This design comes from an exercise in tuning for small area, a short achievable clock period and few clock cycles on the open sky130 flow, not from production work.
At most, simulation tests tie the RTL to the original design; equivalence was not proved.
The series may have gaps, and a smaller design here may also do less where the tests do not look.
Function not checked in runs 2 to 6: the RTL went through the layout flow alone.

==> flow/design.v <==
module addr_sel
(
	input clk,
	input [6:0] addr_serial_num,							 
	output reg [9:0] sram_raddr_w0,			 
	output reg [9:0] sram_raddr_w1,			 
	output reg [9:0] sram_raddr_d0,
	output reg [9:0] sram_raddr_d1
);
wire [9:0] sram_raddr_w0_nx;			 
wire [9:0] sram_raddr_w1_nx;			 
wire [9:0] sram_raddr_d0_nx;
wire [9:0] sram_raddr_d1_nx;
always@(posedge clk) begin				 
	sram_raddr_w0 <= sram_raddr_w0_nx;
	sram_raddr_w1 <= sram_raddr_w1_nx;
	sram_raddr_d0 <= sram_raddr_d0_nx;
	sram_raddr_d1 <= sram_raddr_d1_nx;
end
assign sram_raddr_w0_nx = (addr_serial_num<=98)? { {3{1'd0}} , addr_serial_num} : 127;
assign sram_raddr_w1_nx = (addr_serial_num>=4 && addr_serial_num<=102)? { {3{1'd0}} , addr_serial_num-7'd4} : 127;
assign sram_raddr_d0_nx = (addr_serial_num<=98)? { {3{1'd0}} , addr_serial_num} : 127;
assign sram_raddr_d1_nx = (addr_serial_num>=4 && addr_serial_num<=102)? { {3{1'd0}} , addr_serial_num-7'd4} : 127;
endmodule
module quantize#(
	parameter ARRAY_SIZE = 8,
	parameter SRAM_DATA_WIDTH = 32,
	parameter DATA_WIDTH = 8,
	parameter OUTPUT_DATA_WIDTH = 16
)
(
	input signed [ARRAY_SIZE*(DATA_WIDTH+DATA_WIDTH+5)-1:0] ori_data,
	output reg signed [ARRAY_SIZE*OUTPUT_DATA_WIDTH-1:0] quantized_data
);
localparam max_val = 32767,min_val = -32768;
localparam ORI_WIDTH = DATA_WIDTH+DATA_WIDTH+5;
reg signed [ORI_WIDTH-1:0] ori_shifted_data;
integer i;
always@* begin
	for(i=0; i<ARRAY_SIZE; i=i+1) begin	
		ori_shifted_data = ori_data[i*ORI_WIDTH +: ORI_WIDTH];
		if(ori_shifted_data >= max_val) quantized_data[i*OUTPUT_DATA_WIDTH +: OUTPUT_DATA_WIDTH] = max_val;
		else if(ori_shifted_data <= min_val) quantized_data[i*OUTPUT_DATA_WIDTH +: OUTPUT_DATA_WIDTH] = min_val;
		else quantized_data[i*OUTPUT_DATA_WIDTH +: OUTPUT_DATA_WIDTH] = ori_shifted_data[OUTPUT_DATA_WIDTH-1:0];
	end
end
endmodule
module systolic#(
	parameter ARRAY_SIZE = 8,
	parameter SRAM_DATA_WIDTH = 32,
	parameter DATA_WIDTH = 8
)
(
	input clk,
	input srstn,
	input alu_start,												 
	input [8:0] cycle_num,
	input [SRAM_DATA_WIDTH-1:0] sram_rdata_w0,		 
	input [SRAM_DATA_WIDTH-1:0] sram_rdata_w1,
	input [SRAM_DATA_WIDTH-1:0] sram_rdata_d0,		 
	input [SRAM_DATA_WIDTH-1:0] sram_rdata_d1,
	input [5:0] matrix_index,
	output reg signed [(ARRAY_SIZE*(DATA_WIDTH+DATA_WIDTH+5))-1:0] mul_outcome
);
localparam FIRST_OUT = ARRAY_SIZE+1;
localparam PARALLEL_START = ARRAY_SIZE+ARRAY_SIZE+1;
localparam OUTCOME_WIDTH = DATA_WIDTH+DATA_WIDTH+5;
reg signed [OUTCOME_WIDTH-1:0] matrix_mul_2D [0:ARRAY_SIZE-1] [0:ARRAY_SIZE-1]; 		
reg signed [OUTCOME_WIDTH-1:0] matrix_mul_2D_nx [0:ARRAY_SIZE-1] [0:ARRAY_SIZE-1]; 		
reg signed [DATA_WIDTH-1:0] data_queue [0:ARRAY_SIZE-1] [0:ARRAY_SIZE-1];
reg signed [DATA_WIDTH-1:0] weight_queue [0:ARRAY_SIZE-1] [0:ARRAY_SIZE-1];
reg signed [DATA_WIDTH+DATA_WIDTH-1:0] mul_result;
reg [5:0] upper_bound;
reg [5:0] lower_bound;
integer i,j;
always@(posedge clk) begin
	if(~srstn) begin
		for(i=0; i<ARRAY_SIZE; i=i+1) begin
			for(j=0; j<ARRAY_SIZE; j=j+1) begin
				weight_queue[i][j] <= 0;
				data_queue[i][j]   <= 0;
			end
		end
	end
	else begin
		if(alu_start) begin
			for(i=0; i<4; i=i+1) begin
				weight_queue[0][i] <= sram_rdata_w0[31-8*i-:8];
				weight_queue[0][i+4] <= sram_rdata_w1[31-8*i-:8];
			end
			for(i=1; i<ARRAY_SIZE; i=i+1) 
				for(j=0; j<ARRAY_SIZE; j=j+1) 
					weight_queue[i][j] <= weight_queue[i-1][j];
			for(i=0; i<4; i=i+1) begin
				data_queue[i][0] <= sram_rdata_d0[31-8*i-:8];
				data_queue[i+4][0] <= sram_rdata_d1[31-8*i-:8];
			end
			for(i=0; i<ARRAY_SIZE; i=i+1) 
				for(j=1; j<ARRAY_SIZE; j=j+1) 
					data_queue[i][j] <= data_queue[i][j-1];
		end
	end
end
always@(posedge clk) begin
	if(~srstn) begin
		for(i=0; i<ARRAY_SIZE; i=i+1) 
			for(j=0; j<ARRAY_SIZE; j=j+1)  
				matrix_mul_2D[i][j] <= 0;
	end
	else begin
		for(i=0; i<ARRAY_SIZE; i=i+1) 
			for(j=0; j<ARRAY_SIZE; j=j+1) 
				matrix_mul_2D[i][j] <= matrix_mul_2D_nx[i][j];
	end
end
always@(*) begin
	if(alu_start) begin			 
		for(i=0; i<ARRAY_SIZE; i=i+1) begin
			for(j=0; j<ARRAY_SIZE; j=j+1) begin
				if( (cycle_num>=FIRST_OUT && (i+j)==(cycle_num-FIRST_OUT)%16) || (cycle_num >=PARALLEL_START && (i+j)==(cycle_num-PARALLEL_START)%16) ) begin
					mul_result = weight_queue[i][j] * data_queue[i][j];
					matrix_mul_2D_nx[i][j] =  { {5{mul_result[15]}} , mul_result };
				end
				else if( cycle_num>=1 && i+j<=(cycle_num-1) ) begin
					mul_result = weight_queue[i][j] * data_queue[i][j];
					matrix_mul_2D_nx[i][j] = matrix_mul_2D[i][j] + { {5{mul_result[15]}} , mul_result };
				end
				else begin
				 	mul_result = 0;	
					matrix_mul_2D_nx[i][j] = matrix_mul_2D[i][j];
				end
			end
		end
	end
	else begin
		mul_result = 0;
		for(i=0; i<ARRAY_SIZE; i=i+1) 
			for(j=0; j<ARRAY_SIZE; j=j+1) 
				matrix_mul_2D_nx[i][j] = matrix_mul_2D[i][j];
	end		
end
always@(*) begin	
	if(matrix_index < ARRAY_SIZE) begin
		upper_bound = matrix_index;
		lower_bound = matrix_index + ARRAY_SIZE;
	end
	else begin
		upper_bound = matrix_index - ARRAY_SIZE;
		lower_bound = matrix_index;
	end
	for(i=0; i<ARRAY_SIZE*OUTCOME_WIDTH; i=i+1)
		mul_outcome[i] = 0;
	for(i=0; i<ARRAY_SIZE; i=i+1) begin
		for(j=0; j<ARRAY_SIZE-i; j=j+1) begin
			if(i+j == upper_bound)
				mul_outcome[i*OUTCOME_WIDTH+:OUTCOME_WIDTH] = matrix_mul_2D[i][j];
		end
	end
	for(i=1; i<ARRAY_SIZE; i=i+1) begin
		for(j=ARRAY_SIZE-i; j<ARRAY_SIZE; j=j+1) begin
			if(i+j == lower_bound)
				mul_outcome[i*OUTCOME_WIDTH+:OUTCOME_WIDTH] = matrix_mul_2D[i][j];
		end
	end
end
endmodule
module systolic_controll#(
	parameter ARRAY_SIZE = 8
)
(
	input clk,
	input srstn,
	input tpu_start,																 
	output reg sram_write_enable,
	output reg [6:0] addr_serial_num,
	output reg alu_start,																 
	output reg [8:0] cycle_num,													 
	output reg [5:0] matrix_index,													 
	output reg [1:0] data_set,
	output reg tpu_done														 
);
localparam IDLE = 3'd0, LOAD_DATA = 3'd1, WAIT1 = 3'd2, ROLLING = 3'd3;
reg [2:0] state;
reg [2:0] state_nx;
reg [1:0] data_set_nx;
reg tpu_done_nx;
reg [6:0] addr_serial_num_nx;
reg [8:0] cycle_num_nx;
reg [5:0] matrix_index_nx;
always@(posedge clk) begin
	if(~srstn) begin
		state <= IDLE;
		data_set <= 0;
		cycle_num <= 0;
		matrix_index <= 0;
		addr_serial_num <= 0;
		tpu_done <= 0;
	end
	else begin
		state <= state_nx;
		data_set <= data_set_nx;
		cycle_num <= cycle_num_nx;
		matrix_index <= matrix_index_nx;
		addr_serial_num <= addr_serial_num_nx;
		tpu_done <= tpu_done_nx;
	end
end
always@(*) begin
	case(state) 
		IDLE:	 begin
			if(tpu_start)
				state_nx = LOAD_DATA;
			else
				state_nx = IDLE;
			tpu_done_nx = 0;
		end
		LOAD_DATA: begin
			state_nx = WAIT1;
			tpu_done_nx = 0;
		end
		WAIT1: begin
			state_nx = ROLLING;
			tpu_done_nx = 0;
		end
		ROLLING: begin
			if(matrix_index==15 && data_set == 1) begin
				state_nx = IDLE;
				tpu_done_nx = 1;
			end
			else begin
				state_nx = ROLLING;
				tpu_done_nx = 0;
			end
		end
		default: begin
			state_nx = IDLE;
			tpu_done_nx = 0;
		end
	endcase
end
always@(*) begin
	case(state)
		IDLE: begin
			if(tpu_start)
				addr_serial_num_nx = 0;
			else
				addr_serial_num_nx = addr_serial_num;
		end
		LOAD_DATA:
			addr_serial_num_nx = 1;
		WAIT1: 
			addr_serial_num_nx = 2;
		ROLLING: begin
			if(addr_serial_num == 127)
				addr_serial_num_nx = addr_serial_num;
			else
				addr_serial_num_nx = addr_serial_num + 1;
		end
		default:
			addr_serial_num_nx = 0;
	endcase
end
always@(*) begin
	case(state)
		IDLE: begin
			alu_start = 0;
			cycle_num_nx = 0;
			matrix_index_nx = 0;
			data_set_nx = 0;
			sram_write_enable = 0;
		end
		LOAD_DATA: begin
			alu_start = 0;
			cycle_num_nx = 0;
			matrix_index_nx = 0;
			data_set_nx = 0;
			sram_write_enable = 0;
		end
		WAIT1: begin
			alu_start = 0;
			cycle_num_nx = 0;
			matrix_index_nx = 0;
			data_set_nx = 0;
			sram_write_enable = 0;
		end
		ROLLING: begin
			alu_start = 1;
			cycle_num_nx = cycle_num + 1;
			if(cycle_num >= ARRAY_SIZE+1) begin
				if(matrix_index == 15) begin
					matrix_index_nx = 0;
					data_set_nx = data_set + 1;
				end
				else begin
					matrix_index_nx = matrix_index + 1;
					data_set_nx = data_set;
				end
				sram_write_enable = 1;
			end
			else begin
				matrix_index_nx = 0;
				data_set_nx = data_set;
				sram_write_enable = 0;
			end
		end
		default: begin
			alu_start = 0;
			cycle_num_nx = 0;
			matrix_index_nx = 0;
			data_set_nx = 0;
			sram_write_enable = 0;
		end
	endcase
end
endmodule
module write_out#(
	parameter ARRAY_SIZE = 8,
	parameter OUTPUT_DATA_WIDTH = 16
)
(
	input clk,
	input srstn,
	input sram_write_enable,
	input [1:0] data_set,
	input [5:0] matrix_index,
	input signed [ARRAY_SIZE*OUTPUT_DATA_WIDTH-1:0] quantized_data,
	output reg sram_write_enable_a0,
	output reg [ARRAY_SIZE*OUTPUT_DATA_WIDTH-1:0] sram_wdata_a,
 	output reg [5:0] sram_waddr_a,
	output reg sram_write_enable_b0,
	output reg [ARRAY_SIZE*OUTPUT_DATA_WIDTH-1:0] sram_wdata_b,
 	output reg [5:0] sram_waddr_b,
	output reg sram_write_enable_c0,
	output reg [ARRAY_SIZE*OUTPUT_DATA_WIDTH-1:0] sram_wdata_c,
 	output reg [5:0] sram_waddr_c
);
integer i;
localparam MAX_INDEX = ARRAY_SIZE - 1;
reg sram_write_enable_a0_nx;
reg sram_write_enable_b0_nx;
reg sram_write_enable_c0_nx;
reg [ARRAY_SIZE*OUTPUT_DATA_WIDTH-1:0] sram_wdata_a_nx;
reg [ARRAY_SIZE*OUTPUT_DATA_WIDTH-1:0] sram_wdata_b_nx;
reg [ARRAY_SIZE*OUTPUT_DATA_WIDTH-1:0] sram_wdata_c_nx;
reg [5:0] sram_waddr_a_nx;
reg [5:0] sram_waddr_b_nx;
reg [5:0] sram_waddr_c_nx;
always@(posedge clk) begin
	if(~srstn) begin
		sram_write_enable_a0 <= 1;
		sram_write_enable_b0 <= 1;
		sram_write_enable_c0 <= 1;
		sram_wdata_a <= 0;
		sram_wdata_b <= 0;
		sram_wdata_c <= 0;
		sram_waddr_a <= 0;
		sram_waddr_b <= 0;
		sram_waddr_c <= 0;
	end
	else begin
		sram_write_enable_a0 <= sram_write_enable_a0_nx;
		sram_write_enable_b0 <= sram_write_enable_b0_nx;
		sram_write_enable_c0 <= sram_write_enable_c0_nx;
		sram_wdata_a <= sram_wdata_a_nx;
		sram_wdata_b <= sram_wdata_b_nx;
		sram_wdata_c <= sram_wdata_c_nx;
		sram_waddr_a <= sram_waddr_a_nx;
		sram_waddr_b <= sram_waddr_b_nx;
		sram_waddr_c <= sram_waddr_c_nx;
	end
end
always@(*) begin
	if(sram_write_enable) begin
		case(data_set)
			0: begin
				if(matrix_index < ARRAY_SIZE) begin
					sram_write_enable_a0_nx = 0;
					for(i=0; i<ARRAY_SIZE; i=i+1) begin
						if(i<=matrix_index)
							sram_wdata_a_nx[(MAX_INDEX-i)*OUTPUT_DATA_WIDTH +: OUTPUT_DATA_WIDTH] = quantized_data[i*OUTPUT_DATA_WIDTH +: OUTPUT_DATA_WIDTH];
						else
							sram_wdata_a_nx[(MAX_INDEX-i)*OUTPUT_DATA_WIDTH +: OUTPUT_DATA_WIDTH] = 0;
					end
					sram_waddr_a_nx = matrix_index;
				end
				else begin							 
					sram_write_enable_a0_nx = 0;
				 	for(i=0; i<ARRAY_SIZE; i=i+1) begin
						if(i < 15-matrix_index)
							sram_wdata_a_nx[(MAX_INDEX-i)*OUTPUT_DATA_WIDTH +: OUTPUT_DATA_WIDTH] = quantized_data[(i+1+(matrix_index-ARRAY_SIZE))*OUTPUT_DATA_WIDTH +: OUTPUT_DATA_WIDTH];
						else
							sram_wdata_a_nx[(MAX_INDEX-i)*OUTPUT_DATA_WIDTH +: OUTPUT_DATA_WIDTH] = 0;
					end
					sram_waddr_a_nx = matrix_index;
				end
			end
			default: begin
				sram_write_enable_a0_nx = 1;
				for(i=0; i<ARRAY_SIZE*OUTPUT_DATA_WIDTH; i=i+1) 
					sram_wdata_a_nx[i] = 0;
				sram_waddr_a_nx = 0;
			end
		endcase
	end
	else begin
		sram_write_enable_a0_nx = 1;
		for(i=0; i<ARRAY_SIZE*OUTPUT_DATA_WIDTH; i=i+1) 
			sram_wdata_a_nx[i] = 0;
		sram_waddr_a_nx = 0;
	end
end
always@(*) begin
	if(sram_write_enable) begin
		case(data_set)
			0: begin
				if(matrix_index < ARRAY_SIZE) begin			 
					sram_write_enable_b0_nx = 1;
					for(i=0; i<ARRAY_SIZE*OUTPUT_DATA_WIDTH; i=i+1) 
						sram_wdata_b_nx[i] = 0;
					sram_waddr_b_nx = 0;
				end
				else begin														 
					sram_write_enable_b0_nx = 0;
					for(i=0; i<ARRAY_SIZE; i=i+1) begin
						if(i <= matrix_index-ARRAY_SIZE)
							sram_wdata_b_nx[(MAX_INDEX-i)*OUTPUT_DATA_WIDTH +: OUTPUT_DATA_WIDTH] = quantized_data[i*OUTPUT_DATA_WIDTH +: OUTPUT_DATA_WIDTH];
						else
							sram_wdata_b_nx[(MAX_INDEX-i)*OUTPUT_DATA_WIDTH +: OUTPUT_DATA_WIDTH] = 0;
					end	
					sram_waddr_b_nx = matrix_index - ARRAY_SIZE;
				end
			end
			1: begin
				if(matrix_index < ARRAY_SIZE) begin
					sram_write_enable_b0_nx = 0;
					for(i=0; i<ARRAY_SIZE; i=i+1) begin
						if(i < ARRAY_SIZE-matrix_index-1)
							sram_wdata_b_nx[(MAX_INDEX-i)*OUTPUT_DATA_WIDTH +: OUTPUT_DATA_WIDTH] = quantized_data[(i+1+matrix_index)*OUTPUT_DATA_WIDTH +: OUTPUT_DATA_WIDTH];
						else
							sram_wdata_b_nx[(MAX_INDEX-i)*OUTPUT_DATA_WIDTH +: OUTPUT_DATA_WIDTH] = 0;
					end
					sram_waddr_b_nx = matrix_index + ARRAY_SIZE;	
				end
				else begin
					sram_write_enable_b0_nx = 1;
					for(i=0; i<ARRAY_SIZE*OUTPUT_DATA_WIDTH; i=i+1)
						sram_wdata_b_nx[i] = 0;
					sram_waddr_b_nx = 0;
				end
			end
			default: begin
				sram_write_enable_b0_nx = 1;
				for(i=0; i<ARRAY_SIZE*OUTPUT_DATA_WIDTH; i=i+1) 
					sram_wdata_b_nx[i] = 0;
				sram_waddr_b_nx = 0;
			end
		endcase
	end
	else begin
		sram_write_enable_b0_nx = 1;
		for(i=0; i<ARRAY_SIZE*OUTPUT_DATA_WIDTH; i=i+1) 
			sram_wdata_b_nx[i] = 0;
		sram_waddr_b_nx = 0;
	end
end
always@(*) begin
	if(sram_write_enable) begin
		case(data_set)
			1: begin
				if(matrix_index < ARRAY_SIZE) begin			 
					sram_write_enable_c0_nx = 0;
					for(i=0; i<ARRAY_SIZE; i=i+1) begin
						if(i<=matrix_index)
							sram_wdata_c_nx[(MAX_INDEX-i)*OUTPUT_DATA_WIDTH +: OUTPUT_DATA_WIDTH] = quantized_data[i*OUTPUT_DATA_WIDTH +: OUTPUT_DATA_WIDTH];
						else
							sram_wdata_c_nx[(MAX_INDEX-i)*OUTPUT_DATA_WIDTH +: OUTPUT_DATA_WIDTH] = 0;
					end
					sram_waddr_c_nx = matrix_index;
				end
				else begin														 
					sram_write_enable_c0_nx = 0;
					for(i=0; i<ARRAY_SIZE; i=i+1) begin
						if(i < 15-matrix_index)
							sram_wdata_c_nx[(MAX_INDEX-i)*OUTPUT_DATA_WIDTH +: OUTPUT_DATA_WIDTH] = quantized_data[(i+1+(matrix_index-ARRAY_SIZE))*OUTPUT_DATA_WIDTH +: OUTPUT_DATA_WIDTH];
						else
							sram_wdata_c_nx[(MAX_INDEX-i)*OUTPUT_DATA_WIDTH +: OUTPUT_DATA_WIDTH] = 0;
					end	
					sram_waddr_c_nx = matrix_index;
				end
			end
			default: begin
				sram_write_enable_c0_nx = 1;
				for(i=0; i<ARRAY_SIZE*OUTPUT_DATA_WIDTH; i=i+1) 
					sram_wdata_c_nx[i] = 0;
				sram_waddr_c_nx = 0;
			end
		endcase
	end
	else begin
		sram_write_enable_c0_nx = 1;
		for(i=0; i<ARRAY_SIZE*OUTPUT_DATA_WIDTH; i=i+1) 
			sram_wdata_c_nx[i] = 0;
		sram_waddr_c_nx = 0;
	end
end
endmodule
module tpu_top#(
	parameter ARRAY_SIZE = 8,
	parameter SRAM_DATA_WIDTH = 32,
	parameter DATA_WIDTH = 8,
	parameter OUTPUT_DATA_WIDTH = 16
)
(
	input clk,
	input srstn,
	input tpu_start,
	input [SRAM_DATA_WIDTH-1:0] sram_rdata_w0,
	input [SRAM_DATA_WIDTH-1:0] sram_rdata_w1,
	input [SRAM_DATA_WIDTH-1:0] sram_rdata_d0,
	input [SRAM_DATA_WIDTH-1:0] sram_rdata_d1,
	output [9:0] sram_raddr_w0,
	output [9:0] sram_raddr_w1,
	output [9:0] sram_raddr_d0,
	output [9:0] sram_raddr_d1,
	output sram_write_enable_a0,
	output [ARRAY_SIZE*OUTPUT_DATA_WIDTH-1:0] sram_wdata_a,
	output [5:0] sram_waddr_a,
	output sram_write_enable_b0,
	output [ARRAY_SIZE*OUTPUT_DATA_WIDTH-1:0] sram_wdata_b,
	output [5:0] sram_waddr_b,
	output sram_write_enable_c0,
	output [ARRAY_SIZE*OUTPUT_DATA_WIDTH-1:0] sram_wdata_c,
	output [5:0] sram_waddr_c,
	output tpu_done
);
localparam ORI_WIDTH = DATA_WIDTH+DATA_WIDTH+5;
wire [6:0] addr_serial_num;
wire signed [ARRAY_SIZE*ORI_WIDTH-1:0] ori_data;
wire signed [ARRAY_SIZE*OUTPUT_DATA_WIDTH-1:0] quantized_data;
wire alu_start;
wire [8:0] cycle_num;
wire [5:0] matrix_index;
wire sram_write_enable;
wire [1:0] data_set;
addr_sel addr_sel 
(
	.clk(clk),
	.addr_serial_num(addr_serial_num),	
	.sram_raddr_w0(sram_raddr_w0),
	.sram_raddr_w1(sram_raddr_w1),
	.sram_raddr_d0(sram_raddr_d0),
	.sram_raddr_d1(sram_raddr_d1)
);
quantize #(
	.ARRAY_SIZE(ARRAY_SIZE),
	.SRAM_DATA_WIDTH(SRAM_DATA_WIDTH),
	.DATA_WIDTH(DATA_WIDTH),
	.OUTPUT_DATA_WIDTH(OUTPUT_DATA_WIDTH)
) quantize
(
	.ori_data(ori_data),
	.quantized_data(quantized_data)	
);
systolic #(
	.ARRAY_SIZE(ARRAY_SIZE),
	.SRAM_DATA_WIDTH(SRAM_DATA_WIDTH),
	.DATA_WIDTH(DATA_WIDTH)
) systolic
(
	.clk(clk),
	.srstn(srstn),
	.alu_start(alu_start),
	.cycle_num(cycle_num),
	.sram_rdata_w0(sram_rdata_w0),
	.sram_rdata_w1(sram_rdata_w1),
	.sram_rdata_d0(sram_rdata_d0),
	.sram_rdata_d1(sram_rdata_d1),
	.matrix_index(matrix_index),
	.mul_outcome(ori_data)
);
systolic_controll  #(
	.ARRAY_SIZE(ARRAY_SIZE)
) systolic_controll
(
	.clk(clk),
	.srstn(srstn),
	.tpu_start(tpu_start),
	.sram_write_enable(sram_write_enable),
	.addr_serial_num(addr_serial_num),
	.alu_start(alu_start),
	.cycle_num(cycle_num),
	.matrix_index(matrix_index),
	.data_set(data_set),
	.tpu_done(tpu_done)
);
write_out #(
	.ARRAY_SIZE(ARRAY_SIZE),
	.OUTPUT_DATA_WIDTH(OUTPUT_DATA_WIDTH)
) write_out
(
	.clk(clk), 
	.srstn(srstn),
	.sram_write_enable(sram_write_enable),
	.data_set(data_set),
	.matrix_index(matrix_index),
	.quantized_data(quantized_data),
	.sram_write_enable_a0(sram_write_enable_a0),
	.sram_wdata_a(sram_wdata_a),
	.sram_waddr_a(sram_waddr_a),
	.sram_write_enable_b0(sram_write_enable_b0),
	.sram_wdata_b(sram_wdata_b),
	.sram_waddr_b(sram_waddr_b),
	.sram_write_enable_c0(sram_write_enable_c0),
	.sram_wdata_c(sram_wdata_c),
	.sram_waddr_c(sram_waddr_c)
);
endmodule
==> flow/run.sh <==
#!/bin/bash
# synth_recipe.tcl (not shown) runs the flow's synth.tcl, then flattens the netlist and writes it again
# the make line also repeats each setting of config.mk as NAME=value (left out here)
make -C /OpenROAD-flow-scripts/flow DESIGN_CONFIG=/design/flow/config.mk WORK_HOME=/design/flow/orfs CLKGATE_MAP_FILE= SYNTH_SCRIPT=/design/flow/synth_recipe.tcl finish
==> flow/config.mk <==
export PLATFORM = sky130hd
export DESIGN_NAME = tpu_top
export DESIGN_NICKNAME = tpu_top
export VERILOG_FILES = /design/flow/design.v
export SDC_FILE = /design/flow/constraint.sdc
export NUM_CORES = 8
export LEC_CHECK = 0
export CAP_MARGIN = 20
export CORE_MARGIN = 2
export CORE_UTILIZATION = 55
export SLEW_MARGIN = 20
==> flow/constraint.sdc <==
create_clock -name core_clock -period 9.0 [get_ports {clk}]
set_input_delay 1.8000 -clock core_clock [delete_from_list [all_inputs] [get_ports {clk}]]
set_output_delay 1.8000 -clock core_clock [all_outputs]
set_load 0.01 [all_outputs]
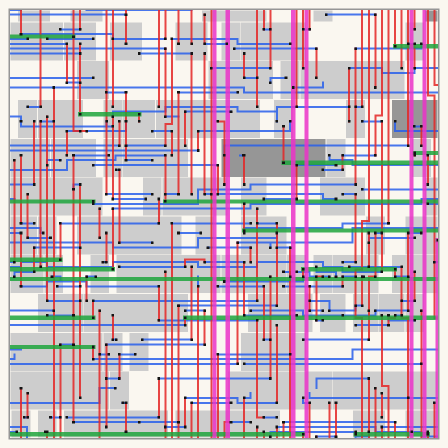
Fig. 1. Close-up of the layout (run 1).
Region (183, 183) to (213, 213) um. Cells in gray, sequential cells in the stronger gray; small squares are vias.
[magenta] M4
[green] M3
[blue] M1
[red] M2
most frequent: inv_1 (13), fa_1 (12)
sequential cells in the window: 1
netlist names of flops here include: systolic.weight_queue (1)
cells with their middle in the window: 68

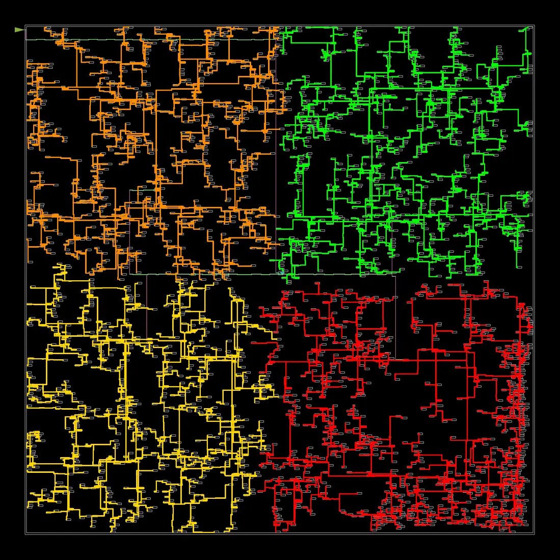
Fig. 2. CTS result over the die (run 1).
sequential cells: 2814
H-tree Lvls: 5
Clock Sinks: 2814
TritonCTS Buffers: 363
CTS Root Cell: clkbuf_16

==> flow_metrics.tcl, run 1 <==
set metrics [dict create \
    preCtsSetupSlack_ns 1.32 \
    finClkSkew_ns 0.108 \
    slew_viol_final 0 \
    fin_util 0.594 \
    reg2reg_depth 19 \
    grt-ovfl-total 0 \
    design_area_um2 367000 \
    rr_startpoint "systolic_controll.matrix_index[4]" \
    grt_pass1_vias 297626 \
    run_status "complete, no violations" \
    grt_max_degree 193 \
    drtIter0Drc 30862 \
    min_delay_worst_endpoint "addr_sel.sram_raddr_w0[6]" \
    rsz0062_at_grt "no" \
    hp-class "reg2reg" \
    synthTopCellsByArea "fa_1, dfxtp_1, ha_1" \
    ios 577 \
    rrSetupSlack_ns 0.86 \
    grt_pass1_wl_mm 1980 \
    fin_tns_setup_ns 0 \
    finalWorstPathRequiredPeriod_ns 8.14 \
    worstSetupEndpointType "flop" \
    hold_ws_ns 0.428 \
    die_w_um 791 \
    path_clk_slew_ns 0.06 \
    cts_setup_buffers 0 \
    antenna_left 0 \
    start_kind "flop" \
    num-fill-cells 56308 \
    dr.pass1.iters 11 \
    cts_hold_repair.buffers 0 \
    avgSynthCellArea_um2 8.01 \
    wirelength_mm 1350 \
    max-slew-margin-rel 0.0579 \
    synth_most_common_cell "inv_1" \
    via_count 308766 \
    place_congestion 1.10 \
    yosys.area.top_type_share 0.211 \
    cp_max_fo 31 \
    finalSetupViolations 0 \
    start_util 0.551 \
    layout_setup_ws_ns 0.860 \
    cts.repair.resized 0 \
    synth_area_um2 341000 \
    synthTopCellsByCount "inv_1, nand2_1, fa_1" \
    reg_top3 "systolic.matrix_mul_2D: 1344 flops, systolic.data_queue: 512 flops, systolic.weight_queue: 512 flops" \
    place_area_um2 354000 \
    via_per_inst 6.12 \
]
Testbench counts for the RTL of run 1, summed over its fixed seeds: cycles 4,320.
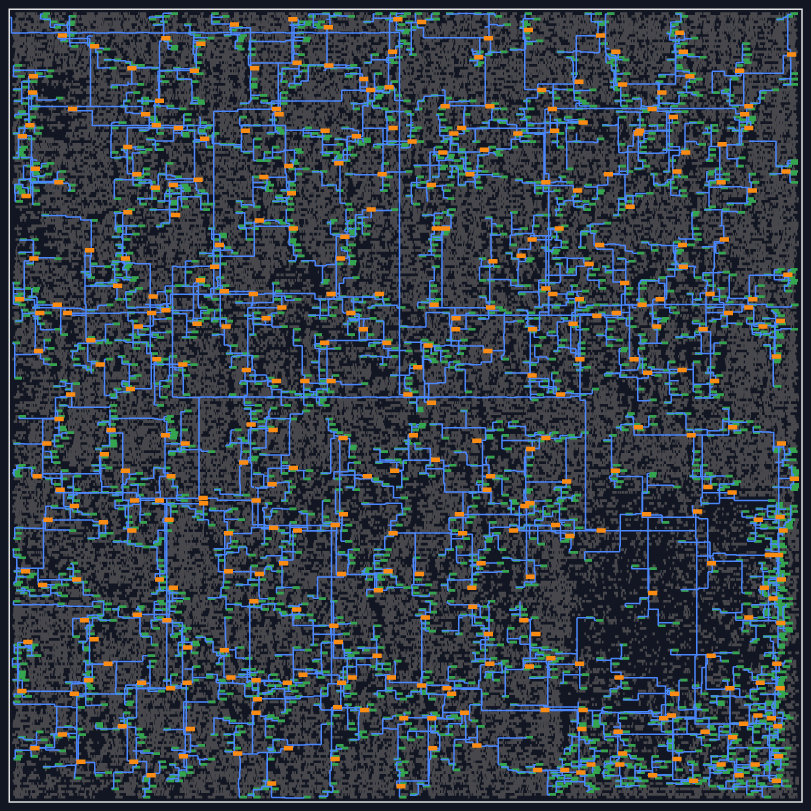
Fig. 3. Clock distribution (run 1).
(1 px per um)
[green] flip-flops | count: 2814
[orange] clock-net drivers | count: 363
[blue] clock wires | length: 49.9 mm
flops lie: all over the die
routed clock nets: 364

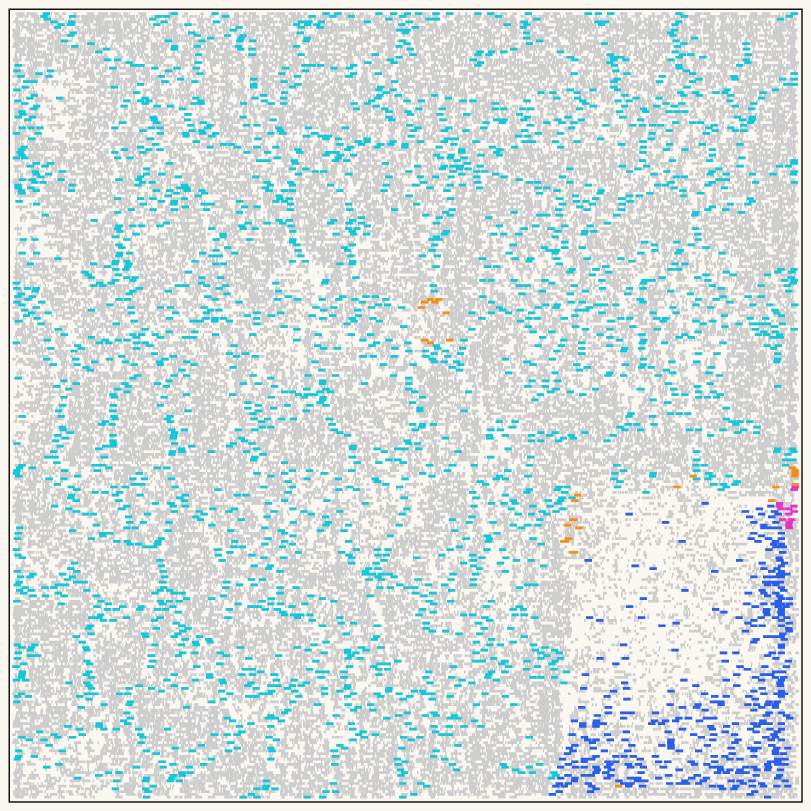
Fig. 4. Hierarchy map of the flops (run 1).
(1 px per um)
[orange] systolic_controll | flops: 27
[cyan] systolic | flops: 2368 | where: all over the die
[blue] write_out | flops: 405 | where: bottom right
[magenta] addr_sel | flops: 14

run 1: critical path: stages (launching register included):
cell and delay [ns]:
dfxtp_2 0.32, inv_1 0.08, ha_1 0.23, ha_2 0.21
inv_1 0.08, ha_4 0.54, or4b_4 0.82, nor2_4 0.84
buf_4 0.36, a221oi_1 0.20, a2111oi_0 0.95, a211oi_1 0.10
buf_4 0.19, nor4b_1 0.33, and4_1 0.83, nor2_1 0.19
o21ai_0 0.48, a211oi_1 0.10, a21oi_1 0.86, a221o_1 0.31
run 1: cells by family after synthesis:
| kind of cell | after synthesis | share of synthesized area |
|---|---|---|
| xor+xnor | 2033 | 0.0522 |
| other cells | 1 | 0.0000110 |
| compound gates | 8867 | 0.165 |
| flops | 2814 | 0.165 |
| fa+ha+maj | 6765 | 0.327 |
| mux | 260 | 0.00865 |
| buf+inv | 7719 | 0.0864 |
| simple gates | 14067 | 0.195 |
run 1: placed cells by master, fill, tap and decap left out, drive strengths merged, types with 122 or more instances in the layout:
cell / n
xor2: 564
nand2b: 369
nor2b: 249
clkbuf: 502
a311oi: 288
nand3: 574
a21o: 404
a31oi: 253
dfxtp: 2814
o21bai: 219
fa: 3584
ha: 3181
or3: 192
o21a: 180
o21ai: 1735
and3: 198
mux2i: 190
diode: 141
a221oi: 122
a21oi: 3296
nor3: 917
nand2: 4910
o221ai: 208
buf: 601
nor2: 3085
o211ai: 288
xnor2: 1469
and2: 3117
inv: 5521
a211oi: 601
clkdlybuf4s50: 563
run 1: layout make-up:
cell class	instances	share of cell area
diodes	141	0.000960
clock buffers	495	0.0284
clock inverters	174	0.00675
inverters	5511	0.0563
multi-input cells	32004	0.697
flip-flops and latches	2814	0.153
well taps	8148	0.0277
repair buffers	1171	0.0292
run 1: routing by layer:
| layer | part of all wire | GRT usage | wire, um |
|---|---|---|---|
| met2 | 0.43 | 0.636 | 577000 |
| met3 | 0.10 | 0.110 | 135000 |
| met4 | 0.099 | 0.338 | 134000 |
| met5 | 0.00050 | 0.00145 | 673 |
| met1 | 0.37 | 0.510 | 506000 |
Fig. 5: run 1, wiring by layer
(1 px per um) Two of the layers only.
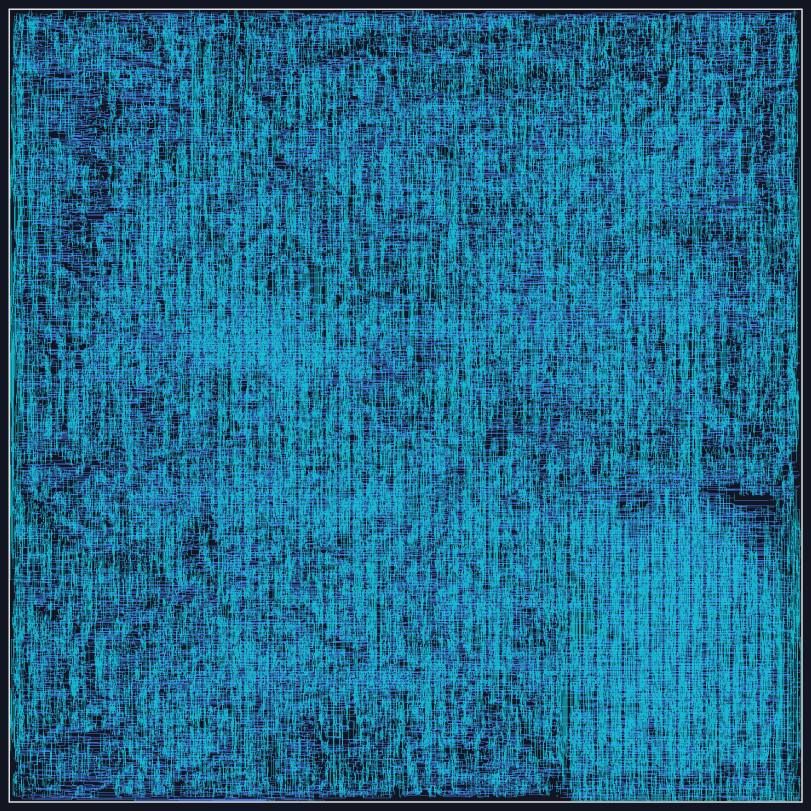

==> run 2: a larger rewrite; changed files in full <==
==> flow/design.v <==
module addr_sel #(
	parameter DONE_CYC = 41
)
(
	input clk,
	input [5:0] cnt_nx,
	output [9:0] sram_raddr_w0,
	output [9:0] sram_raddr_w1,
	output [9:0] sram_raddr_d0,
	output [9:0] sram_raddr_d1
);
reg [4:0] addr0;
reg [4:0] addr1;
always @(posedge clk) begin
	addr0 <= (cnt_nx == DONE_CYC) ? 5'd0 : cnt_nx[4:0];
	addr1 <= cnt_nx[4:0] - 5'd4;
end
assign sram_raddr_w0 = {5'd0, addr0};
assign sram_raddr_d0 = {5'd0, addr0};
assign sram_raddr_w1 = {5'd0, addr1};
assign sram_raddr_d1 = {5'd0, addr1};
endmodule
module quantize
(
	input [17:0] x,
	output [15:0] q
);
wire wrapped = (x == 18'h20000);
wire hi_ovf = ~x[17] & (x[16] | x[15]);
wire lo_ovf = x[17] & ~(x[16] & x[15]);
wire pos = hi_ovf | wrapped;
wire neg = lo_ovf & ~wrapped;
assign q = pos ? 16'h7fff : neg ? 16'h8000 : x[15:0];
endmodule
module systolic
(
	input clk,
	input [31:0] sram_rdata_w0,
	input [31:0] sram_rdata_w1,
	input [31:0] sram_rdata_d0,
	input [31:0] sram_rdata_d1,
	input [14:0] clr,
	output [64*18-1:0] acc_flat
);
reg [7:0] wq [0:7][0:7];
reg [7:0] dq [0:7][0:7];
reg [17:0] acc [0:7][0:7];
integer i, j;
always @(posedge clk) begin
	for (j = 0; j < 4; j = j + 1) begin
		wq[0][j]   <= sram_rdata_w0[31-8*j -: 8];
		wq[0][j+4] <= sram_rdata_w1[31-8*j -: 8];
		dq[j][0]   <= sram_rdata_d0[31-8*j -: 8];
		dq[j+4][0] <= sram_rdata_d1[31-8*j -: 8];
	end
	for (i = 1; i < 8; i = i + 1)
		for (j = 0; j < 8; j = j + 1)
			wq[i][j] <= wq[i-1][j];
	for (i = 0; i < 8; i = i + 1)
		for (j = 1; j < 8; j = j + 1)
			dq[i][j] <= dq[i][j-1];
end
genvar gi, gj;
generate
	for (gi = 0; gi < 8; gi = gi + 1) begin : row
		for (gj = 0; gj < 8; gj = gj + 1) begin : col
			wire signed [15:0] prod = $signed(wq[gi][gj]) * $signed(dq[gi][gj]);
			wire [17:0] base = clr[gi+gj] ? 18'd0 : acc[gi][gj];
			always @(posedge clk)
				acc[gi][gj] <= base + {{2{prod[15]}}, prod};
			assign acc_flat[(gi*8+gj)*18 +: 18] = acc[gi][gj];
		end
	end
endgenerate
endmodule
module systolic_controll #(
	parameter DONE_CYC = 41
)
(
	input clk,
	input srstn,
	input tpu_start,
	output reg [5:0] cnt,
	output [5:0] cnt_nx,
	output reg tpu_done
);
assign cnt_nx = (~srstn) ? 6'd0 :
                tpu_start ? 6'd1 :
                (cnt != 6'd0 && cnt != DONE_CYC) ? cnt + 6'd1 : 6'd0;
always @(posedge clk) begin
	cnt <= cnt_nx;
	tpu_done <= (cnt_nx == DONE_CYC);
end
endmodule
module write_out
(
	input clk,
	input srstn,
	input [5:0] cnt,
	input [5:0] cnt_nx,
	input [64*18-1:0] acc_flat,
	input [14:0] rd,
	output reg sram_write_enable_a0,
	output [127:0] sram_wdata_a,
	output [5:0] sram_waddr_a,
	output reg sram_write_enable_b0,
	output [127:0] sram_wdata_b,
	output [5:0] sram_waddr_b,
	output reg sram_write_enable_c0,
	output [127:0] sram_wdata_c,
	output [5:0] sram_waddr_c
);
reg [127:0] xw;
reg [127:0] yw;
reg [3:0] addr_ac;
reg addr_b3;
reg odd;       
wire [5:0] pm_nx = cnt_nx - 6'd10;
wire [5:0] pm = cnt - 6'd10;
always @(posedge clk) begin
	odd <= pm_nx[3];
end
genvar s, t;
generate
	for (s = 0; s < 8; s = s + 1) begin : slot
		wire [17:0] rterm [0:s];
		wire [17:0] cterm [0:s];
		for (t = 0; t <= s; t = t + 1) begin : rp
			assign rterm[t] = (t == 0 ? 18'd0 : rterm[t-1]) |
				({18{rd[7-s+t]}} & acc_flat[((7-s)*8+t)*18 +: 18]);
		end
		assign cterm[0] = 18'd0;
		for (t = 1; t <= s; t = t + 1) begin : cp
			assign cterm[t] = cterm[t-1] |
				({18{rd[7+t]}} & acc_flat[((7-s+t)*8+s)*18 +: 18]);
		end
		wire [15:0] rq, cq;
		quantize qr (.x(rterm[s]), .q(rq));
		quantize qc (.x(cterm[s]), .q(cq));
		always @(posedge clk) begin
			xw[s*16 +: 16] <= odd ? cq : rq;
			yw[s*16 +: 16] <= odd ? rq : cq;
		end
	end
endgenerate
always @(posedge clk) begin
	addr_ac <= pm[3:0];
	addr_b3 <= ~pm[3];
	sram_write_enable_a0 <= ~(srstn && cnt >= 6'd10 && cnt <= 6'd24);
	sram_write_enable_b0 <= ~(srstn && cnt >= 6'd18 && cnt <= 6'd32);
	sram_write_enable_c0 <= ~(srstn && cnt >= 6'd26 && cnt <= 6'd40);
end
assign sram_wdata_a = xw;
assign sram_wdata_c = xw;
assign sram_wdata_b = yw;
assign sram_waddr_a = {2'd0, addr_ac};
assign sram_waddr_c = {2'd0, addr_ac};
assign sram_waddr_b = {2'd0, addr_b3, addr_ac[2:0]};
endmodule
module tpu_top#(
	parameter ARRAY_SIZE = 8,
	parameter SRAM_DATA_WIDTH = 32,
	parameter DATA_WIDTH = 8,
	parameter OUTPUT_DATA_WIDTH = 16
)
(
	input clk,
	input srstn,
	input tpu_start,
	input [SRAM_DATA_WIDTH-1:0] sram_rdata_w0,
	input [SRAM_DATA_WIDTH-1:0] sram_rdata_w1,
	input [SRAM_DATA_WIDTH-1:0] sram_rdata_d0,
	input [SRAM_DATA_WIDTH-1:0] sram_rdata_d1,
	output [9:0] sram_raddr_w0,
	output [9:0] sram_raddr_w1,
	output [9:0] sram_raddr_d0,
	output [9:0] sram_raddr_d1,
	output sram_write_enable_a0,
	output [ARRAY_SIZE*OUTPUT_DATA_WIDTH-1:0] sram_wdata_a,
	output [5:0] sram_waddr_a,
	output sram_write_enable_b0,
	output [ARRAY_SIZE*OUTPUT_DATA_WIDTH-1:0] sram_wdata_b,
	output [5:0] sram_waddr_b,
	output sram_write_enable_c0,
	output [ARRAY_SIZE*OUTPUT_DATA_WIDTH-1:0] sram_wdata_c,
	output [5:0] sram_waddr_c,
	output tpu_done
);
wire [5:0] cnt;
wire [5:0] cnt_nx;
wire [64*18-1:0] acc_flat;
reg [14:0] clr;
reg [14:0] rd;
integer s;
always @(posedge clk) begin
	for (s = 0; s < 15; s = s + 1) begin
		clr[s] <= (cnt_nx[2:0] == ((s + 2) & 7));
		rd[s]  <= (cnt_nx[2:0] == ((s + 2) & 7));
	end
end
systolic_controll systolic_controll (
	.clk(clk),
	.srstn(srstn),
	.tpu_start(tpu_start),
	.cnt(cnt),
	.cnt_nx(cnt_nx),
	.tpu_done(tpu_done)
);
addr_sel addr_sel (
	.clk(clk),
	.cnt_nx(cnt_nx),
	.sram_raddr_w0(sram_raddr_w0),
	.sram_raddr_w1(sram_raddr_w1),
	.sram_raddr_d0(sram_raddr_d0),
	.sram_raddr_d1(sram_raddr_d1)
);
systolic systolic (
	.clk(clk),
	.sram_rdata_w0(sram_rdata_w0),
	.sram_rdata_w1(sram_rdata_w1),
	.sram_rdata_d0(sram_rdata_d0),
	.sram_rdata_d1(sram_rdata_d1),
	.clr(clr),
	.acc_flat(acc_flat)
);
write_out write_out (
	.clk(clk),
	.srstn(srstn),
	.cnt(cnt),
	.cnt_nx(cnt_nx),
	.acc_flat(acc_flat),
	.rd(rd),
	.sram_write_enable_a0(sram_write_enable_a0),
	.sram_wdata_a(sram_wdata_a),
	.sram_waddr_a(sram_waddr_a),
	.sram_write_enable_b0(sram_write_enable_b0),
	.sram_wdata_b(sram_wdata_b),
	.sram_waddr_b(sram_waddr_b),
	.sram_write_enable_c0(sram_write_enable_c0),
	.sram_wdata_c(sram_wdata_c),
	.sram_waddr_c(sram_waddr_c)
);
endmodule
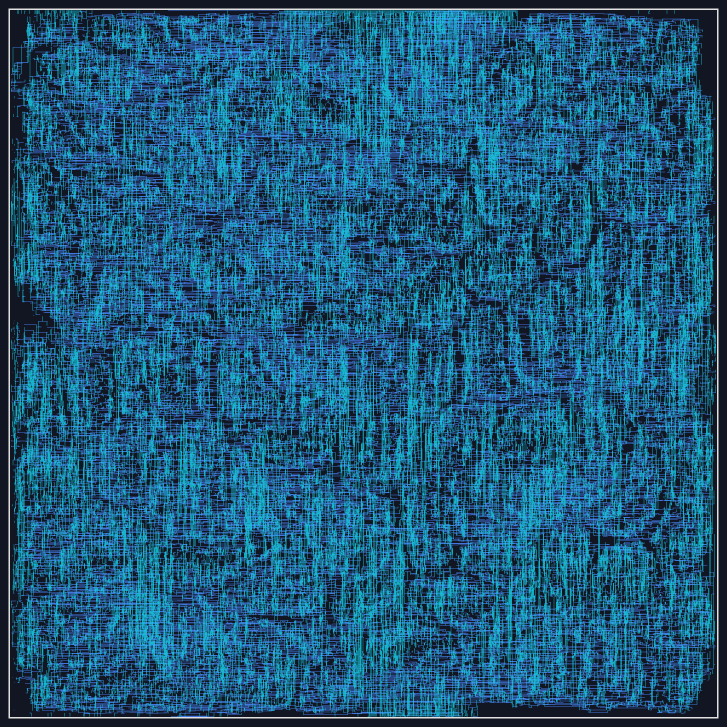
Fig. 6. Wiring by layer (run 2).
(1 px per um) Two of the layers only.
[blue] M1 | wire length: 339 mm
[cyan] M2 | wire length: 317 mm

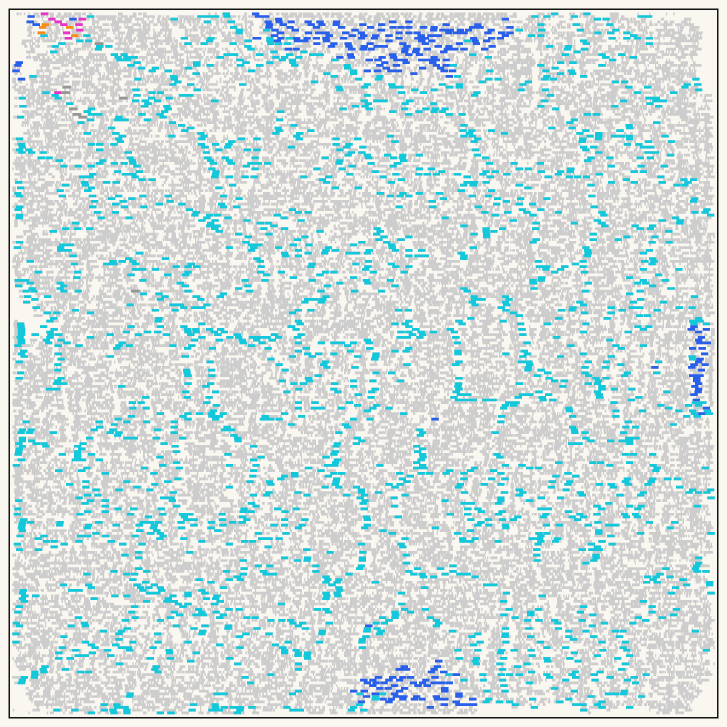
Fig. 7. Hierarchy map of the flops (run 2).
(1 px per um)
[magenta] addr_sel | flops: 10 | where: top left
[orange] systolic_controll | flops: 5 | where: top left
[cyan] systolic | flops: 2176 | where: all over the die
[blue] write_out | flops: 265

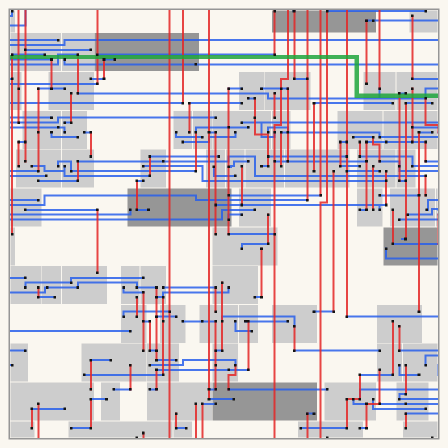
Fig. 8. Close-up of the layout (run 2).
Region (162, 162) to (192, 192) um. Cells in gray, sequential cells in the stronger gray; small squares are vias.
[green] M3
[blue] M1
[red] M2
most frequent: xnor2_1 (7), ha_1 (6), dfxtp_1 (5)
sequential cells in the window: 5
cells with their middle in the window: 56
netlist names of flops here include: systolic.acc (4), systolic.dq (1)

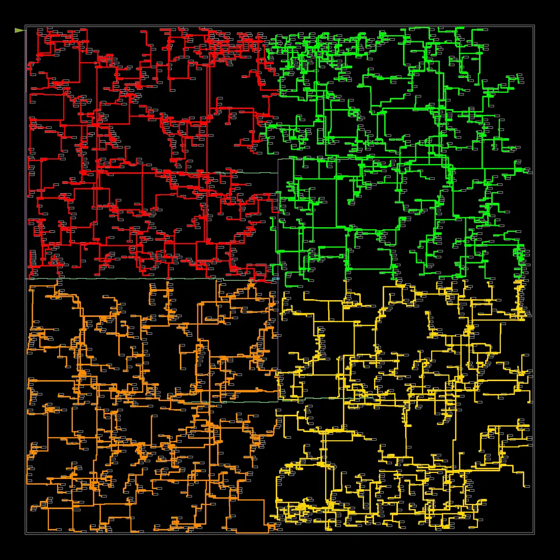
Fig. 9. CTS result over the die (run 2).
sequential cells: 2464
TritonCTS Buffers: 320
Clock Sinks: 2464

==> run 2 against run 1 <==
Effect of this change:
- still clean on timing, DRC and antenna
- register-to-register slack improved by 1.4 ns
- via count fell by 36%
- routed wire length fell by 47%
- worst hold slack improved by 0.018 ns
- critical path depth rose by 4
- utilization rose by 0.32 points
- critical path type unchanged
- largest cell class unchanged
==> flow_metrics.tcl, run 2 <==
set metrics [dict create \
    run_status "complete, no violations" \
    cts_setup_buffers 0 \
    rrSetupSlack_ns 2.25 \
    cp_common_cell "fa_1" \
    reg_top3 "systolic.acc: 1152 flops, systolic.dq: 512 flops, systolic.wq: 512 flops" \
    synth_most_common_cell "inv_1" \
    antenna_left 0 \
    place_congestion 0.921 \
    max-slew-margin-rel 0.165 \
    start_kind "flop" \
    via_count 197901 \
    finalWorstPathRequiredPeriod_ns 6.75 \
    synthTopCellsByCount "inv_1, fa_1, ha_1" \
    grtUsageMet2 0.458 \
    synth_area_um2 272000 \
    cp_max_fo 9 \
    worstSetupEndpointType "flop" \
    clockRootBuffer "clkbuf_16" \
    reg2reg_depth 23 \
    hp-class "reg2reg" \
    synthTopCellsByArea "fa_1, dfxtp_1, ha_1" \
    avgSynthCellArea_um2 9.21 \
    grt_pass1_vias 202732 \
    dr.pass1.iters 9 \
    grt_max_degree 144 \
    finalSetupViolations 0 \
    cts_hold_repair.buffers 0 \
    grt-ovfl-total 0 \
    die_w_um 707 \
    htreeDepth 5 \
    path_clk_slew_ns 0.06 \
    start_util 0.551 \
    final_common_cell "inv_1" \
    rr_startpoint "systolic.dq[57][5]" \
    path_depth 23 \
    slew_viol_final 0 \
    mostFrequentLayoutCells "inv_1, fa_1, ha_1, and2_1, dfxtp_1" \
    rsz0062_at_grt "no" \
    fin_tns_setup_ns 0 \
    cpMaxStageDelayCell "dfxtp_1" \
    grt_pass1_wl_mm 1150 \
    finClkSkew_ns 0.0535 \
    cts.repair.resized 0 \
    hold_ws_ns 0.446 \
    top_usage_layer "met2" \
]
## run 2: worst max-delay path by stage
stage / startpoint / endpoint / slack (ns)
2_1_floorplan: systolic.wq[57][5] / systolic.acc[57][17] / 3.28
3_3_place_gp: systolic.dq[57][5] / systolic.acc[57][17] / 2.27
3_5_place_dp: systolic.dq[57][5] / systolic.acc[57][17] / 2.28
4_1_cts: systolic.dq[57][5] / systolic.acc[57][17] / 2.25
5_1_grt: systolic.dq[57][5] / systolic.acc[57][17] / 1.89
6_report: systolic.dq[57][5] / systolic.acc[57][17] / 2.25
## run 2: cell type report
type	count	area, um^2
Tap cell	6500	8130
Timing Repair Buffer	618	6130
Fill cell	43875	198000
Multi-Input combinational cell	21010	199000
Clock buffer	428	9070
Inverter	5552	20800
Antenna cell	23	57.6
Sequential cell	2464	49400
Clock inverter	143	2030
## run 2: routing by layer
| layer | up-vias | wire length [um] |
|---|---|---|
| li1 | 94791 | - |
| met1 | 98171 | 339000 |
| met2 | 4130 | 317000 |
| met3 | 803 | 43200 |
| met4 | 6 | 17600 |
| met5 | - | 38 |
## run 2: stage by stage
step / instances / utilization / area (um^2) / setup WS, ns
2_1_floorplan: 29527 / - / 272000 / 3.28
6_report: 36738 / 0.597 / 295000 / 2.25
3_3_place_gp: 36139 / 0.575 / 283000 / 2.27
4_1_cts: 36711 / 0.597 / 294000 / 2.25
5_1_grt: 36723 / 0.597 / 294000 / 1.89
3_5_place_dp: 36140 / 0.575 / 283000 / 2.28
## run 2: kinds of logic (layout without fill, tap and decap cells)
group,Yosys count,count (layout),synth area share
flip-flops,2464,2464,0.182
AO/OA/AOI/OAI,4068,4068,0.0993
other,1,49,0.0000138
multiplexers,271,271,0.0100
AND/OR/NAND/NOR,8093,8093,0.158
XOR/XNOR,2018,2018,0.0650
adder cells (fa/ha/maj),6534,6534,0.399
buffers and inverters,6053,6741,0.0870
Fig. 10: run 2, clock distribution
(1 px per um)
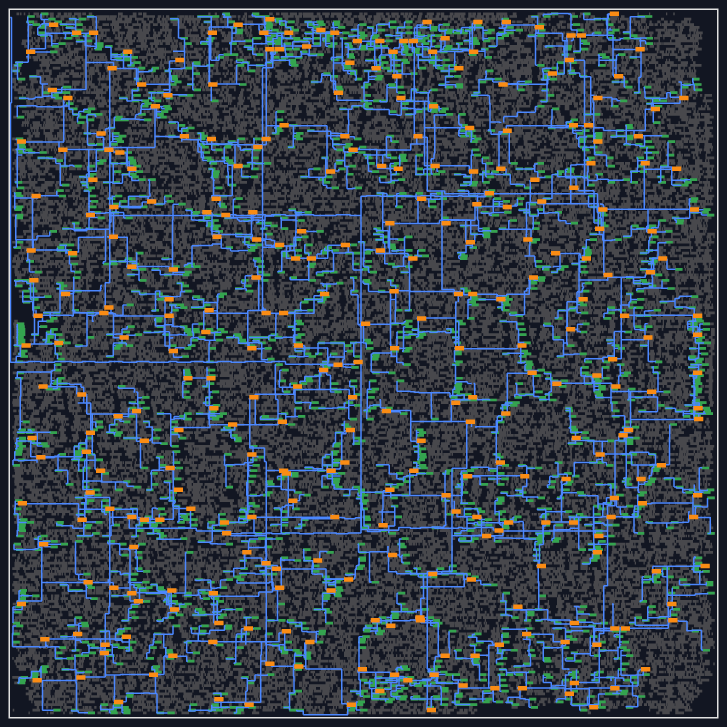

--- run 3 (changed files replaced; the others as in run 2) ---
==> flow/design.v <==
module addr_sel #(
	parameter DONE_CYC = 41
)
(
	input clk,
	input [5:0] cnt_nx,
	output [9:0] sram_raddr_w0,
	output [9:0] sram_raddr_w1,
	output [9:0] sram_raddr_d0,
	output [9:0] sram_raddr_d1
);
reg [4:0] addr0;
reg [4:0] addr1;
always @(posedge clk) begin
	addr0 <= (cnt_nx == DONE_CYC) ? 5'd0 : cnt_nx[4:0];
	addr1 <= cnt_nx[4:0] - 5'd4;
end
assign sram_raddr_w0 = {5'd0, addr0};
assign sram_raddr_d0 = {5'd0, addr0};
assign sram_raddr_w1 = {5'd0, addr1};
assign sram_raddr_d1 = {5'd0, addr1};
endmodule
module quantize #(
	parameter NK = 2,
	parameter [NK*5-1:0] KPOS = {5'd12, 5'd6},
	parameter [17:0] CORR = 18'd0
)
(
	input [17:0] pc,
	input [NK-1:0] kc,
	output [15:0] q
);
reg [17:0] kv;
integer i;
always @(*) begin
	kv = 18'd0;
	for (i = 0; i < NK; i = i + 1)
		kv[KPOS[i*5 +: 5]] = ~kc[i];
end
wire [17:0] x = ~pc + kv + CORR;
wire wrapped = (x == 18'h20000);
wire hi_ovf = ~x[17] & (x[16] | x[15]);
wire lo_ovf = x[17] & ~(x[16] & x[15]);
wire pos = hi_ovf | wrapped;
wire neg = lo_ovf & ~wrapped;
assign q = pos ? 16'h7fff : neg ? 16'h8000 : x[15:0];
endmodule
module systolic #(
	parameter NK = 2
)
(
	input clk,
	input [5:0] cnt,
	input [5:0] cnt_nx,
	input [31:0] sram_rdata_w0,
	input [31:0] sram_rdata_w1,
	input [31:0] sram_rdata_d0,
	input [31:0] sram_rdata_d1,
	output [8*18-1:0] pbot,
	output [8*NK-1:0] kbot
);
wire [7:0] lane [0:7];    
wire [7:0] dlane [0:7];   
genvar gi, gj;
generate
	for (gj = 0; gj < 4; gj = gj + 1) begin : lanes
		assign lane[gj]     = sram_rdata_w0[31-8*gj -: 8];
		assign lane[gj+4]   = sram_rdata_w1[31-8*gj -: 8];
		assign dlane[gj]    = sram_rdata_d0[31-8*gj -: 8];
		assign dlane[gj+4]  = sram_rdata_d1[31-8*gj -: 8];
	end
endgenerate
reg [14:0] en;
integer s;
always @(posedge clk) begin
	en[0] <= (cnt_nx[2:0] == 3'd1);
	for (s = 1; s < 15; s = s + 1)
		en[s] <= en[s-1];
end
reg [7:0] wr [0:7][0:7];
reg [7:0] dr [0:7][0:7];
reg [17:0] pr [0:7][0:7];
reg [NK-1:0] kr [0:7][0:7];
generate
	for (gi = 0; gi < 8; gi = gi + 1) begin : row
		wire [2:0] rsel = cnt[2:0] - 3'd1 - gi;
		always @(posedge clk)
			dr[gi][0] <= dlane[rsel];
		for (gj = 0; gj < 8; gj = gj + 1) begin : col
			wire [17:0] po;
			wire [NK-1:0] ko;
			always @(posedge clk) begin
				if (en[gi+gj])
					wr[gi][gj] <= lane[gj];
				pr[gi][gj] <= po;
				kr[gi][gj] <= ko;
			end
			if (gj > 0) begin : sh
				always @(posedge clk)
					dr[gi][gj] <= dr[gi][gj-1];
			end
			if (gi == 0) begin : first
				mac_first u (.w(wr[gi][gj]), .d(dr[gi][gj]), .po(po), .ko(ko));
			end else begin : other
				mac u (.w(wr[gi][gj]), .d(dr[gi][gj]), .pi(pr[gi-1][gj]), .ki(kr[gi-1][gj]), .po(po), .ko(ko));
			end
		end
		assign pbot[gi*18 +: 18] = pr[7][gi];
		assign kbot[gi*NK +: NK] = kr[7][gi];
	end
endgenerate
endmodule
module fa (input a, input b, input c, output s, output co);
assign s = a ^ b ^ c;
assign co = (a & b) | (c & (a ^ b));
endmodule
module mac_first (
	input [7:0] w,
	input [7:0] d,
	output [17:0] po,
	output [1:0] ko
);
wire p1;
wire p2;
wire p3;
wire p4;
wire p5;
wire p6;
wire p7;
wire p8;
wire p9;
wire p10;
wire p11;
wire p12;
wire p13;
wire p14;
wire p15;
wire p16;
wire p17;
wire p18;
wire p19;
wire p20;
wire p21;
wire p22;
wire p23;
wire p24;
wire p25;
wire p26;
wire p27;
wire p28;
wire p29;
wire p30;
wire p31;
wire p32;
wire p33;
wire p34;
wire p35;
wire p36;
wire p37;
wire p38;
wire p39;
wire p40;
wire p41;
wire p42;
wire p43;
wire p44;
wire p45;
wire p46;
wire p47;
wire p48;
wire p49;
wire p50;
wire p51;
wire p52;
wire p53;
wire p54;
wire p55;
wire p56;
wire p57;
wire p58;
wire p59;
wire p60;
wire p61;
wire p62;
wire p63;
wire p64;
wire s65;
wire c66;
wire s67;
wire c68;
wire s69;
wire c70;
wire s71;
wire c72;
wire s73;
wire c74;
wire s75;
wire c76;
wire s77;
wire c78;
wire s79;
wire c80;
wire s81;
wire c82;
wire s83;
wire c84;
wire s85;
wire c86;
wire s87;
wire c88;
wire s89;
wire c90;
wire s91;
wire c92;
wire s93;
wire c94;
wire s95;
wire c96;
wire s97;
wire c98;
wire s99;
wire c100;
wire s101;
wire c102;
wire s103;
wire c104;
wire s105;
wire c106;
wire s107;
wire c108;
wire s109;
wire c110;
wire s111;
wire c112;
wire s113;
wire c114;
wire s115;
wire c116;
wire s117;
wire c118;
wire s119;
wire c120;
wire s121;
wire c122;
wire s123;
wire c124;
wire s125;
wire c126;
wire s127;
wire c128;
wire s129;
wire c130;
wire s131;
wire c132;
wire s133;
wire c134;
wire s135;
wire c136;
wire s137;
wire c138;
wire s139;
wire c140;
wire s141;
wire c142;
wire s143;
wire c144;
wire s145;
wire c146;
wire s147;
wire c148;
wire s149;
wire c150;
wire s151;
wire c152;
wire s153;
wire c154;
wire s155;
wire c156;
wire s157;
wire c158;
wire s159;
wire c160;
assign p1 = ~(w[0] & d[0]);
assign p2 = ~(w[0] & d[1]);
assign p3 = ~(w[0] & d[2]);
assign p4 = ~(w[0] & d[3]);
assign p5 = ~(w[0] & d[4]);
assign p6 = ~(w[0] & d[5]);
assign p7 = ~(w[0] & d[6]);
assign p8 = w[0] & d[7];
assign p9 = ~(w[1] & d[0]);
assign p10 = ~(w[1] & d[1]);
assign p11 = ~(w[1] & d[2]);
assign p12 = ~(w[1] & d[3]);
assign p13 = ~(w[1] & d[4]);
assign p14 = ~(w[1] & d[5]);
assign p15 = ~(w[1] & d[6]);
assign p16 = w[1] & d[7];
assign p17 = ~(w[2] & d[0]);
assign p18 = ~(w[2] & d[1]);
assign p19 = ~(w[2] & d[2]);
assign p20 = ~(w[2] & d[3]);
assign p21 = ~(w[2] & d[4]);
assign p22 = ~(w[2] & d[5]);
assign p23 = ~(w[2] & d[6]);
assign p24 = w[2] & d[7];
assign p25 = ~(w[3] & d[0]);
assign p26 = ~(w[3] & d[1]);
assign p27 = ~(w[3] & d[2]);
assign p28 = ~(w[3] & d[3]);
assign p29 = ~(w[3] & d[4]);
assign p30 = ~(w[3] & d[5]);
assign p31 = ~(w[3] & d[6]);
assign p32 = w[3] & d[7];
assign p33 = ~(w[4] & d[0]);
assign p34 = ~(w[4] & d[1]);
assign p35 = ~(w[4] & d[2]);
assign p36 = ~(w[4] & d[3]);
assign p37 = ~(w[4] & d[4]);
assign p38 = ~(w[4] & d[5]);
assign p39 = ~(w[4] & d[6]);
assign p40 = w[4] & d[7];
assign p41 = ~(w[5] & d[0]);
assign p42 = ~(w[5] & d[1]);
assign p43 = ~(w[5] & d[2]);
assign p44 = ~(w[5] & d[3]);
assign p45 = ~(w[5] & d[4]);
assign p46 = ~(w[5] & d[5]);
assign p47 = ~(w[5] & d[6]);
assign p48 = w[5] & d[7];
assign p49 = ~(w[6] & d[0]);
assign p50 = ~(w[6] & d[1]);
assign p51 = ~(w[6] & d[2]);
assign p52 = ~(w[6] & d[3]);
assign p53 = ~(w[6] & d[4]);
assign p54 = ~(w[6] & d[5]);
assign p55 = ~(w[6] & d[6]);
assign p56 = w[6] & d[7];
assign p57 = w[7] & d[0];
assign p58 = w[7] & d[1];
assign p59 = w[7] & d[2];
assign p60 = w[7] & d[3];
assign p61 = w[7] & d[4];
assign p62 = w[7] & d[5];
assign p63 = w[7] & d[6];
assign p64 = ~(w[7] & d[7]);
assign s65 = p7 ^ p14;
assign c66 = p7 & p14;
assign s67 = p8 ^ p15;
assign c68 = p8 & p15;
fa u70 (.a(p22), .b(p29), .c(p36), .s(s69), .co(c70));
assign s71 = p16 ^ p23;
assign c72 = p16 & p23;
fa u74 (.a(p30), .b(p37), .c(p44), .s(s73), .co(c74));
fa u76 (.a(p24), .b(p31), .c(p38), .s(s75), .co(c76));
fa u78 (.a(p5), .b(p12), .c(1'b1), .s(s77), .co(c78));
fa u80 (.a(p6), .b(p13), .c(p20), .s(s79), .co(c80));
fa u82 (.a(p27), .b(p34), .c(1'b1), .s(s81), .co(c82));
fa u84 (.a(p21), .b(p28), .c(p35), .s(s83), .co(c84));
fa u86 (.a(p42), .b(p49), .c(s65), .s(s85), .co(c86));
fa u88 (.a(p43), .b(p50), .c(p57), .s(s87), .co(c88));
fa u90 (.a(c66), .b(s67), .c(s69), .s(s89), .co(c90));
fa u92 (.a(p51), .b(p58), .c(c68), .s(s91), .co(c92));
fa u94 (.a(s71), .b(c70), .c(s73), .s(s93), .co(c94));
fa u96 (.a(p45), .b(p52), .c(p59), .s(s95), .co(c96));
fa u98 (.a(c72), .b(c74), .c(s75), .s(s97), .co(c98));
fa u100 (.a(p32), .b(p39), .c(p46), .s(s99), .co(c100));
fa u102 (.a(p53), .b(p60), .c(c76), .s(s101), .co(c102));
assign s103 = p40 ^ p47;
assign c104 = p40 & p47;
fa u106 (.a(p54), .b(p61), .c(1'b1), .s(s105), .co(c106));
fa u108 (.a(p48), .b(p55), .c(1'b1), .s(s107), .co(c108));
fa u110 (.a(1'b0), .b(p3), .c(1'b1), .s(s109), .co(c110));
fa u112 (.a(p4), .b(p11), .c(p18), .s(s111), .co(c112));
fa u114 (.a(p19), .b(p26), .c(p33), .s(s113), .co(c114));
fa u116 (.a(p41), .b(c78), .c(s81), .s(s115), .co(c116));
fa u118 (.a(c82), .b(c80), .c(s83), .s(s117), .co(c118));
fa u120 (.a(c84), .b(s87), .c(c86), .s(s119), .co(c120));
fa u122 (.a(c88), .b(s91), .c(c90), .s(s121), .co(c122));
fa u124 (.a(s95), .b(c92), .c(c94), .s(s123), .co(c124));
fa u126 (.a(c96), .b(s99), .c(c98), .s(s125), .co(c126));
fa u128 (.a(s103), .b(s105), .c(c100), .s(s127), .co(c128));
fa u130 (.a(p62), .b(c104), .c(c106), .s(s129), .co(c130));
assign s131 = p56 ^ p63;
assign c132 = p56 & p63;
fa u134 (.a(1'b0), .b(p2), .c(1'b1), .s(s133), .co(c134));
fa u136 (.a(p10), .b(p17), .c(s109), .s(s135), .co(c136));
fa u138 (.a(p25), .b(c110), .c(s111), .s(s137), .co(c138));
fa u140 (.a(s77), .b(c112), .c(s113), .s(s139), .co(c140));
fa u142 (.a(c114), .b(s79), .c(s115), .s(s141), .co(c142));
fa u144 (.a(c116), .b(s85), .c(s117), .s(s143), .co(c144));
fa u146 (.a(c118), .b(s89), .c(s119), .s(s145), .co(c146));
fa u148 (.a(s93), .b(c120), .c(s121), .s(s147), .co(c148));
fa u150 (.a(s97), .b(c122), .c(s123), .s(s149), .co(c150));
fa u152 (.a(s101), .b(c124), .c(s125), .s(s151), .co(c152));
fa u154 (.a(c102), .b(s127), .c(c126), .s(s153), .co(c154));
fa u156 (.a(s107), .b(s129), .c(c128), .s(s155), .co(c156));
fa u158 (.a(c108), .b(s131), .c(c130), .s(s157), .co(c158));
assign s159 = p64 ^ c132;
assign c160 = p64 & c132;
wire [17:0] x = {1'b1, 1'b1, c160, c158, c156, c154, c152, c150, c148, c146, c144, c142, c140, c138, c136, c134, s133, p1};
wire [17:0] y = {1'b1, 1'b1, 1'b0, s159, s157, s155, s153, s151, s149, s147, s145, s143, s141, s139, s137, s135, p9, 1'b1};
assign {ko[0], po[5:0]} = {1'b0, x[5:0]} + {1'b0, y[5:0]};
assign {ko[1], po[11:6]} = {1'b0, x[11:6]} + {1'b0, y[11:6]};
assign po[17:12] = x[17:12] + y[17:12];
endmodule
module mac (
	input [7:0] w,
	input [7:0] d,
	input [17:0] pi,
	input [1:0] ki,
	output [17:0] po,
	output [1:0] ko
);
wire p1;
wire p2;
wire p3;
wire p4;
wire p5;
wire p6;
wire p7;
wire p8;
wire p9;
wire p10;
wire p11;
wire p12;
wire p13;
wire p14;
wire p15;
wire p16;
wire p17;
wire p18;
wire p19;
wire p20;
wire p21;
wire p22;
wire p23;
wire p24;
wire p25;
wire p26;
wire p27;
wire p28;
wire p29;
wire p30;
wire p31;
wire p32;
wire p33;
wire p34;
wire p35;
wire p36;
wire p37;
wire p38;
wire p39;
wire p40;
wire p41;
wire p42;
wire p43;
wire p44;
wire p45;
wire p46;
wire p47;
wire p48;
wire p49;
wire p50;
wire p51;
wire p52;
wire p53;
wire p54;
wire p55;
wire p56;
wire p57;
wire p58;
wire p59;
wire p60;
wire p61;
wire p62;
wire p63;
wire p64;
wire s65;
wire c66;
wire s67;
wire c68;
wire s69;
wire c70;
wire s71;
wire c72;
wire s73;
wire c74;
wire s75;
wire c76;
wire s77;
wire c78;
wire s79;
wire c80;
wire s81;
wire c82;
wire s83;
wire c84;
wire s85;
wire c86;
wire s87;
wire c88;
wire s89;
wire c90;
wire s91;
wire c92;
wire s93;
wire c94;
wire s95;
wire c96;
wire s97;
wire c98;
wire s99;
wire c100;
wire s101;
wire c102;
wire s103;
wire c104;
wire s105;
wire c106;
wire s107;
wire c108;
wire s109;
wire c110;
wire s111;
wire c112;
wire s113;
wire c114;
wire s115;
wire c116;
wire s117;
wire c118;
wire s119;
wire c120;
wire s121;
wire c122;
wire s123;
wire c124;
wire s125;
wire c126;
wire s127;
wire c128;
wire s129;
wire c130;
wire s131;
wire c132;
wire s133;
wire c134;
wire s135;
wire c136;
wire s137;
wire c138;
wire s139;
wire c140;
wire s141;
wire c142;
wire s143;
wire c144;
wire s145;
wire c146;
wire s147;
wire c148;
wire s149;
wire c150;
wire s151;
wire c152;
wire s153;
wire c154;
wire s155;
wire c156;
wire s157;
wire c158;
wire s159;
wire c160;
wire s161;
wire c162;
wire s163;
wire c164;
wire s165;
wire c166;
wire s167;
wire c168;
wire s169;
wire c170;
wire s171;
wire c172;
wire s173;
wire c174;
wire s175;
wire c176;
wire s177;
wire c178;
wire s179;
wire c180;
wire s181;
wire c182;
wire s183;
wire c184;
assign p1 = ~(w[0] & d[0]);
assign p2 = ~(w[0] & d[1]);
assign p3 = ~(w[0] & d[2]);
assign p4 = ~(w[0] & d[3]);
assign p5 = ~(w[0] & d[4]);
assign p6 = ~(w[0] & d[5]);
assign p7 = ~(w[0] & d[6]);
assign p8 = w[0] & d[7];
assign p9 = ~(w[1] & d[0]);
assign p10 = ~(w[1] & d[1]);
assign p11 = ~(w[1] & d[2]);
assign p12 = ~(w[1] & d[3]);
assign p13 = ~(w[1] & d[4]);
assign p14 = ~(w[1] & d[5]);
assign p15 = ~(w[1] & d[6]);
assign p16 = w[1] & d[7];
assign p17 = ~(w[2] & d[0]);
assign p18 = ~(w[2] & d[1]);
assign p19 = ~(w[2] & d[2]);
assign p20 = ~(w[2] & d[3]);
assign p21 = ~(w[2] & d[4]);
assign p22 = ~(w[2] & d[5]);
assign p23 = ~(w[2] & d[6]);
assign p24 = w[2] & d[7];
assign p25 = ~(w[3] & d[0]);
assign p26 = ~(w[3] & d[1]);
assign p27 = ~(w[3] & d[2]);
assign p28 = ~(w[3] & d[3]);
assign p29 = ~(w[3] & d[4]);
assign p30 = ~(w[3] & d[5]);
assign p31 = ~(w[3] & d[6]);
assign p32 = w[3] & d[7];
assign p33 = ~(w[4] & d[0]);
assign p34 = ~(w[4] & d[1]);
assign p35 = ~(w[4] & d[2]);
assign p36 = ~(w[4] & d[3]);
assign p37 = ~(w[4] & d[4]);
assign p38 = ~(w[4] & d[5]);
assign p39 = ~(w[4] & d[6]);
assign p40 = w[4] & d[7];
assign p41 = ~(w[5] & d[0]);
assign p42 = ~(w[5] & d[1]);
assign p43 = ~(w[5] & d[2]);
assign p44 = ~(w[5] & d[3]);
assign p45 = ~(w[5] & d[4]);
assign p46 = ~(w[5] & d[5]);
assign p47 = ~(w[5] & d[6]);
assign p48 = w[5] & d[7];
assign p49 = ~(w[6] & d[0]);
assign p50 = ~(w[6] & d[1]);
assign p51 = ~(w[6] & d[2]);
assign p52 = ~(w[6] & d[3]);
assign p53 = ~(w[6] & d[4]);
assign p54 = ~(w[6] & d[5]);
assign p55 = ~(w[6] & d[6]);
assign p56 = w[6] & d[7];
assign p57 = w[7] & d[0];
assign p58 = w[7] & d[1];
assign p59 = w[7] & d[2];
assign p60 = w[7] & d[3];
assign p61 = w[7] & d[4];
assign p62 = w[7] & d[5];
assign p63 = w[7] & d[6];
assign p64 = ~(w[7] & d[7]);
assign s65 = pi[5] ^ p6;
assign c66 = pi[5] & p6;
fa u68 (.a(pi[6]), .b(ki[0]), .c(p7), .s(s67), .co(c68));
fa u70 (.a(p14), .b(p21), .c(p28), .s(s69), .co(c70));
fa u72 (.a(pi[7]), .b(p8), .c(p15), .s(s71), .co(c72));
fa u74 (.a(p22), .b(p29), .c(p36), .s(s73), .co(c74));
assign s75 = p43 ^ p50;
assign c76 = p43 & p50;
fa u78 (.a(pi[8]), .b(p16), .c(p23), .s(s77), .co(c78));
fa u80 (.a(p30), .b(p37), .c(p44), .s(s79), .co(c80));
assign s81 = p51 ^ p58;
assign c82 = p51 & p58;
fa u84 (.a(pi[9]), .b(p24), .c(p31), .s(s83), .co(c84));
fa u86 (.a(p38), .b(p45), .c(p52), .s(s85), .co(c86));
fa u88 (.a(pi[10]), .b(p32), .c(p39), .s(s87), .co(c88));
assign s89 = pi[3] ^ p4;
assign c90 = pi[3] & p4;
fa u92 (.a(pi[4]), .b(p5), .c(p12), .s(s91), .co(c92));
assign s93 = p19 ^ p26;
assign c94 = p19 & p26;
fa u96 (.a(p13), .b(p20), .c(p27), .s(s95), .co(c96));
fa u98 (.a(p34), .b(p41), .c(s65), .s(s97), .co(c98));
fa u100 (.a(p35), .b(p42), .c(p49), .s(s99), .co(c100));
fa u102 (.a(c66), .b(s67), .c(s69), .s(s101), .co(c102));
fa u104 (.a(p57), .b(s75), .c(c68), .s(s103), .co(c104));
fa u106 (.a(c70), .b(s71), .c(s73), .s(s105), .co(c106));
fa u108 (.a(c76), .b(s81), .c(c72), .s(s107), .co(c108));
fa u110 (.a(c74), .b(s77), .c(s79), .s(s109), .co(c110));
fa u112 (.a(p59), .b(c82), .c(c78), .s(s111), .co(c112));
fa u114 (.a(c80), .b(s83), .c(s85), .s(s113), .co(c114));
fa u116 (.a(p46), .b(p53), .c(p60), .s(s115), .co(c116));
fa u118 (.a(c84), .b(c86), .c(s87), .s(s117), .co(c118));
fa u120 (.a(pi[11]), .b(p40), .c(p47), .s(s119), .co(c120));
fa u122 (.a(p54), .b(p61), .c(c88), .s(s121), .co(c122));
fa u124 (.a(pi[12]), .b(ki[1]), .c(p48), .s(s123), .co(c124));
assign s125 = p55 ^ p62;
assign c126 = p55 & p62;
assign s127 = pi[13] ^ p56;
assign c128 = pi[13] & p56;
assign s129 = pi[2] ^ p3;
assign c130 = pi[2] & p3;
fa u132 (.a(p11), .b(p18), .c(p25), .s(s131), .co(c132));
fa u134 (.a(p33), .b(c90), .c(s93), .s(s133), .co(c134));
fa u136 (.a(c94), .b(c92), .c(s95), .s(s135), .co(c136));
fa u138 (.a(c96), .b(s99), .c(c98), .s(s137), .co(c138));
fa u140 (.a(c100), .b(c102), .c(s103), .s(s139), .co(c140));
fa u142 (.a(c104), .b(c106), .c(s107), .s(s141), .co(c142));
fa u144 (.a(c108), .b(c110), .c(s111), .s(s143), .co(c144));
fa u146 (.a(s115), .b(c112), .c(c114), .s(s145), .co(c146));
fa u148 (.a(c116), .b(s119), .c(c118), .s(s147), .co(c148));
fa u150 (.a(s125), .b(c120), .c(s123), .s(s149), .co(c150));
fa u152 (.a(p63), .b(c126), .c(s127), .s(s151), .co(c152));
assign s153 = pi[14] ^ p64;
assign c154 = pi[14] & p64;
assign s155 = pi[1] ^ p2;
assign c156 = pi[1] & p2;
fa u158 (.a(p10), .b(p17), .c(s129), .s(s157), .co(c158));
fa u160 (.a(c130), .b(s89), .c(s131), .s(s159), .co(c160));
fa u162 (.a(c132), .b(s91), .c(s133), .s(s161), .co(c162));
fa u164 (.a(c134), .b(s97), .c(s135), .s(s163), .co(c164));
fa u166 (.a(c136), .b(s101), .c(s137), .s(s165), .co(c166));
fa u168 (.a(s105), .b(c138), .c(s139), .s(s167), .co(c168));
fa u170 (.a(s109), .b(c140), .c(s141), .s(s169), .co(c170));
fa u172 (.a(s113), .b(c142), .c(s143), .s(s171), .co(c172));
fa u174 (.a(s117), .b(c144), .c(s145), .s(s173), .co(c174));
fa u176 (.a(s121), .b(c146), .c(s147), .s(s175), .co(c176));
fa u178 (.a(c122), .b(s149), .c(c148), .s(s177), .co(c178));
fa u180 (.a(c124), .b(s151), .c(c150), .s(s179), .co(c180));
fa u182 (.a(c128), .b(s153), .c(c152), .s(s181), .co(c182));
assign s183 = pi[15] ^ c154;
assign c184 = pi[15] & c154;
wire [17:0] x = {pi[17], c184, c182, c180, c178, c176, c174, c172, c170, c168, c166, c164, c162, c160, c158, c156, s155, pi[0]};
wire [17:0] y = {1'b1, pi[16], s183, s181, s179, s177, s175, s173, s171, s169, s167, s165, s163, s161, s159, s157, p9, p1};
assign {ko[0], po[5:0]} = {1'b0, x[5:0]} + {1'b0, y[5:0]};
assign {ko[1], po[11:6]} = {1'b0, x[11:6]} + {1'b0, y[11:6]};
assign po[17:12] = x[17:12] + y[17:12];
endmodule
module systolic_controll #(
	parameter DONE_CYC = 41
)
(
	input clk,
	input srstn,
	input tpu_start,
	output reg [5:0] cnt,
	output [5:0] cnt_nx,
	output reg tpu_done
);
assign cnt_nx = (~srstn) ? 6'd0 :
                tpu_start ? 6'd1 :
                (cnt != 6'd0 && cnt != DONE_CYC) ? cnt + 6'd1 : 6'd0;
always @(posedge clk) begin
	cnt <= cnt_nx;
	tpu_done <= (cnt_nx == DONE_CYC);
end
endmodule
module write_out #(
	parameter NK = 2,
	parameter [NK*5-1:0] KPOS = {5'd12, 5'd6},
	parameter [17:0] CORR = 18'd0
)
(
	input clk,
	input srstn,
	input [5:0] cnt,
	input [5:0] cnt_nx,
	input [8*18-1:0] pbot,
	input [8*NK-1:0] kbot,
	output reg sram_write_enable_a0,
	output [127:0] sram_wdata_a,
	output [5:0] sram_waddr_a,
	output reg sram_write_enable_b0,
	output [127:0] sram_wdata_b,
	output [5:0] sram_waddr_b,
	output reg sram_write_enable_c0,
	output [127:0] sram_wdata_c,
	output [5:0] sram_waddr_c
);
reg [127:0] xw;
reg [127:0] yw;
reg [3:0] addr_ac;
reg addr_b3;
reg odd;         
reg [7:0] lsel;  
reg [7:0] umask;  
wire [5:0] pm_nx = cnt_nx - 6'd10;
wire [5:0] pm = cnt - 6'd10;
integer p;
always @(posedge clk) begin
	odd <= pm_nx[3];
	for (p = 0; p < 8; p = p + 1) begin
		lsel[p] <= (pm_nx[2:0] == p);
		umask[p] <= (pm_nx[2:0] < p);
	end
end
wire [15:0] q [0:7];
genvar s, t;
generate
	for (s = 0; s < 8; s = s + 1) begin : colq
		quantize #(.NK(NK), .KPOS(KPOS), .CORR(CORR)) u (.pc(pbot[s*18 +: 18]), .kc(kbot[s*NK +: NK]), .q(q[s]));
	end
	for (s = 0; s < 8; s = s + 1) begin : slot
		wire [15:0] lt [0:s];
		for (t = 0; t <= s; t = t + 1) begin : lp
			assign lt[t] = (t == 0 ? 16'd0 : lt[t-1]) | ({16{lsel[7-s+t]}} & q[t]);
		end
		wire [15:0] lv = lt[s];
		wire [15:0] uv = {16{umask[s]}} & q[s];
		always @(posedge clk) begin
			xw[s*16 +: 16] <= odd ? uv : lv;
			yw[s*16 +: 16] <= odd ? lv : uv;
		end
	end
endgenerate
always @(posedge clk) begin
	addr_ac <= pm[3:0];
	addr_b3 <= ~pm[3];
	sram_write_enable_a0 <= ~(srstn && cnt >= 6'd10 && cnt <= 6'd24);
	sram_write_enable_b0 <= ~(srstn && cnt >= 6'd18 && cnt <= 6'd32);
	sram_write_enable_c0 <= ~(srstn && cnt >= 6'd26 && cnt <= 6'd40);
end
assign sram_wdata_a = xw;
assign sram_wdata_c = xw;
assign sram_wdata_b = yw;
assign sram_waddr_a = {2'd0, addr_ac};
assign sram_waddr_c = {2'd0, addr_ac};
assign sram_waddr_b = {2'd0, addr_b3, addr_ac[2:0]};
endmodule
module tpu_top#(
	parameter ARRAY_SIZE = 8,
	parameter SRAM_DATA_WIDTH = 32,
	parameter DATA_WIDTH = 8,
	parameter OUTPUT_DATA_WIDTH = 16
)
(
	input clk,
	input srstn,
	input tpu_start,
	input [SRAM_DATA_WIDTH-1:0] sram_rdata_w0,
	input [SRAM_DATA_WIDTH-1:0] sram_rdata_w1,
	input [SRAM_DATA_WIDTH-1:0] sram_rdata_d0,
	input [SRAM_DATA_WIDTH-1:0] sram_rdata_d1,
	output [9:0] sram_raddr_w0,
	output [9:0] sram_raddr_w1,
	output [9:0] sram_raddr_d0,
	output [9:0] sram_raddr_d1,
	output sram_write_enable_a0,
	output [ARRAY_SIZE*OUTPUT_DATA_WIDTH-1:0] sram_wdata_a,
	output [5:0] sram_waddr_a,
	output sram_write_enable_b0,
	output [ARRAY_SIZE*OUTPUT_DATA_WIDTH-1:0] sram_wdata_b,
	output [5:0] sram_waddr_b,
	output sram_write_enable_c0,
	output [ARRAY_SIZE*OUTPUT_DATA_WIDTH-1:0] sram_wdata_c,
	output [5:0] sram_waddr_c,
	output tpu_done
);
localparam NK = 2;
localparam [NK*5-1:0] KPOS = {5'd12, 5'd6};
localparam [17:0] CORR = 18'd0;
wire [5:0] cnt;
wire [5:0] cnt_nx;
wire [8*18-1:0] pbot;
wire [8*NK-1:0] kbot;
systolic_controll systolic_controll (
	.clk(clk),
	.srstn(srstn),
	.tpu_start(tpu_start),
	.cnt(cnt),
	.cnt_nx(cnt_nx),
	.tpu_done(tpu_done)
);
addr_sel addr_sel (
	.clk(clk),
	.cnt_nx(cnt_nx),
	.sram_raddr_w0(sram_raddr_w0),
	.sram_raddr_w1(sram_raddr_w1),
	.sram_raddr_d0(sram_raddr_d0),
	.sram_raddr_d1(sram_raddr_d1)
);
systolic #(.NK(NK)) systolic (
	.clk(clk),
	.cnt(cnt),
	.cnt_nx(cnt_nx),
	.sram_rdata_w0(sram_rdata_w0),
	.sram_rdata_w1(sram_rdata_w1),
	.sram_rdata_d0(sram_rdata_d0),
	.sram_rdata_d1(sram_rdata_d1),
	.pbot(pbot),
	.kbot(kbot)
);
write_out #(.NK(NK), .KPOS(KPOS), .CORR(CORR)) write_out (
	.clk(clk),
	.srstn(srstn),
	.cnt(cnt),
	.cnt_nx(cnt_nx),
	.pbot(pbot),
	.kbot(kbot),
	.sram_write_enable_a0(sram_write_enable_a0),
	.sram_wdata_a(sram_wdata_a),
	.sram_waddr_a(sram_waddr_a),
	.sram_write_enable_b0(sram_write_enable_b0),
	.sram_wdata_b(sram_wdata_b),
	.sram_waddr_b(sram_waddr_b),
	.sram_write_enable_c0(sram_write_enable_c0),
	.sram_wdata_c(sram_wdata_c),
	.sram_waddr_c(sram_waddr_c)
);
endmodule
==> flow/config.mk <==
export PLATFORM = sky130hd
export DESIGN_NAME = tpu_top
export DESIGN_NICKNAME = tpu_top
export VERILOG_FILES = /design/flow/design.v
export SDC_FILE = /design/flow/constraint.sdc
export NUM_CORES = 8
export LEC_CHECK = 0
export CAP_MARGIN = 20
export CORE_MARGIN = 2
export CORE_UTILIZATION = 55
export SETUP_SLACK_MARGIN = 5
export SLEW_MARGIN = 20
export SYNTH_HIERARCHICAL = 1
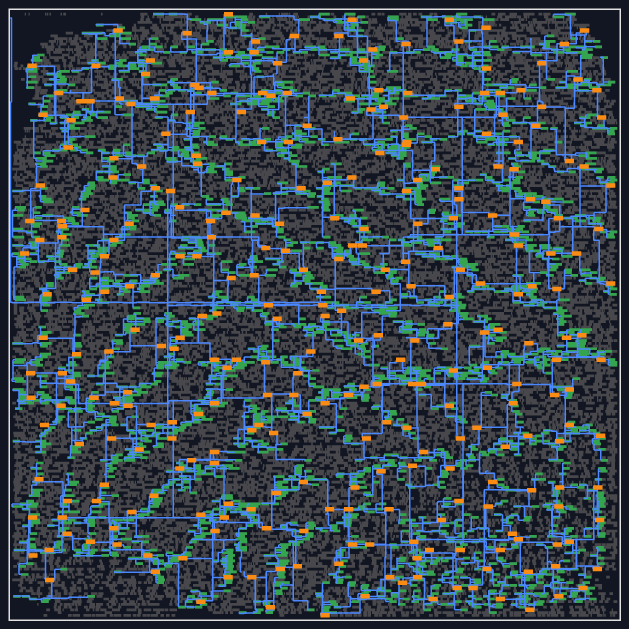
Fig. 11. Clock distribution (run 3).
(1 px per um)
[blue] clock wires | length: 35.8 mm
[orange] clock-net drivers | count: 309
[green] flip-flops | count: 2616
routed clock nets: 310
flops lie: all over the die

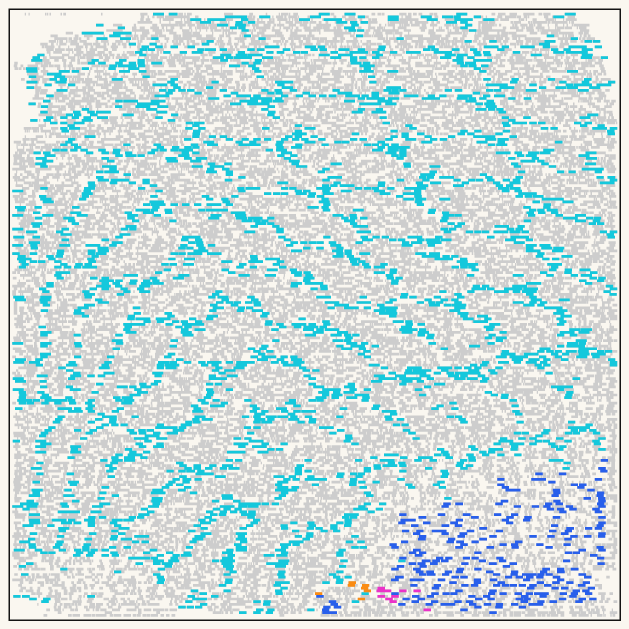
Fig. 12. Hierarchy map of the flops (run 3).
(1 px per um)
[magenta] addr_sel | flops: 10
[blue] write_out | flops: 280 | where: bottom right
[orange] systolic_controll | flops: 7 | where: bottom middle
[cyan] systolic | flops: 2319 | where: all over the die

==> run 3 against run 2 <==
Effect of this change:
- register-to-register slack gained 2.7 ns
- largest cell class unchanged
- fmax grew 66%
- utilization is 0.82 points higher
- area after synthesis down 26%
- worst hold slack got worse by 0.031 ns
- cell count decreased by 37%
- design area down 25%
- non-clock buffer count grew 30
- highest routed layer unchanged
- still clean on timing, DRC and antenna
- die area down 26%
==> flow_metrics.tcl, run 3 <==
set metrics [dict create \
    finalHoldViolations 0 \
    start_util 0.552 \
    synthTopCellsByCount "nand2_1, fa_1, dfxtp_1" \
    antenna_found_initial 39 \
    dr.pass1.iters 13 \
    crit_required_ns 9.86 \
    rsz0062_at_grt "yes" \
    cp_max_fo 10 \
    max-slew-margin-rel 0.0450 \
    worstPathCellList "inv_1, ha_1, ha_1, or3b_2, a21oi_1, a211oi_1, o41ai_4, o21ai_2, nor2_1, a222oi_1, and3_1, o21ai_0" \
    place_congestion 0.919 \
    cts_tree "yes" \
    worst_slew_pin_slew_ns 1.43 \
    place_area_um2 210000 \
    grt_use_total 0.268 \
    grt-ovfl-total 0 \
    ff_latch_area_um2 57600 \
    dieArea_um2 371000 \
    synthTopCellsByArea "fa_1, dfxtp_1, ha_1" \
    yosys.area.top_type_share 0.325 \
    fin_crit_sh 0.452 \
    slew_viol_final 0 \
    final_common_cell "nand2_1" \
    synth_area_um2 202000 \
    finClkSkew_ns 0.0436 \
    finalSetupViolations 0 \
    cap_violations 0 \
    via_count 130968 \
    yosysTopAreaCell "fa_1" \
    drc_errors 0 \
    grtUsageMet2 0.452 \
    cts.sinks 2616 \
    avgSynthCellArea_um2 11.4 \
    antenna_left 0 \
    synth_compound_area_frac 0.0998 \
    grt_pass1_vias 137519 \
    ys_types 95 \
    wirelength_mm 494 \
    clock_latency_ns 0.93 \
    critPathMaxStageDelay_ns 1.11 \
    route.met2.wl_mm 242 \
    synth_most_common_cell "nand2_1" \
    path_clk_slew_ns 0.06 \
    fin_cells 23025 \
    top_usage_layer "met2" \
    crit_arrival_ns 4.92 \
    hold_ws_ns 0.415 \
    io_buffer_count 550 \
    gr-usage-met1 0.364 \
    htreeDepth 5 \
    grt_pass1_wl_mm 788 \
    mostFrequentLayoutCells "nand2_1, fa_1, dfxtp_1, ha_1, and2_1" \
    cpMaxStageDelayCell "nor2_1" \
    reg_top3 "systolic.pr: 1152 flops, systolic.dr: 512 flops, systolic.wr: 512 flops" \
    synth_top_family_by_area "adder cells" \
    drive_gt1_frac 0.0632 \
    drtIter0Drc 8962 \
    max_freq_mhz 246 \
    drt-met1-wl_mm 210 \
    clockRootBuffer "clkbuf_16" \
    fin_tns_setup_ns 0 \
    cts_buffers 309 \
    num-fill-cells 30239 \
    multi_input_area_um2 139000 \
    area.growth.synth_to_final_pct 9.75 \
    route.met3.wl_mm 28.5 \
    synth_ff_type "dfxtp_1" \
    design_area_um2 221000 \
    yosys.area_share.simple 0.120 \
    numPlacedInstances 22429 \
    die_w_um 609 \
    synth_adder_area_share 0.435 \
    synth_xor_area_frac 0.0300 \
    hp-class "reg2reg" \
    finalWorstPathRequiredPeriod_ns 4.06 \
    cp_common_cell "ha_1" \
    syn_inst 17716 \
    synthMuxAreaShare 0.00262 \
    routed.top_layer "met5" \
    start_kind "flop" \
    largest_register "systolic.pr" \
    ios 577 \
    run_status "complete, no violations" \
    worstSetupEndpointType "flop" \
    yosysWarnings 19 \
    hpwlAfterDp_mm 399 \
    via_per_inst 5.69 \
    globalRouteMet3Util 0.0411 \
    yosysSeqAreaShare 0.285 \
    grt_max_degree 120 \
    worstSetupPathType "reg2reg" \
]
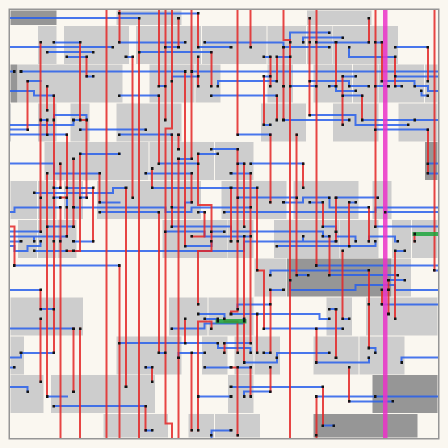
Fig. 13. Close-up of the layout (run 3).
Region (137, 137) to (167, 167) um. Cells in gray, sequential cells in the stronger gray; small squares are vias.
[magenta] M4
[green] M3
[blue] M1
[red] M2
netlist names of flops here include: systolic.pr (3)
sequential cells in the window: 3
most frequent: ha_1 (11), nand2_1 (9)
cells with their middle in the window: 60

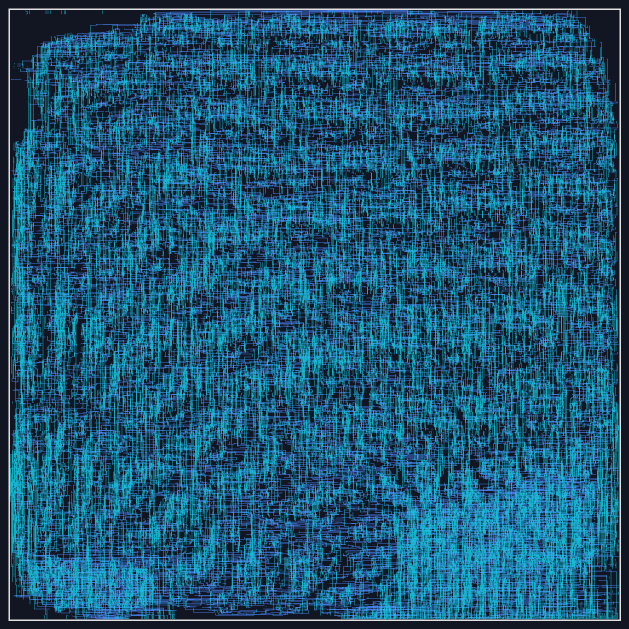
Fig. 14. Wiring by layer (run 3).
(1 px per um) Two of the layers only.
[cyan] M2 | wire length: 242 mm
[blue] M1 | wire length: 210 mm

==> run 3: changes by cell type after synthesis, sizes merged, moves of 512 or more <==
| cell | before | now |
|---|---|---|
| inv | 5552 | 336 |
| nor2b | 1249 | 79 |
| ha | 2890 | 1777 |
| nand2 | 1537 | 3319 |
| xnor2 | 1662 | 460 |
| edfxtp | 0 | 512 |
| nor2 | 1337 | 295 |
| and2 | 2642 | 941 |
==> run 3: area by class of cell <==
class	instances	share of cell area
diodes	22	0.000249
clock buffers	385	0.0395
clock inverters	181	0.00934
inverters	337	0.00574
multi-input cells	14020	0.629
flip-flops and latches	2616	0.260
well taps	4816	0.0272
repair buffers	648	0.0283
==> run 3: stage by stage <==
| stage | utilization | worst slack (ns) |
|---|---|---|
| global route | 0.606 | 4.84 |
| finish | 0.606 | 4.94 |
| CTS | 0.605 | 5.00 |
| global placement | 0.575 | 4.68 |
| detailed placement | 0.575 | 4.65 |
| floorplan | - | 5.49 |
==> run 3: path summary, 6_finish.rpt <==
kind / from / depth (start not counted) / slack, ns / endpoint
worst min register to register: systolic.pr[9][17] / 1 / 0.42 / systolic.pr[17][17]
worst min-delay path: systolic.pr[9][17] / 1 / 0.42 / systolic.pr[17][17]
worst max register to register: systolic.pr[58][6] / 12 / 4.94 / write_out.yw[70]
worst max-delay path: systolic.pr[58][6] / 12 / 4.94 / write_out.yw[70]
==> run 3: worst max-delay path: cells and delay by family (launching register included) <==
kind	cells	cell delay [ns]
buffers and inverters	1	0.06
AND/OR/NAND/NOR	3	1.85
AO/OA/AOI/OAI	6	1.28
adder cells (fa/ha/maj)	2	0.49
flip-flops	1	0.30
==> run 3: Yosys stat by module (local to each module, per instance), excerpt <==
module | flip-flops and latches | times used
mac_first | 0 | 8
addr_sel | 10 | 1
systolic_controll | 7 | 1
fa | 0 | 3080
mac | 0 | 56
==> run 3: timing repair <==
item | 4_1_cts | 5_1_grt
gates resized for setup | 24 | 34
buffers inserted | 0 | 7
hold buffers | 0 | 0
endpoints found under the setup margin | 44 | 73
Fig. 15: run 3, CTS result over the die
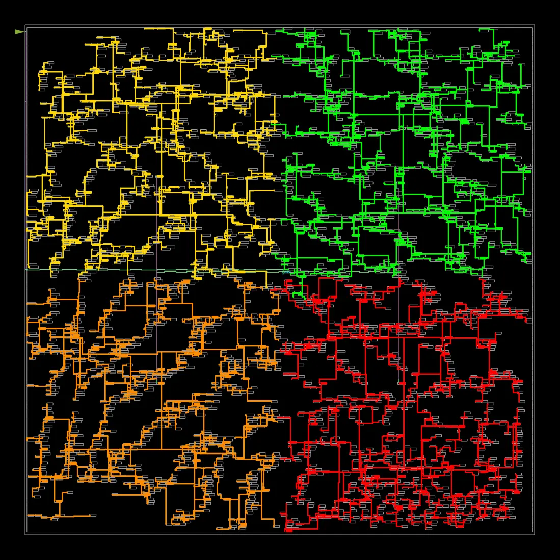

--- run 4: outline of the changes from run 3 ---
flow/design.v: 911 -> 922 lines; modules unchanged: 6
  mac_first: edited, 290 -> 293 lines
  mac: edited, 333 -> 341 lines
  tpu_top: edited, 81 -> 81 lines
==> module tpu_top as of run 4 <==
module tpu_top#(
	parameter ARRAY_SIZE = 8,
	parameter SRAM_DATA_WIDTH = 32,
	parameter DATA_WIDTH = 8,
	parameter OUTPUT_DATA_WIDTH = 16
)
(
	input clk,
	input srstn,
	input tpu_start,
	input [SRAM_DATA_WIDTH-1:0] sram_rdata_w0,
	input [SRAM_DATA_WIDTH-1:0] sram_rdata_w1,
	input [SRAM_DATA_WIDTH-1:0] sram_rdata_d0,
	input [SRAM_DATA_WIDTH-1:0] sram_rdata_d1,
	output [9:0] sram_raddr_w0,
	output [9:0] sram_raddr_w1,
	output [9:0] sram_raddr_d0,
	output [9:0] sram_raddr_d1,
	output sram_write_enable_a0,
	output [ARRAY_SIZE*OUTPUT_DATA_WIDTH-1:0] sram_wdata_a,
	output [5:0] sram_waddr_a,
	output sram_write_enable_b0,
	output [ARRAY_SIZE*OUTPUT_DATA_WIDTH-1:0] sram_wdata_b,
	output [5:0] sram_waddr_b,
	output sram_write_enable_c0,
	output [ARRAY_SIZE*OUTPUT_DATA_WIDTH-1:0] sram_wdata_c,
	output [5:0] sram_waddr_c,
	output tpu_done
);
localparam NK = 5;
localparam [NK*5-1:0] KPOS = {5'd14, 5'd12, 5'd10, 5'd8, 5'd6};
localparam [17:0] CORR = 18'd0;
wire [5:0] cnt;
wire [5:0] cnt_nx;
wire [8*18-1:0] pbot;
wire [8*NK-1:0] kbot;
systolic_controll systolic_controll (
	.clk(clk),
	.srstn(srstn),
	.tpu_start(tpu_start),
	.cnt(cnt),
	.cnt_nx(cnt_nx),
	.tpu_done(tpu_done)
);
addr_sel addr_sel (
	.clk(clk),
	.cnt_nx(cnt_nx),
	.sram_raddr_w0(sram_raddr_w0),
	.sram_raddr_w1(sram_raddr_w1),
	.sram_raddr_d0(sram_raddr_d0),
	.sram_raddr_d1(sram_raddr_d1)
);
systolic #(.NK(NK)) systolic (
	.clk(clk),
	.cnt(cnt),
	.cnt_nx(cnt_nx),
	.sram_rdata_w0(sram_rdata_w0),
	.sram_rdata_w1(sram_rdata_w1),
	.sram_rdata_d0(sram_rdata_d0),
	.sram_rdata_d1(sram_rdata_d1),
	.pbot(pbot),
	.kbot(kbot)
);
write_out #(.NK(NK), .KPOS(KPOS), .CORR(CORR)) write_out (
	.clk(clk),
	.srstn(srstn),
	.cnt(cnt),
	.cnt_nx(cnt_nx),
	.pbot(pbot),
	.kbot(kbot),
	.sram_write_enable_a0(sram_write_enable_a0),
	.sram_wdata_a(sram_wdata_a),
	.sram_waddr_a(sram_waddr_a),
	.sram_write_enable_b0(sram_write_enable_b0),
	.sram_wdata_b(sram_wdata_b),
	.sram_waddr_b(sram_waddr_b),
	.sram_write_enable_c0(sram_write_enable_c0),
	.sram_wdata_c(sram_wdata_c),
	.sram_waddr_c(sram_waddr_c)
);
endmodule
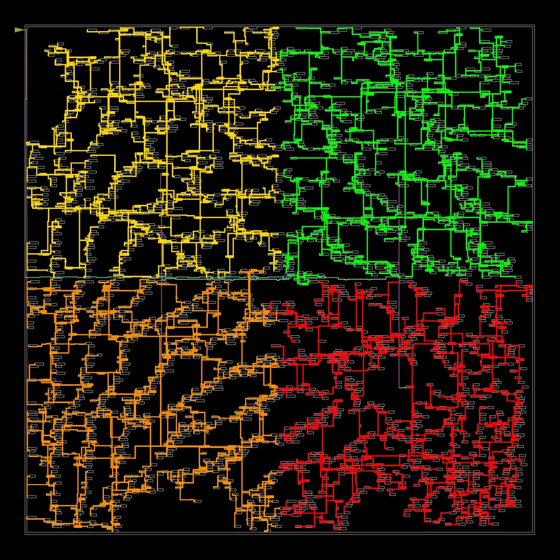
Fig. 16. CTS result over the die (run 4).
TritonCTS Buffers: 324
Clock Sinks: 2808
sequential cells: 2808

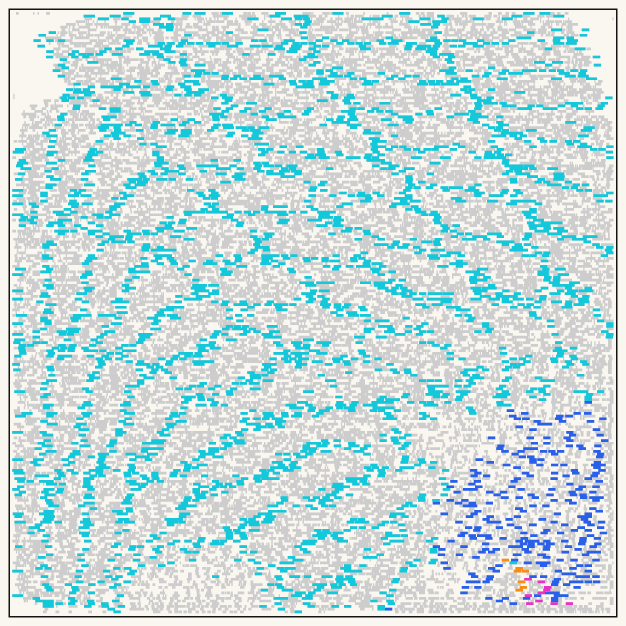
Fig. 17. Hierarchy map of the flops (run 4).
(1 px per um)
[orange] systolic_controll | flops: 7 | where: bottom right
[cyan] systolic | flops: 2511 | where: all over the die
[blue] write_out | flops: 280 | where: bottom right
[magenta] addr_sel | flops: 10 | where: bottom right

==> run 4 against run 3 <==
Effect of this change:
- still clean
- design area is 0.65% lower
- sequential share of layout area increased by 1.9 points
- area after synthesis is 1.1% lower
- utilization grew 0.25 points
- die area fell by 1.1%
- via count down 5.2%
- critical endpoint is now sram_wdata_c[98]
- largest cell class unchanged
==> flow_metrics.tcl, run 4 <==
set metrics [dict create \
    fin_nets 22171 \
    hold_ws_ns 0.422 \
    fin_tns_setup_ns 0 \
    synthTopCellsByArea "fa_1, dfxtp_1, ha_1" \
    grt_use_total 0.271 \
    final_common_cell "fa_1" \
    grt_max_degree 124 \
    rows 221 \
    syn_inst 16460 \
    path_clk_slew_ns 0.06 \
    start_kind "flop" \
    drtIter0Drc 8946 \
    rsz0062_at_grt "yes" \
    wl_per_cell_um 22.2 \
    yosysWarnings 19 \
    ys_ff_latch 2808 \
    reg_top3 "systolic.pr: 1152 flops, systolic.dr: 512 flops, systolic.wr: 512 flops" \
    hp-class "reg2reg" \
    cpLargestDelayFamily "buffers and inverters" \
    synth_ff_type "dfxtp_1" \
    via_per_inst 5.64 \
    largest_register "systolic.pr" \
    clock_latency_ns 0.93 \
    synth_most_common_cell "fa_1" \
    avgSynthCellArea_um2 12.1 \
    worstSetupEndpointType "output pin" \
    io_buffer_count 550 \
    place_congestion 0.914 \
    grt_pass1_vias 132034 \
    start_util 0.551 \
    antenna_left 0 \
    area.growth.synth_to_final_pct 10.3 \
    grt-ovfl-total 0 \
    slew_viol_final 0 \
    cpMaxStageDelayCell "clkdlybuf4s50_1" \
    via_count 124133 \
    finalHoldViolations 0 \
    dieHeight_um 606 \
    wirelength_mm 489 \
    cp_num_buf_inv 1 \
    clockRootBuffer "clkbuf_16" \
    worstPathCellList "clkdlybuf4s50_1" \
    clock_path_buffers 4 \
    core_um2 361000 \
    finalSetupViolations 0 \
    synthTopCellsByCount "fa_1, nand2_1, dfxtp_1" \
    crit_arrival_ns 2.15 \
    ys_types 90 \
    mostFrequentLayoutCells "fa_1, nand2_1, dfxtp_1, ha_1, and2_1" \
    ios 577 \
    htreeDepth 5 \
    worstSetupPathType "reg2out" \
    synth_area_um2 199000 \
    async_flop_share 0 \
    synth_enable_flop_cells 512 \
    cp_max_fo 2 \
    drc_errors 0 \
    hpwlAfterDp_mm 391 \
    cap_violations 0 \
    finalWorstPathRequiredPeriod_ns 3.95 \
    grt_pass1_wl_mm 774 \
    crit_required_ns 7.20 \
    run_status "complete, no violations" \
    dr.pass1.iters 10 \
    worst_slew_pin_slew_ns 1.26 \
    yosysSeqAreaShare 0.308 \
    cts_tree "yes" \
    max-slew-margin-rel 0.154 \
    yosys.area.top_type_share 0.367 \
    critPathMaxStageDelay_ns 0.67 \
    largest_reg_flops 1152 \
    antenna_found_initial 17 \
    dieArea_um2 367000 \
    max_freq_mhz 253 \
    finClkSkew_ns 0.0350 \
    yosysTopAreaCell "fa_1" \
    drive_gt1_frac 0.0514 \
    die_w_um 606 \
    fin_crit_sh 0.439 \
]
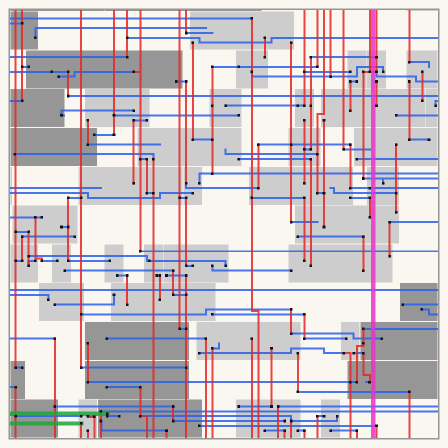
Fig. 18. Close-up of the layout (run 4).
Region (136, 136) to (166, 166) um. Cells in gray, sequential cells in the stronger gray; small squares are vias.
[blue] M1
[green] M3
[red] M2
[magenta] M4
most frequent: fa_1 (10), dfxtp_1 (7), nand2_1 (6)
cells with their middle in the window: 38
sequential cells in the window: 8
netlist names of flops here include: systolic.pr (4), systolic.dr (3)

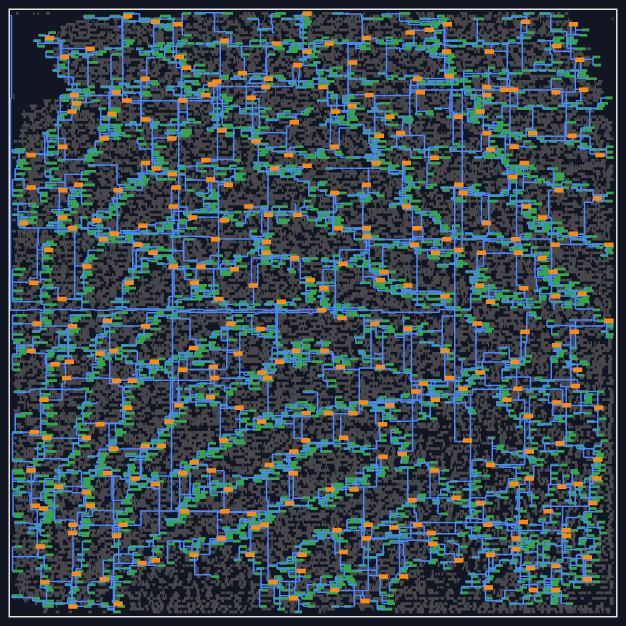
Fig. 19. Clock distribution (run 4).
(1 px per um)
[orange] clock-net drivers | count: 324
[green] flip-flops | count: 2808
[blue] clock wires | length: 38.3 mm
routed clock nets: 325

-- run 4: final timing paths --
path,start,endpoint,slack [ns],cells past startpoint
worst max register to register,systolic_controll.cnt[0],systolic.dr[56][4],5.08,10
worst max-delay path,write_out.xw[98],sram_wdata_c[98],5.05,1
worst min-delay path,systolic.pr[5][17],systolic.pr[13][17],0.42,1
worst min register to register,systolic.pr[5][17],systolic.pr[13][17],0.42,1
-- run 4: area by class of cell --
| type | count | area, um^2 |
|---|---|---|
| clock buffers | 435 | 9310 |
| inverters | 513 | 1930 |
| multi-input cells | 12644 | 133000 |
| diodes | 12 | 30.0 |
| flip-flops and latches | 2808 | 61400 |
| clock inverters | 164 | 1800 |
| fillers | 29126 | 142000 |
| well taps | 4794 | 6000 |
| repair buffers | 620 | 6060 |
-- run 4: Yosys stat by module, one instance, submodules excluded, a selection --
module | cells | cell area, um^2 | flip-flops and latches | copies in the design
fa | 1 | 20.0 | 0 | 3280
systolic_controll | 40 | 384 | 7 | 1
mac_first | 117 | 752 | 0 | 8
mac | 124 | 881 | 0 | 56
addr_sel | 53 | 523 | 10 | 1
-- run 4: layer usage --
layer,up-vias,part of all wire,GRT usage
met4,6,0.031,0.0799
met3,760,0.055,0.0375
met1,64673,0.44,0.382
li1,55442,-,-
met5,-,0.000082,0
met2,3252,0.48,0.438
-- run 4: timing repair --
| action | CTS | global route |
|---|---|---|
| buffers inserted | 0 | 2 |
| setup endpoints to repair | 24 | 72 |
| gates resized for setup | 13 | 5 |
| cloned | 0 | 0 |
| hold buffers | 0 | 0 |
| pin swaps | 0 | 1 |
-- run 4: cells by family after synthesis --
group / synth area share
XOR/XNOR: 0.0190
AND/OR/NAND/NOR: 0.116
other: 0.000339
multiplexers: 0.00265
flip-flops: 0.308
AO/OA/AOI/OAI: 0.0688
adder cells (fa/ha/maj): 0.460
buffers and inverters: 0.0258
-- run 4: through the flow --
step	area [um^2]	worst slack [ns]	instances	utilization
after detailed placement	209000	4.72	21372	0.577
final	220000	5.05	21990	0.608
after global placement	208000	4.73	21369	0.577
after CTS	220000	5.00	21971	0.608
after floorplan	200000	5.55	16572	-
after global routing	220000	4.87	21980	0.608
Fig. 20: run 4, wiring by layer
(1 px per um) Two of the layers only.
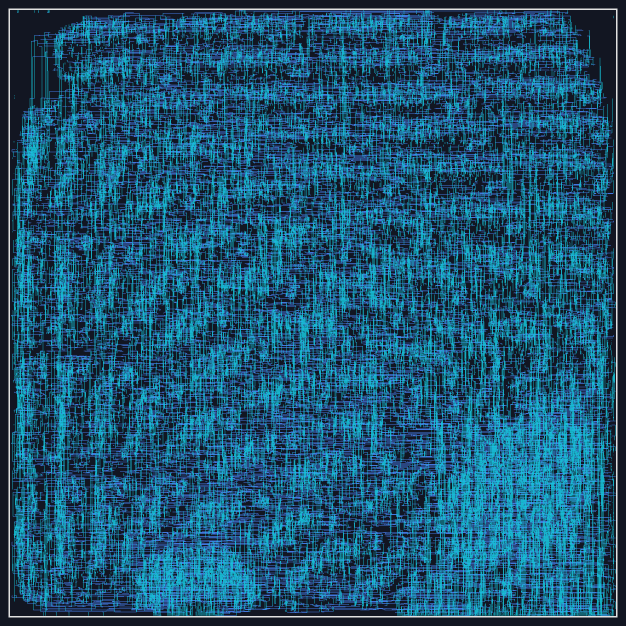

==> inputs of run 5 (changes only) <==
==> flow/flow/run.sh (new file) <==
#!/bin/bash
set -euo pipefail
MARGIN=$(cat flow/margin.txt)
bash standard.sh SETUP_SLACK_MARGIN=$MARGIN finish > standard_flow.log 2>&1
==> flow/flow/margin.txt (new file) <==
6.0
==> flow/standard.sh (new file) <==
#!/bin/bash
# synth_recipe.tcl (not shown) runs the flow's synth.tcl, then flattens the netlist and writes it again
# the make line also repeats each setting of config.mk as NAME=value (left out here)
make -C /OpenROAD-flow-scripts/flow DESIGN_CONFIG=/design/flow/config.mk WORK_HOME=/design/flow/orfs CLKGATE_MAP_FILE= SYNTH_SCRIPT=/design/flow/synth_recipe.tcl "${@:-finish}"
removed: flow/run.sh
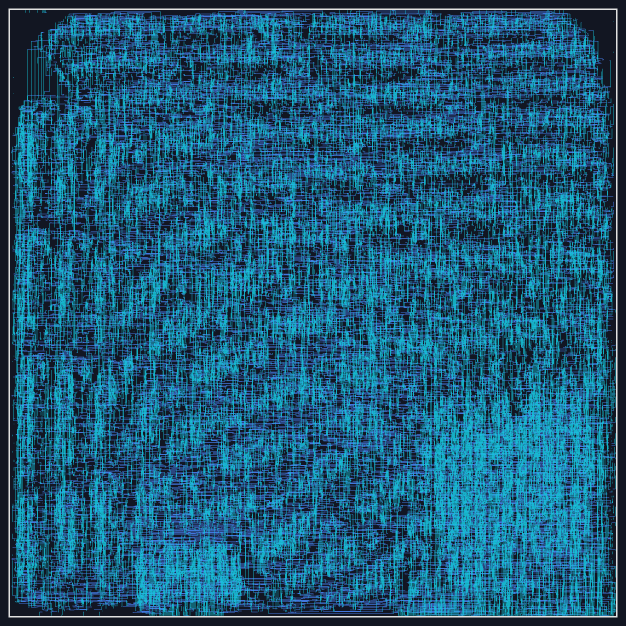
Fig. 21. Wiring by layer (run 5).
(1 px per um) Two of the layers only.
[blue] M1 | wire length: 228 mm
[cyan] M2 | wire length: 257 mm

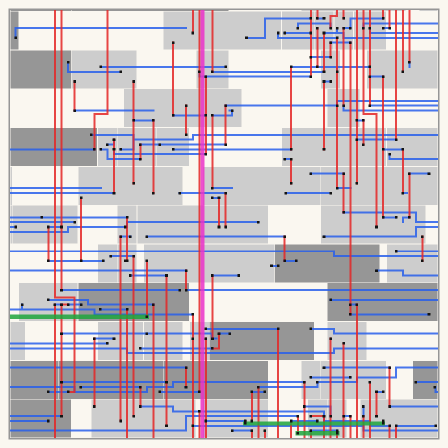
Fig. 22. Close-up of the layout (run 5).
Region (136, 136) to (166, 166) um. Cells in gray, sequential cells in the stronger gray; small squares are vias.
[magenta] M4
[green] M3
[blue] M1
[red] M2
cells with their middle in the window: 46
netlist names of flops here include: systolic.pr (4), systolic.dr (3)
most frequent: nand2_1 (8)
sequential cells in the window: 8

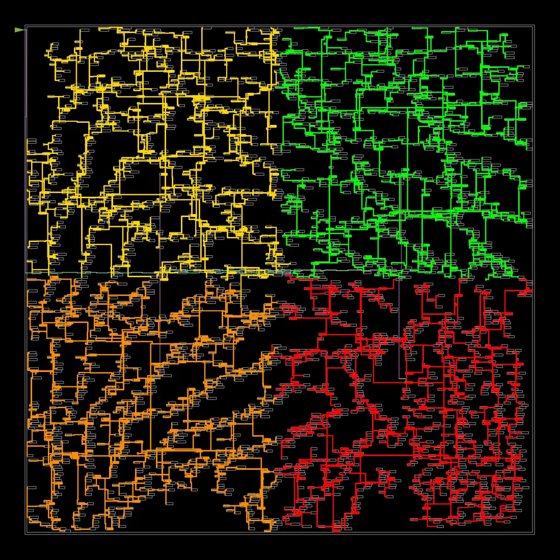
Fig. 23. CTS result over the die (run 5).
TritonCTS Buffers: 327

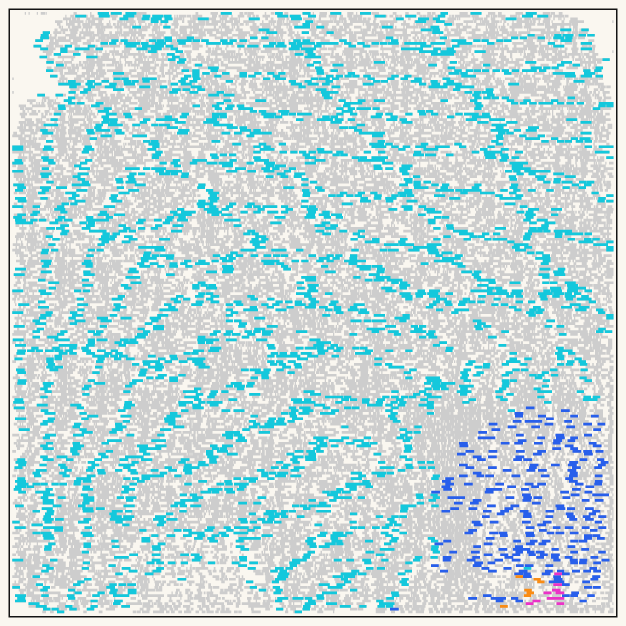
Fig. 24. Hierarchy map of the flops (run 5).
(1 px per um)
[magenta] addr_sel | flops: 10 | where: bottom right
[cyan] systolic | flops: 2511 | where: all over the die
[orange] systolic_controll | flops: 7 | where: bottom right
[blue] write_out | flops: 280 | where: bottom right

==> run 5 against run 4 <==
Effect of this change:
- clock skew is 0.029 ns higher
- fmax is 16% higher
- routed wire length is 9.5% higher
- cell count is 7.6% higher
==> flow_metrics.tcl, run 5 <==
set metrics [dict create \
    crit_arrival_ns 1.61 \
    grt_max_degree 137 \
    critPathMaxStageDelay_ns 0.36 \
    rsz0062_at_grt "yes" \
    grt_use_total 0.286 \
    run_status "complete, no violations" \
    cpMaxStageDelayCell "dfxtp_4" \
    drive_gt1_frac 0.375 \
    synth_most_common_cell "fa_1" \
    core_um2 361000 \
    fin_util 0.694 \
    io_buffer_count 550 \
    start_util 0.551 \
    fin_crit_sh 0.379 \
    finalSetupViolations 0 \
    clock_path_buffers 4 \
    async_flop_share 0 \
    reg_top3 "systolic.pr: 1152 flops, systolic.dr: 512 flops, systolic.wr: 512 flops" \
    area.growth.synth_to_final_pct 25.9 \
    die_w_um 606 \
    ys_types 90 \
    dr.pass1.iters 13 \
    worstPathCellList "buf_8, buf_6" \
    syn_inst 16460 \
    crit_required_ns 7.20 \
    cts.sinks 2808 \
    synth_area_um2 199000 \
    largest_register "systolic.pr" \
    fin_tns_setup_ns 0 \
    via_per_inst 5.62 \
    yosysSeqAreaShare 0.308 \
    drc_errors 0 \
    clock_latency_ns 0.98 \
    finClkSkew_ns 0.0636 \
    largest_reg_flops 1152 \
    max_freq_mhz 293 \
    rows 221 \
    via_count 132933 \
    cap_violations 0 \
    htreeDepth 5 \
]
run 5: critical path: cells and delay by family (launching register included):
family	cells	cell delay [ns]
buf+inv	2	0.26
flops	1	0.36
run 5: Yosys stat by module, one instance, submodules excluded, a selection:
module,flip-flops and latches,area [um^2]
fa,0,20.0
systolic_controll,7,384
mac,0,881
mac_first,0,752
addr_sel,10,523
run 5: layer usage:
layer / track usage / up-vias / wire, um
met4: 0.101 / 6 / 21600
met2: 0.467 / 3874 / 257000
li1: - / 58783 / -
met1: 0.395 / 69243 / 228000
met3: 0.0381 / 1027 / 29000
met5: 0 / - / 41
run 5: layout make-up:
cell class | count | share of cell area
Tap cell | 4794 | 0.0239
Antenna cell | 7 | 0.0000698
Clock inverter | 159 | 0.00714
Sequential cell | 2808 | 0.252
Timing Repair Buffer | 2268 | 0.0846
Inverter | 513 | 0.00781
Multi-Input combinational cell | 12654 | 0.586
Clock buffer | 449 | 0.0383
run 5: metrics by stage:
stage                     worst slack (ns)  hold slack, ns  instance area, um^2
after floorplan                       5.93           0.330               202000
after global placement                5.29           0.412               210000
after detailed placement              5.27           0.415               210000
after CTS                             5.52           0.410               239000
after global routing                  5.57           0.424               251000
final                                 5.59           0.409               251000
run 5: cell families after synthesis:
logic type,count (synthesis),share of synthesized area
flip-flops,2808,0.308
other,18,0.000339
AO/OA/AOI/OAI,1970,0.0688
multiplexers,44,0.00265
AND/OR/NAND/NOR,4962,0.116
XOR/XNOR,409,0.0190
adder cells (fa/ha/maj),5129,0.460
buffers and inverters,1120,0.0258
run 5: path summary, 6_finish.rpt:
kind / from / end / slack (ns) / depth (start not counted)
worst max register to register: systolic.wr[50][2] / systolic.pr[50][11] / 5.70 / 7
worst max-delay path: write_out.xw[74] / sram_wdata_c[74] / 5.59 / 2
worst min register to register: systolic.dr[51][1] / systolic.dr[52][1] / 0.41 / 0
worst min-delay path: systolic.dr[51][1] / systolic.dr[52][1] / 0.41 / 0
run 5: what timing repair did:
action / 4_1_cts / 5_1_grt
pin swaps: 1258 / 1418
setup endpoints to repair: 1442 / 1429
cloned: 11 / 3
gates resized for setup: 4707 / 2154
buffers inserted: 1170 / 486
Fig. 25: run 5, clock distribution
(1 px per um)
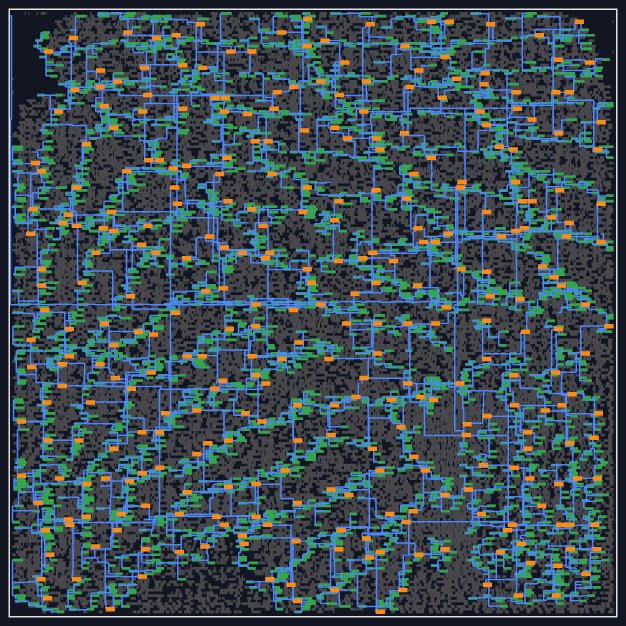

==> inputs of run 6 (changes only) <==
--- a/flow/design.v
+++ b/flow/design.v
@@ -81,11 +81,16 @@
 reg [7:0] dr [0:7][0:7];
 reg [17:0] pr [0:7][0:7];
 reg [NK-1:0] kr [0:7][0:7];
+reg [2:0] rs [0:7];
+always @(posedge clk) begin
+	rs[0] <= cnt_nx[2:0] - 3'd1;
+	for (s = 1; s < 8; s = s + 1)
+		rs[s] <= rs[s-1];
+end
 generate
 	for (gi = 0; gi < 8; gi = gi + 1) begin : row
-		wire [2:0] rsel = cnt[2:0] - 3'd1 - gi;
 		always @(posedge clk)
-			dr[gi][0] <= dlane[rsel];
+			dr[gi][0] <= dlane[rs[gi]];
 		for (gj = 0; gj < 8; gj = gj + 1) begin : col
 			wire [17:0] po;
 			wire [NK-1:0] ko;
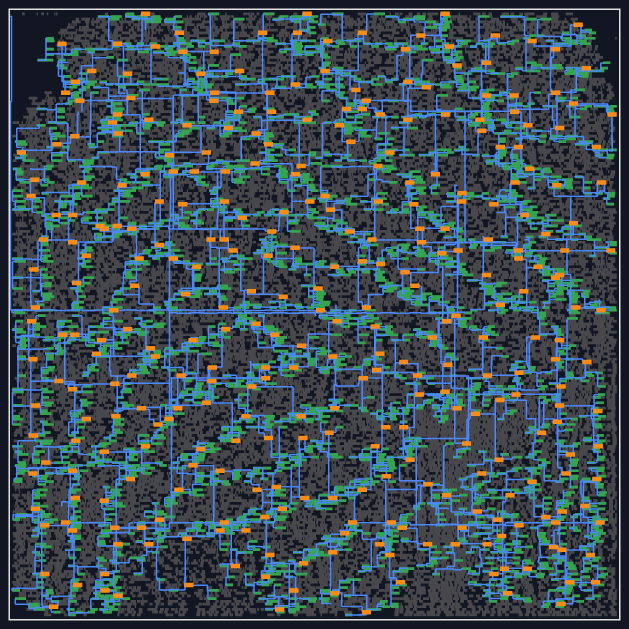
Fig. 26. Clock distribution (run 6).
(1 px per um)
[blue] clock wires | length: 39.0 mm
[orange] clock-net drivers | count: 333
[green] flip-flops | count: 2832
routed clock nets: 334
flops lie: all over the die

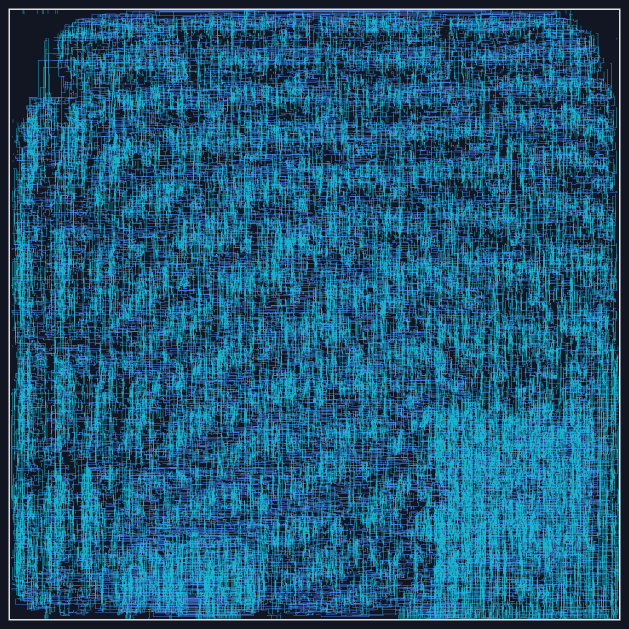
Fig. 27. Wiring by layer (run 6).
(1 px per um) Two of the layers only.
[cyan] M2 | wire length: 260 mm
[blue] M1 | wire length: 230 mm

==> run 6 against run 5 <==
Effect of this change:
- still clean
- design area up 0.38%
- utilization down 0.42 points
- fmax grew 1.1%
- synthesized cell count increased by 1.6%
- die area up 1.0%
- worst hold slack worse by 0.016 ns
- global-route usage is 0.34 points lower
- cell count is 1.0% higher
- critical endpoint is now sram_wdata_a[84]
==> flow_metrics.tcl, run 6 <==
set metrics [dict create \
    run_status "complete, no violations" \
    wl_per_cell_um 22.6 \
    drive_gt1_frac 0.365 \
    numPlacedInstances 21616 \
    synth_enable_flop_cells 512 \
    ys_ff_latch 2832 \
    cp_max_fo 2 \
    reg_top3 "systolic.pr: 1152 flops, systolic.dr: 512 flops, systolic.wr: 512 flops" \
    min_from "systolic.dr[62][7]" \
    area.growth.synth_to_final_pct 25.2 \
    reg2reg_depth 7 \
    critPathMaxStageDelay_ns 0.35 \
    drtIter0Drc 9337 \
    cts_setup_buffers 1168 \
    worstSetupEndpointType "output pin" \
    finClkSkew_ns 0.0674 \
    cpLargestDelayFamily "flip-flops" \
    async_flop_share 0 \
    dieHeight_um 609 \
    r2r_end "systolic.pr[4][11]" \
    synth_most_common_cell "fa_1" \
    htreeDepth 5 \
    clockRootBuffer "clkbuf_16" \
    cts_hold_repair.buffers 0 \
    path_clk_slew_ns 0.06 \
    fin_nets 24042 \
    finalSetupViolations 0 \
    grt_max_degree 108 \
    io_buffer_count 550 \
    place_congestion 0.920 \
    start_util 0.552 \
    cts.repair.resized 4602 \
    hpwlAfterDp_mm 396 \
    yosys.area.top_type_share 0.364 \
    max-slew-margin-rel 0.126 \
    worstSetupPathType "reg2out" \
    finalHoldViolations 0 \
    layout_setup_ws_ns 5.63 \
    grt_pass1_wl_mm 819 \
    fin_cells 23896 \
    synthTopCellsByCount "fa_1, nand2_1, dfxtp_1" \
    fin_util 0.690 \
    clock_path_buffers 4 \
    max_freq_mhz 296 \
    dieArea_um2 371000 \
    via_per_inst 5.63 \
    rows 222 \
    finalWorstPathRequiredPeriod_ns 3.37 \
    multi_input_area_um2 148000 \
    die_w_um 609 \
    yosysSeqAreaShare 0.307 \
    hp-class "reg2reg" \
    ios 577 \
    min_delay_worst_endpoint "systolic.dr[63][7]" \
    syn_inst 16720 \
    cts_tree "yes" \
    fin_tns_setup_ns 0 \
    rr_startpoint "systolic.wr[4][2]" \
    grt_use_total 0.283 \
    largest_reg_flops 1152 \
    crit_arrival_ns 1.57 \
    final_common_cell "nand2_1" \
    antenna_left 0 \
    hold_depth 0 \
    num-fill-cells 26350 \
    dr.pass1.iters 9 \
    start_kind "flop" \
    cpMaxStageDelayCell "dfxtp_4" \
    grt_pass1_vias 142131 \
    wirelength_mm 539 \
    synthTopCellsByArea "fa_1, dfxtp_1, ha_1" \
    clock_latency_ns 0.98 \
    avgSynthCellArea_um2 12.0 \
    rrSetupSlack_ns 5.69 \
    rsz0062_at_grt "yes" \
    fin_crit_sh 0.375 \
]
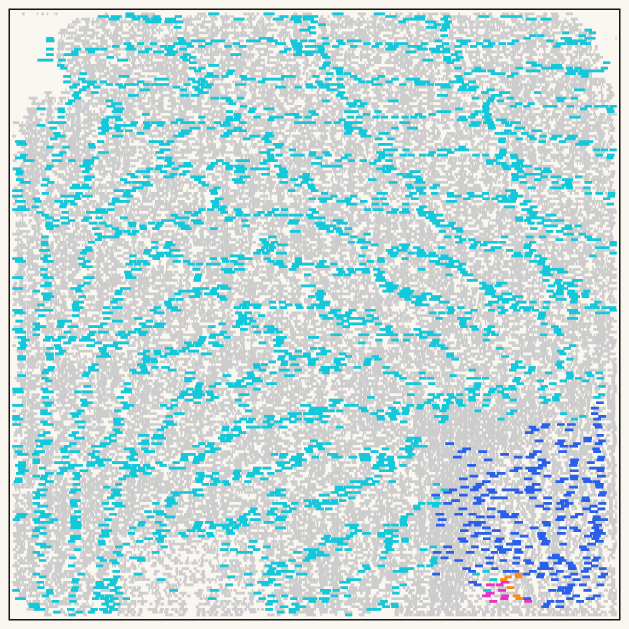
Fig. 28. Hierarchy map of the flops (run 6).
(1 px per um)
[magenta] addr_sel | flops: 10 | where: bottom right
[cyan] systolic | flops: 2535 | where: all over the die
[blue] write_out | flops: 280 | where: bottom right
[orange] systolic_controll | flops: 7 | where: bottom right

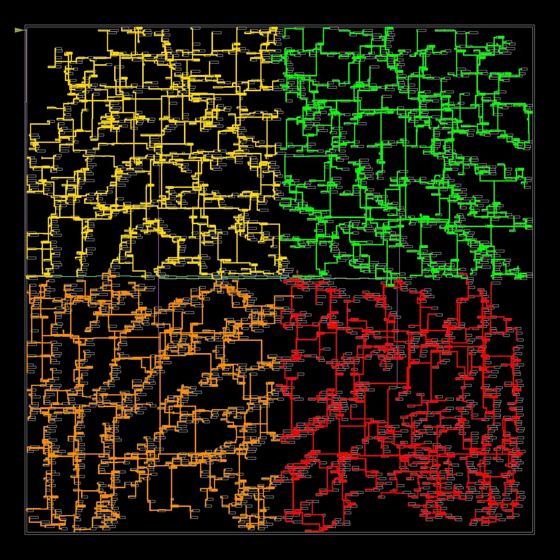
Fig. 29. CTS result over the die (run 6).
sequential cells: 2832
Clock Sinks: 2832
TritonCTS Buffers: 333

==> run 6: changes by cell type after synthesis, moves of 37 or more <==
cell and delta:
a222oi_1 -39, buf_2 +37, mux2i_1 +64, nor2b_1 +40, o22a_1 +43
==> run 6: worst max-delay path by stage <==
stage	start	to	slack, ns	cells past startpoint
2_1_floorplan	systolic.wr[10][0]	systolic.pr[10][9]	5.93	7
3_3_place_gp	systolic.pr[56][6]	write_out.xw[116]	5.22	12
3_5_place_dp	systolic.pr[56][8]	write_out.yw[118]	5.32	11
4_1_cts	write_out.xw[84]	sram_wdata_a[84]	5.56	2
5_1_grt	write_out.xw[84]	sram_wdata_a[84]	5.58	2
6_report	write_out.xw[84]	sram_wdata_a[84]	5.63	2
==> run 6: metrics by stage <==
step                      hold slack, ns  area [um^2]
after floorplan                    0.326       204000
after global placement             0.412       212000
after detailed placement           0.415       212000
after CTS                          0.407       241000
after global routing               0.410       252000
final                              0.394       252000
==> run 6: per-module statistics from Yosys (local to each module, per instance), a selection <==
module | copies in the design | area, um^2
fa | 3280 | 20.0
addr_sel | 1 | 523
systolic_controll | 1 | 384
mac | 56 | 881
mac_first | 8 | 752
==> run 6: logic make-up after synthesis <==
family / after synthesis / share of synthesized area
adders and majority gates: 5119 / 0.455
xor gates and xnor gates: 408 / 0.0186
muxes: 118 / 0.00648
DFF: 2832 / 0.307
buffers and inverters: 1163 / 0.0269
and+or+nand+nor: 5072 / 0.118
other: 18 / 0.000336
AOI/OAI and AO/OA: 1990 / 0.0682
==> run 6: metal layers <==
layer,vias up,share of wire,GRT usage
li1,59574,-,-
met4,2,0.036,0.0897
met1,70117,0.43,0.391
met5,-,0.000043,0
met3,1015,0.056,0.0367
met2,3802,0.48,0.466
==> run 6: area by class of cell <==
type | instances | share of cell area
clock buffers | 471 | 0.0392
clock inverters | 146 | 0.00673
flip-flops and latches | 2832 | 0.252
repair buffers | 2243 | 0.0819
multi-input cells | 12856 | 0.588
diodes | 6 | 0.0000596
inverters | 526 | 0.00793
well taps | 4816 | 0.0239

==> re-timing with driven ports <==
The results above use ideal ports. As a check the final layouts listed here were re-extracted and re-timed, cells and wires unchanged. Step 1 assumes that a clkbuf_16 drives the clock port and a buf_2 every other input. Step 2 adds t to the input delays and takes it off the output delays; t is the mean of the earliest and latest rising clock arrival at the registers after step 1. Input paths then give back, and output paths get back, about the clock's delay inside the block. Slacks: ideal ports / drivers / drivers and shift; pairs: ideal ports / drivers.
run	shift t [ns]	setup WS [ns]	hold slack, ns
run 1	1.248	0.860 / 0.860 / 0.860	0.428 / 0.428 / 0.428
run 2	1.097	2.246 / 2.246 / 2.246	0.446 / 0.446 / 0.446
run 3	1.018	4.936 / 4.921 / 4.648	0.415 / 0.415 / 0.415
run 4	1.019	5.049 / 4.944 / 4.687	0.422 / 0.422 / 0.422
run 5	1.042	5.588 / 5.485 / 5.300	0.409 / 0.409 / 0.409
run 6	1.044	5.627 / 5.523 / 5.344	0.394 / 0.394 / 0.394
After both steps every run listed still meets setup and hold. For run 4, which loses most, drivers alone change the setup slack by -0.105 ns; drivers and shift together by -0.362 ns.
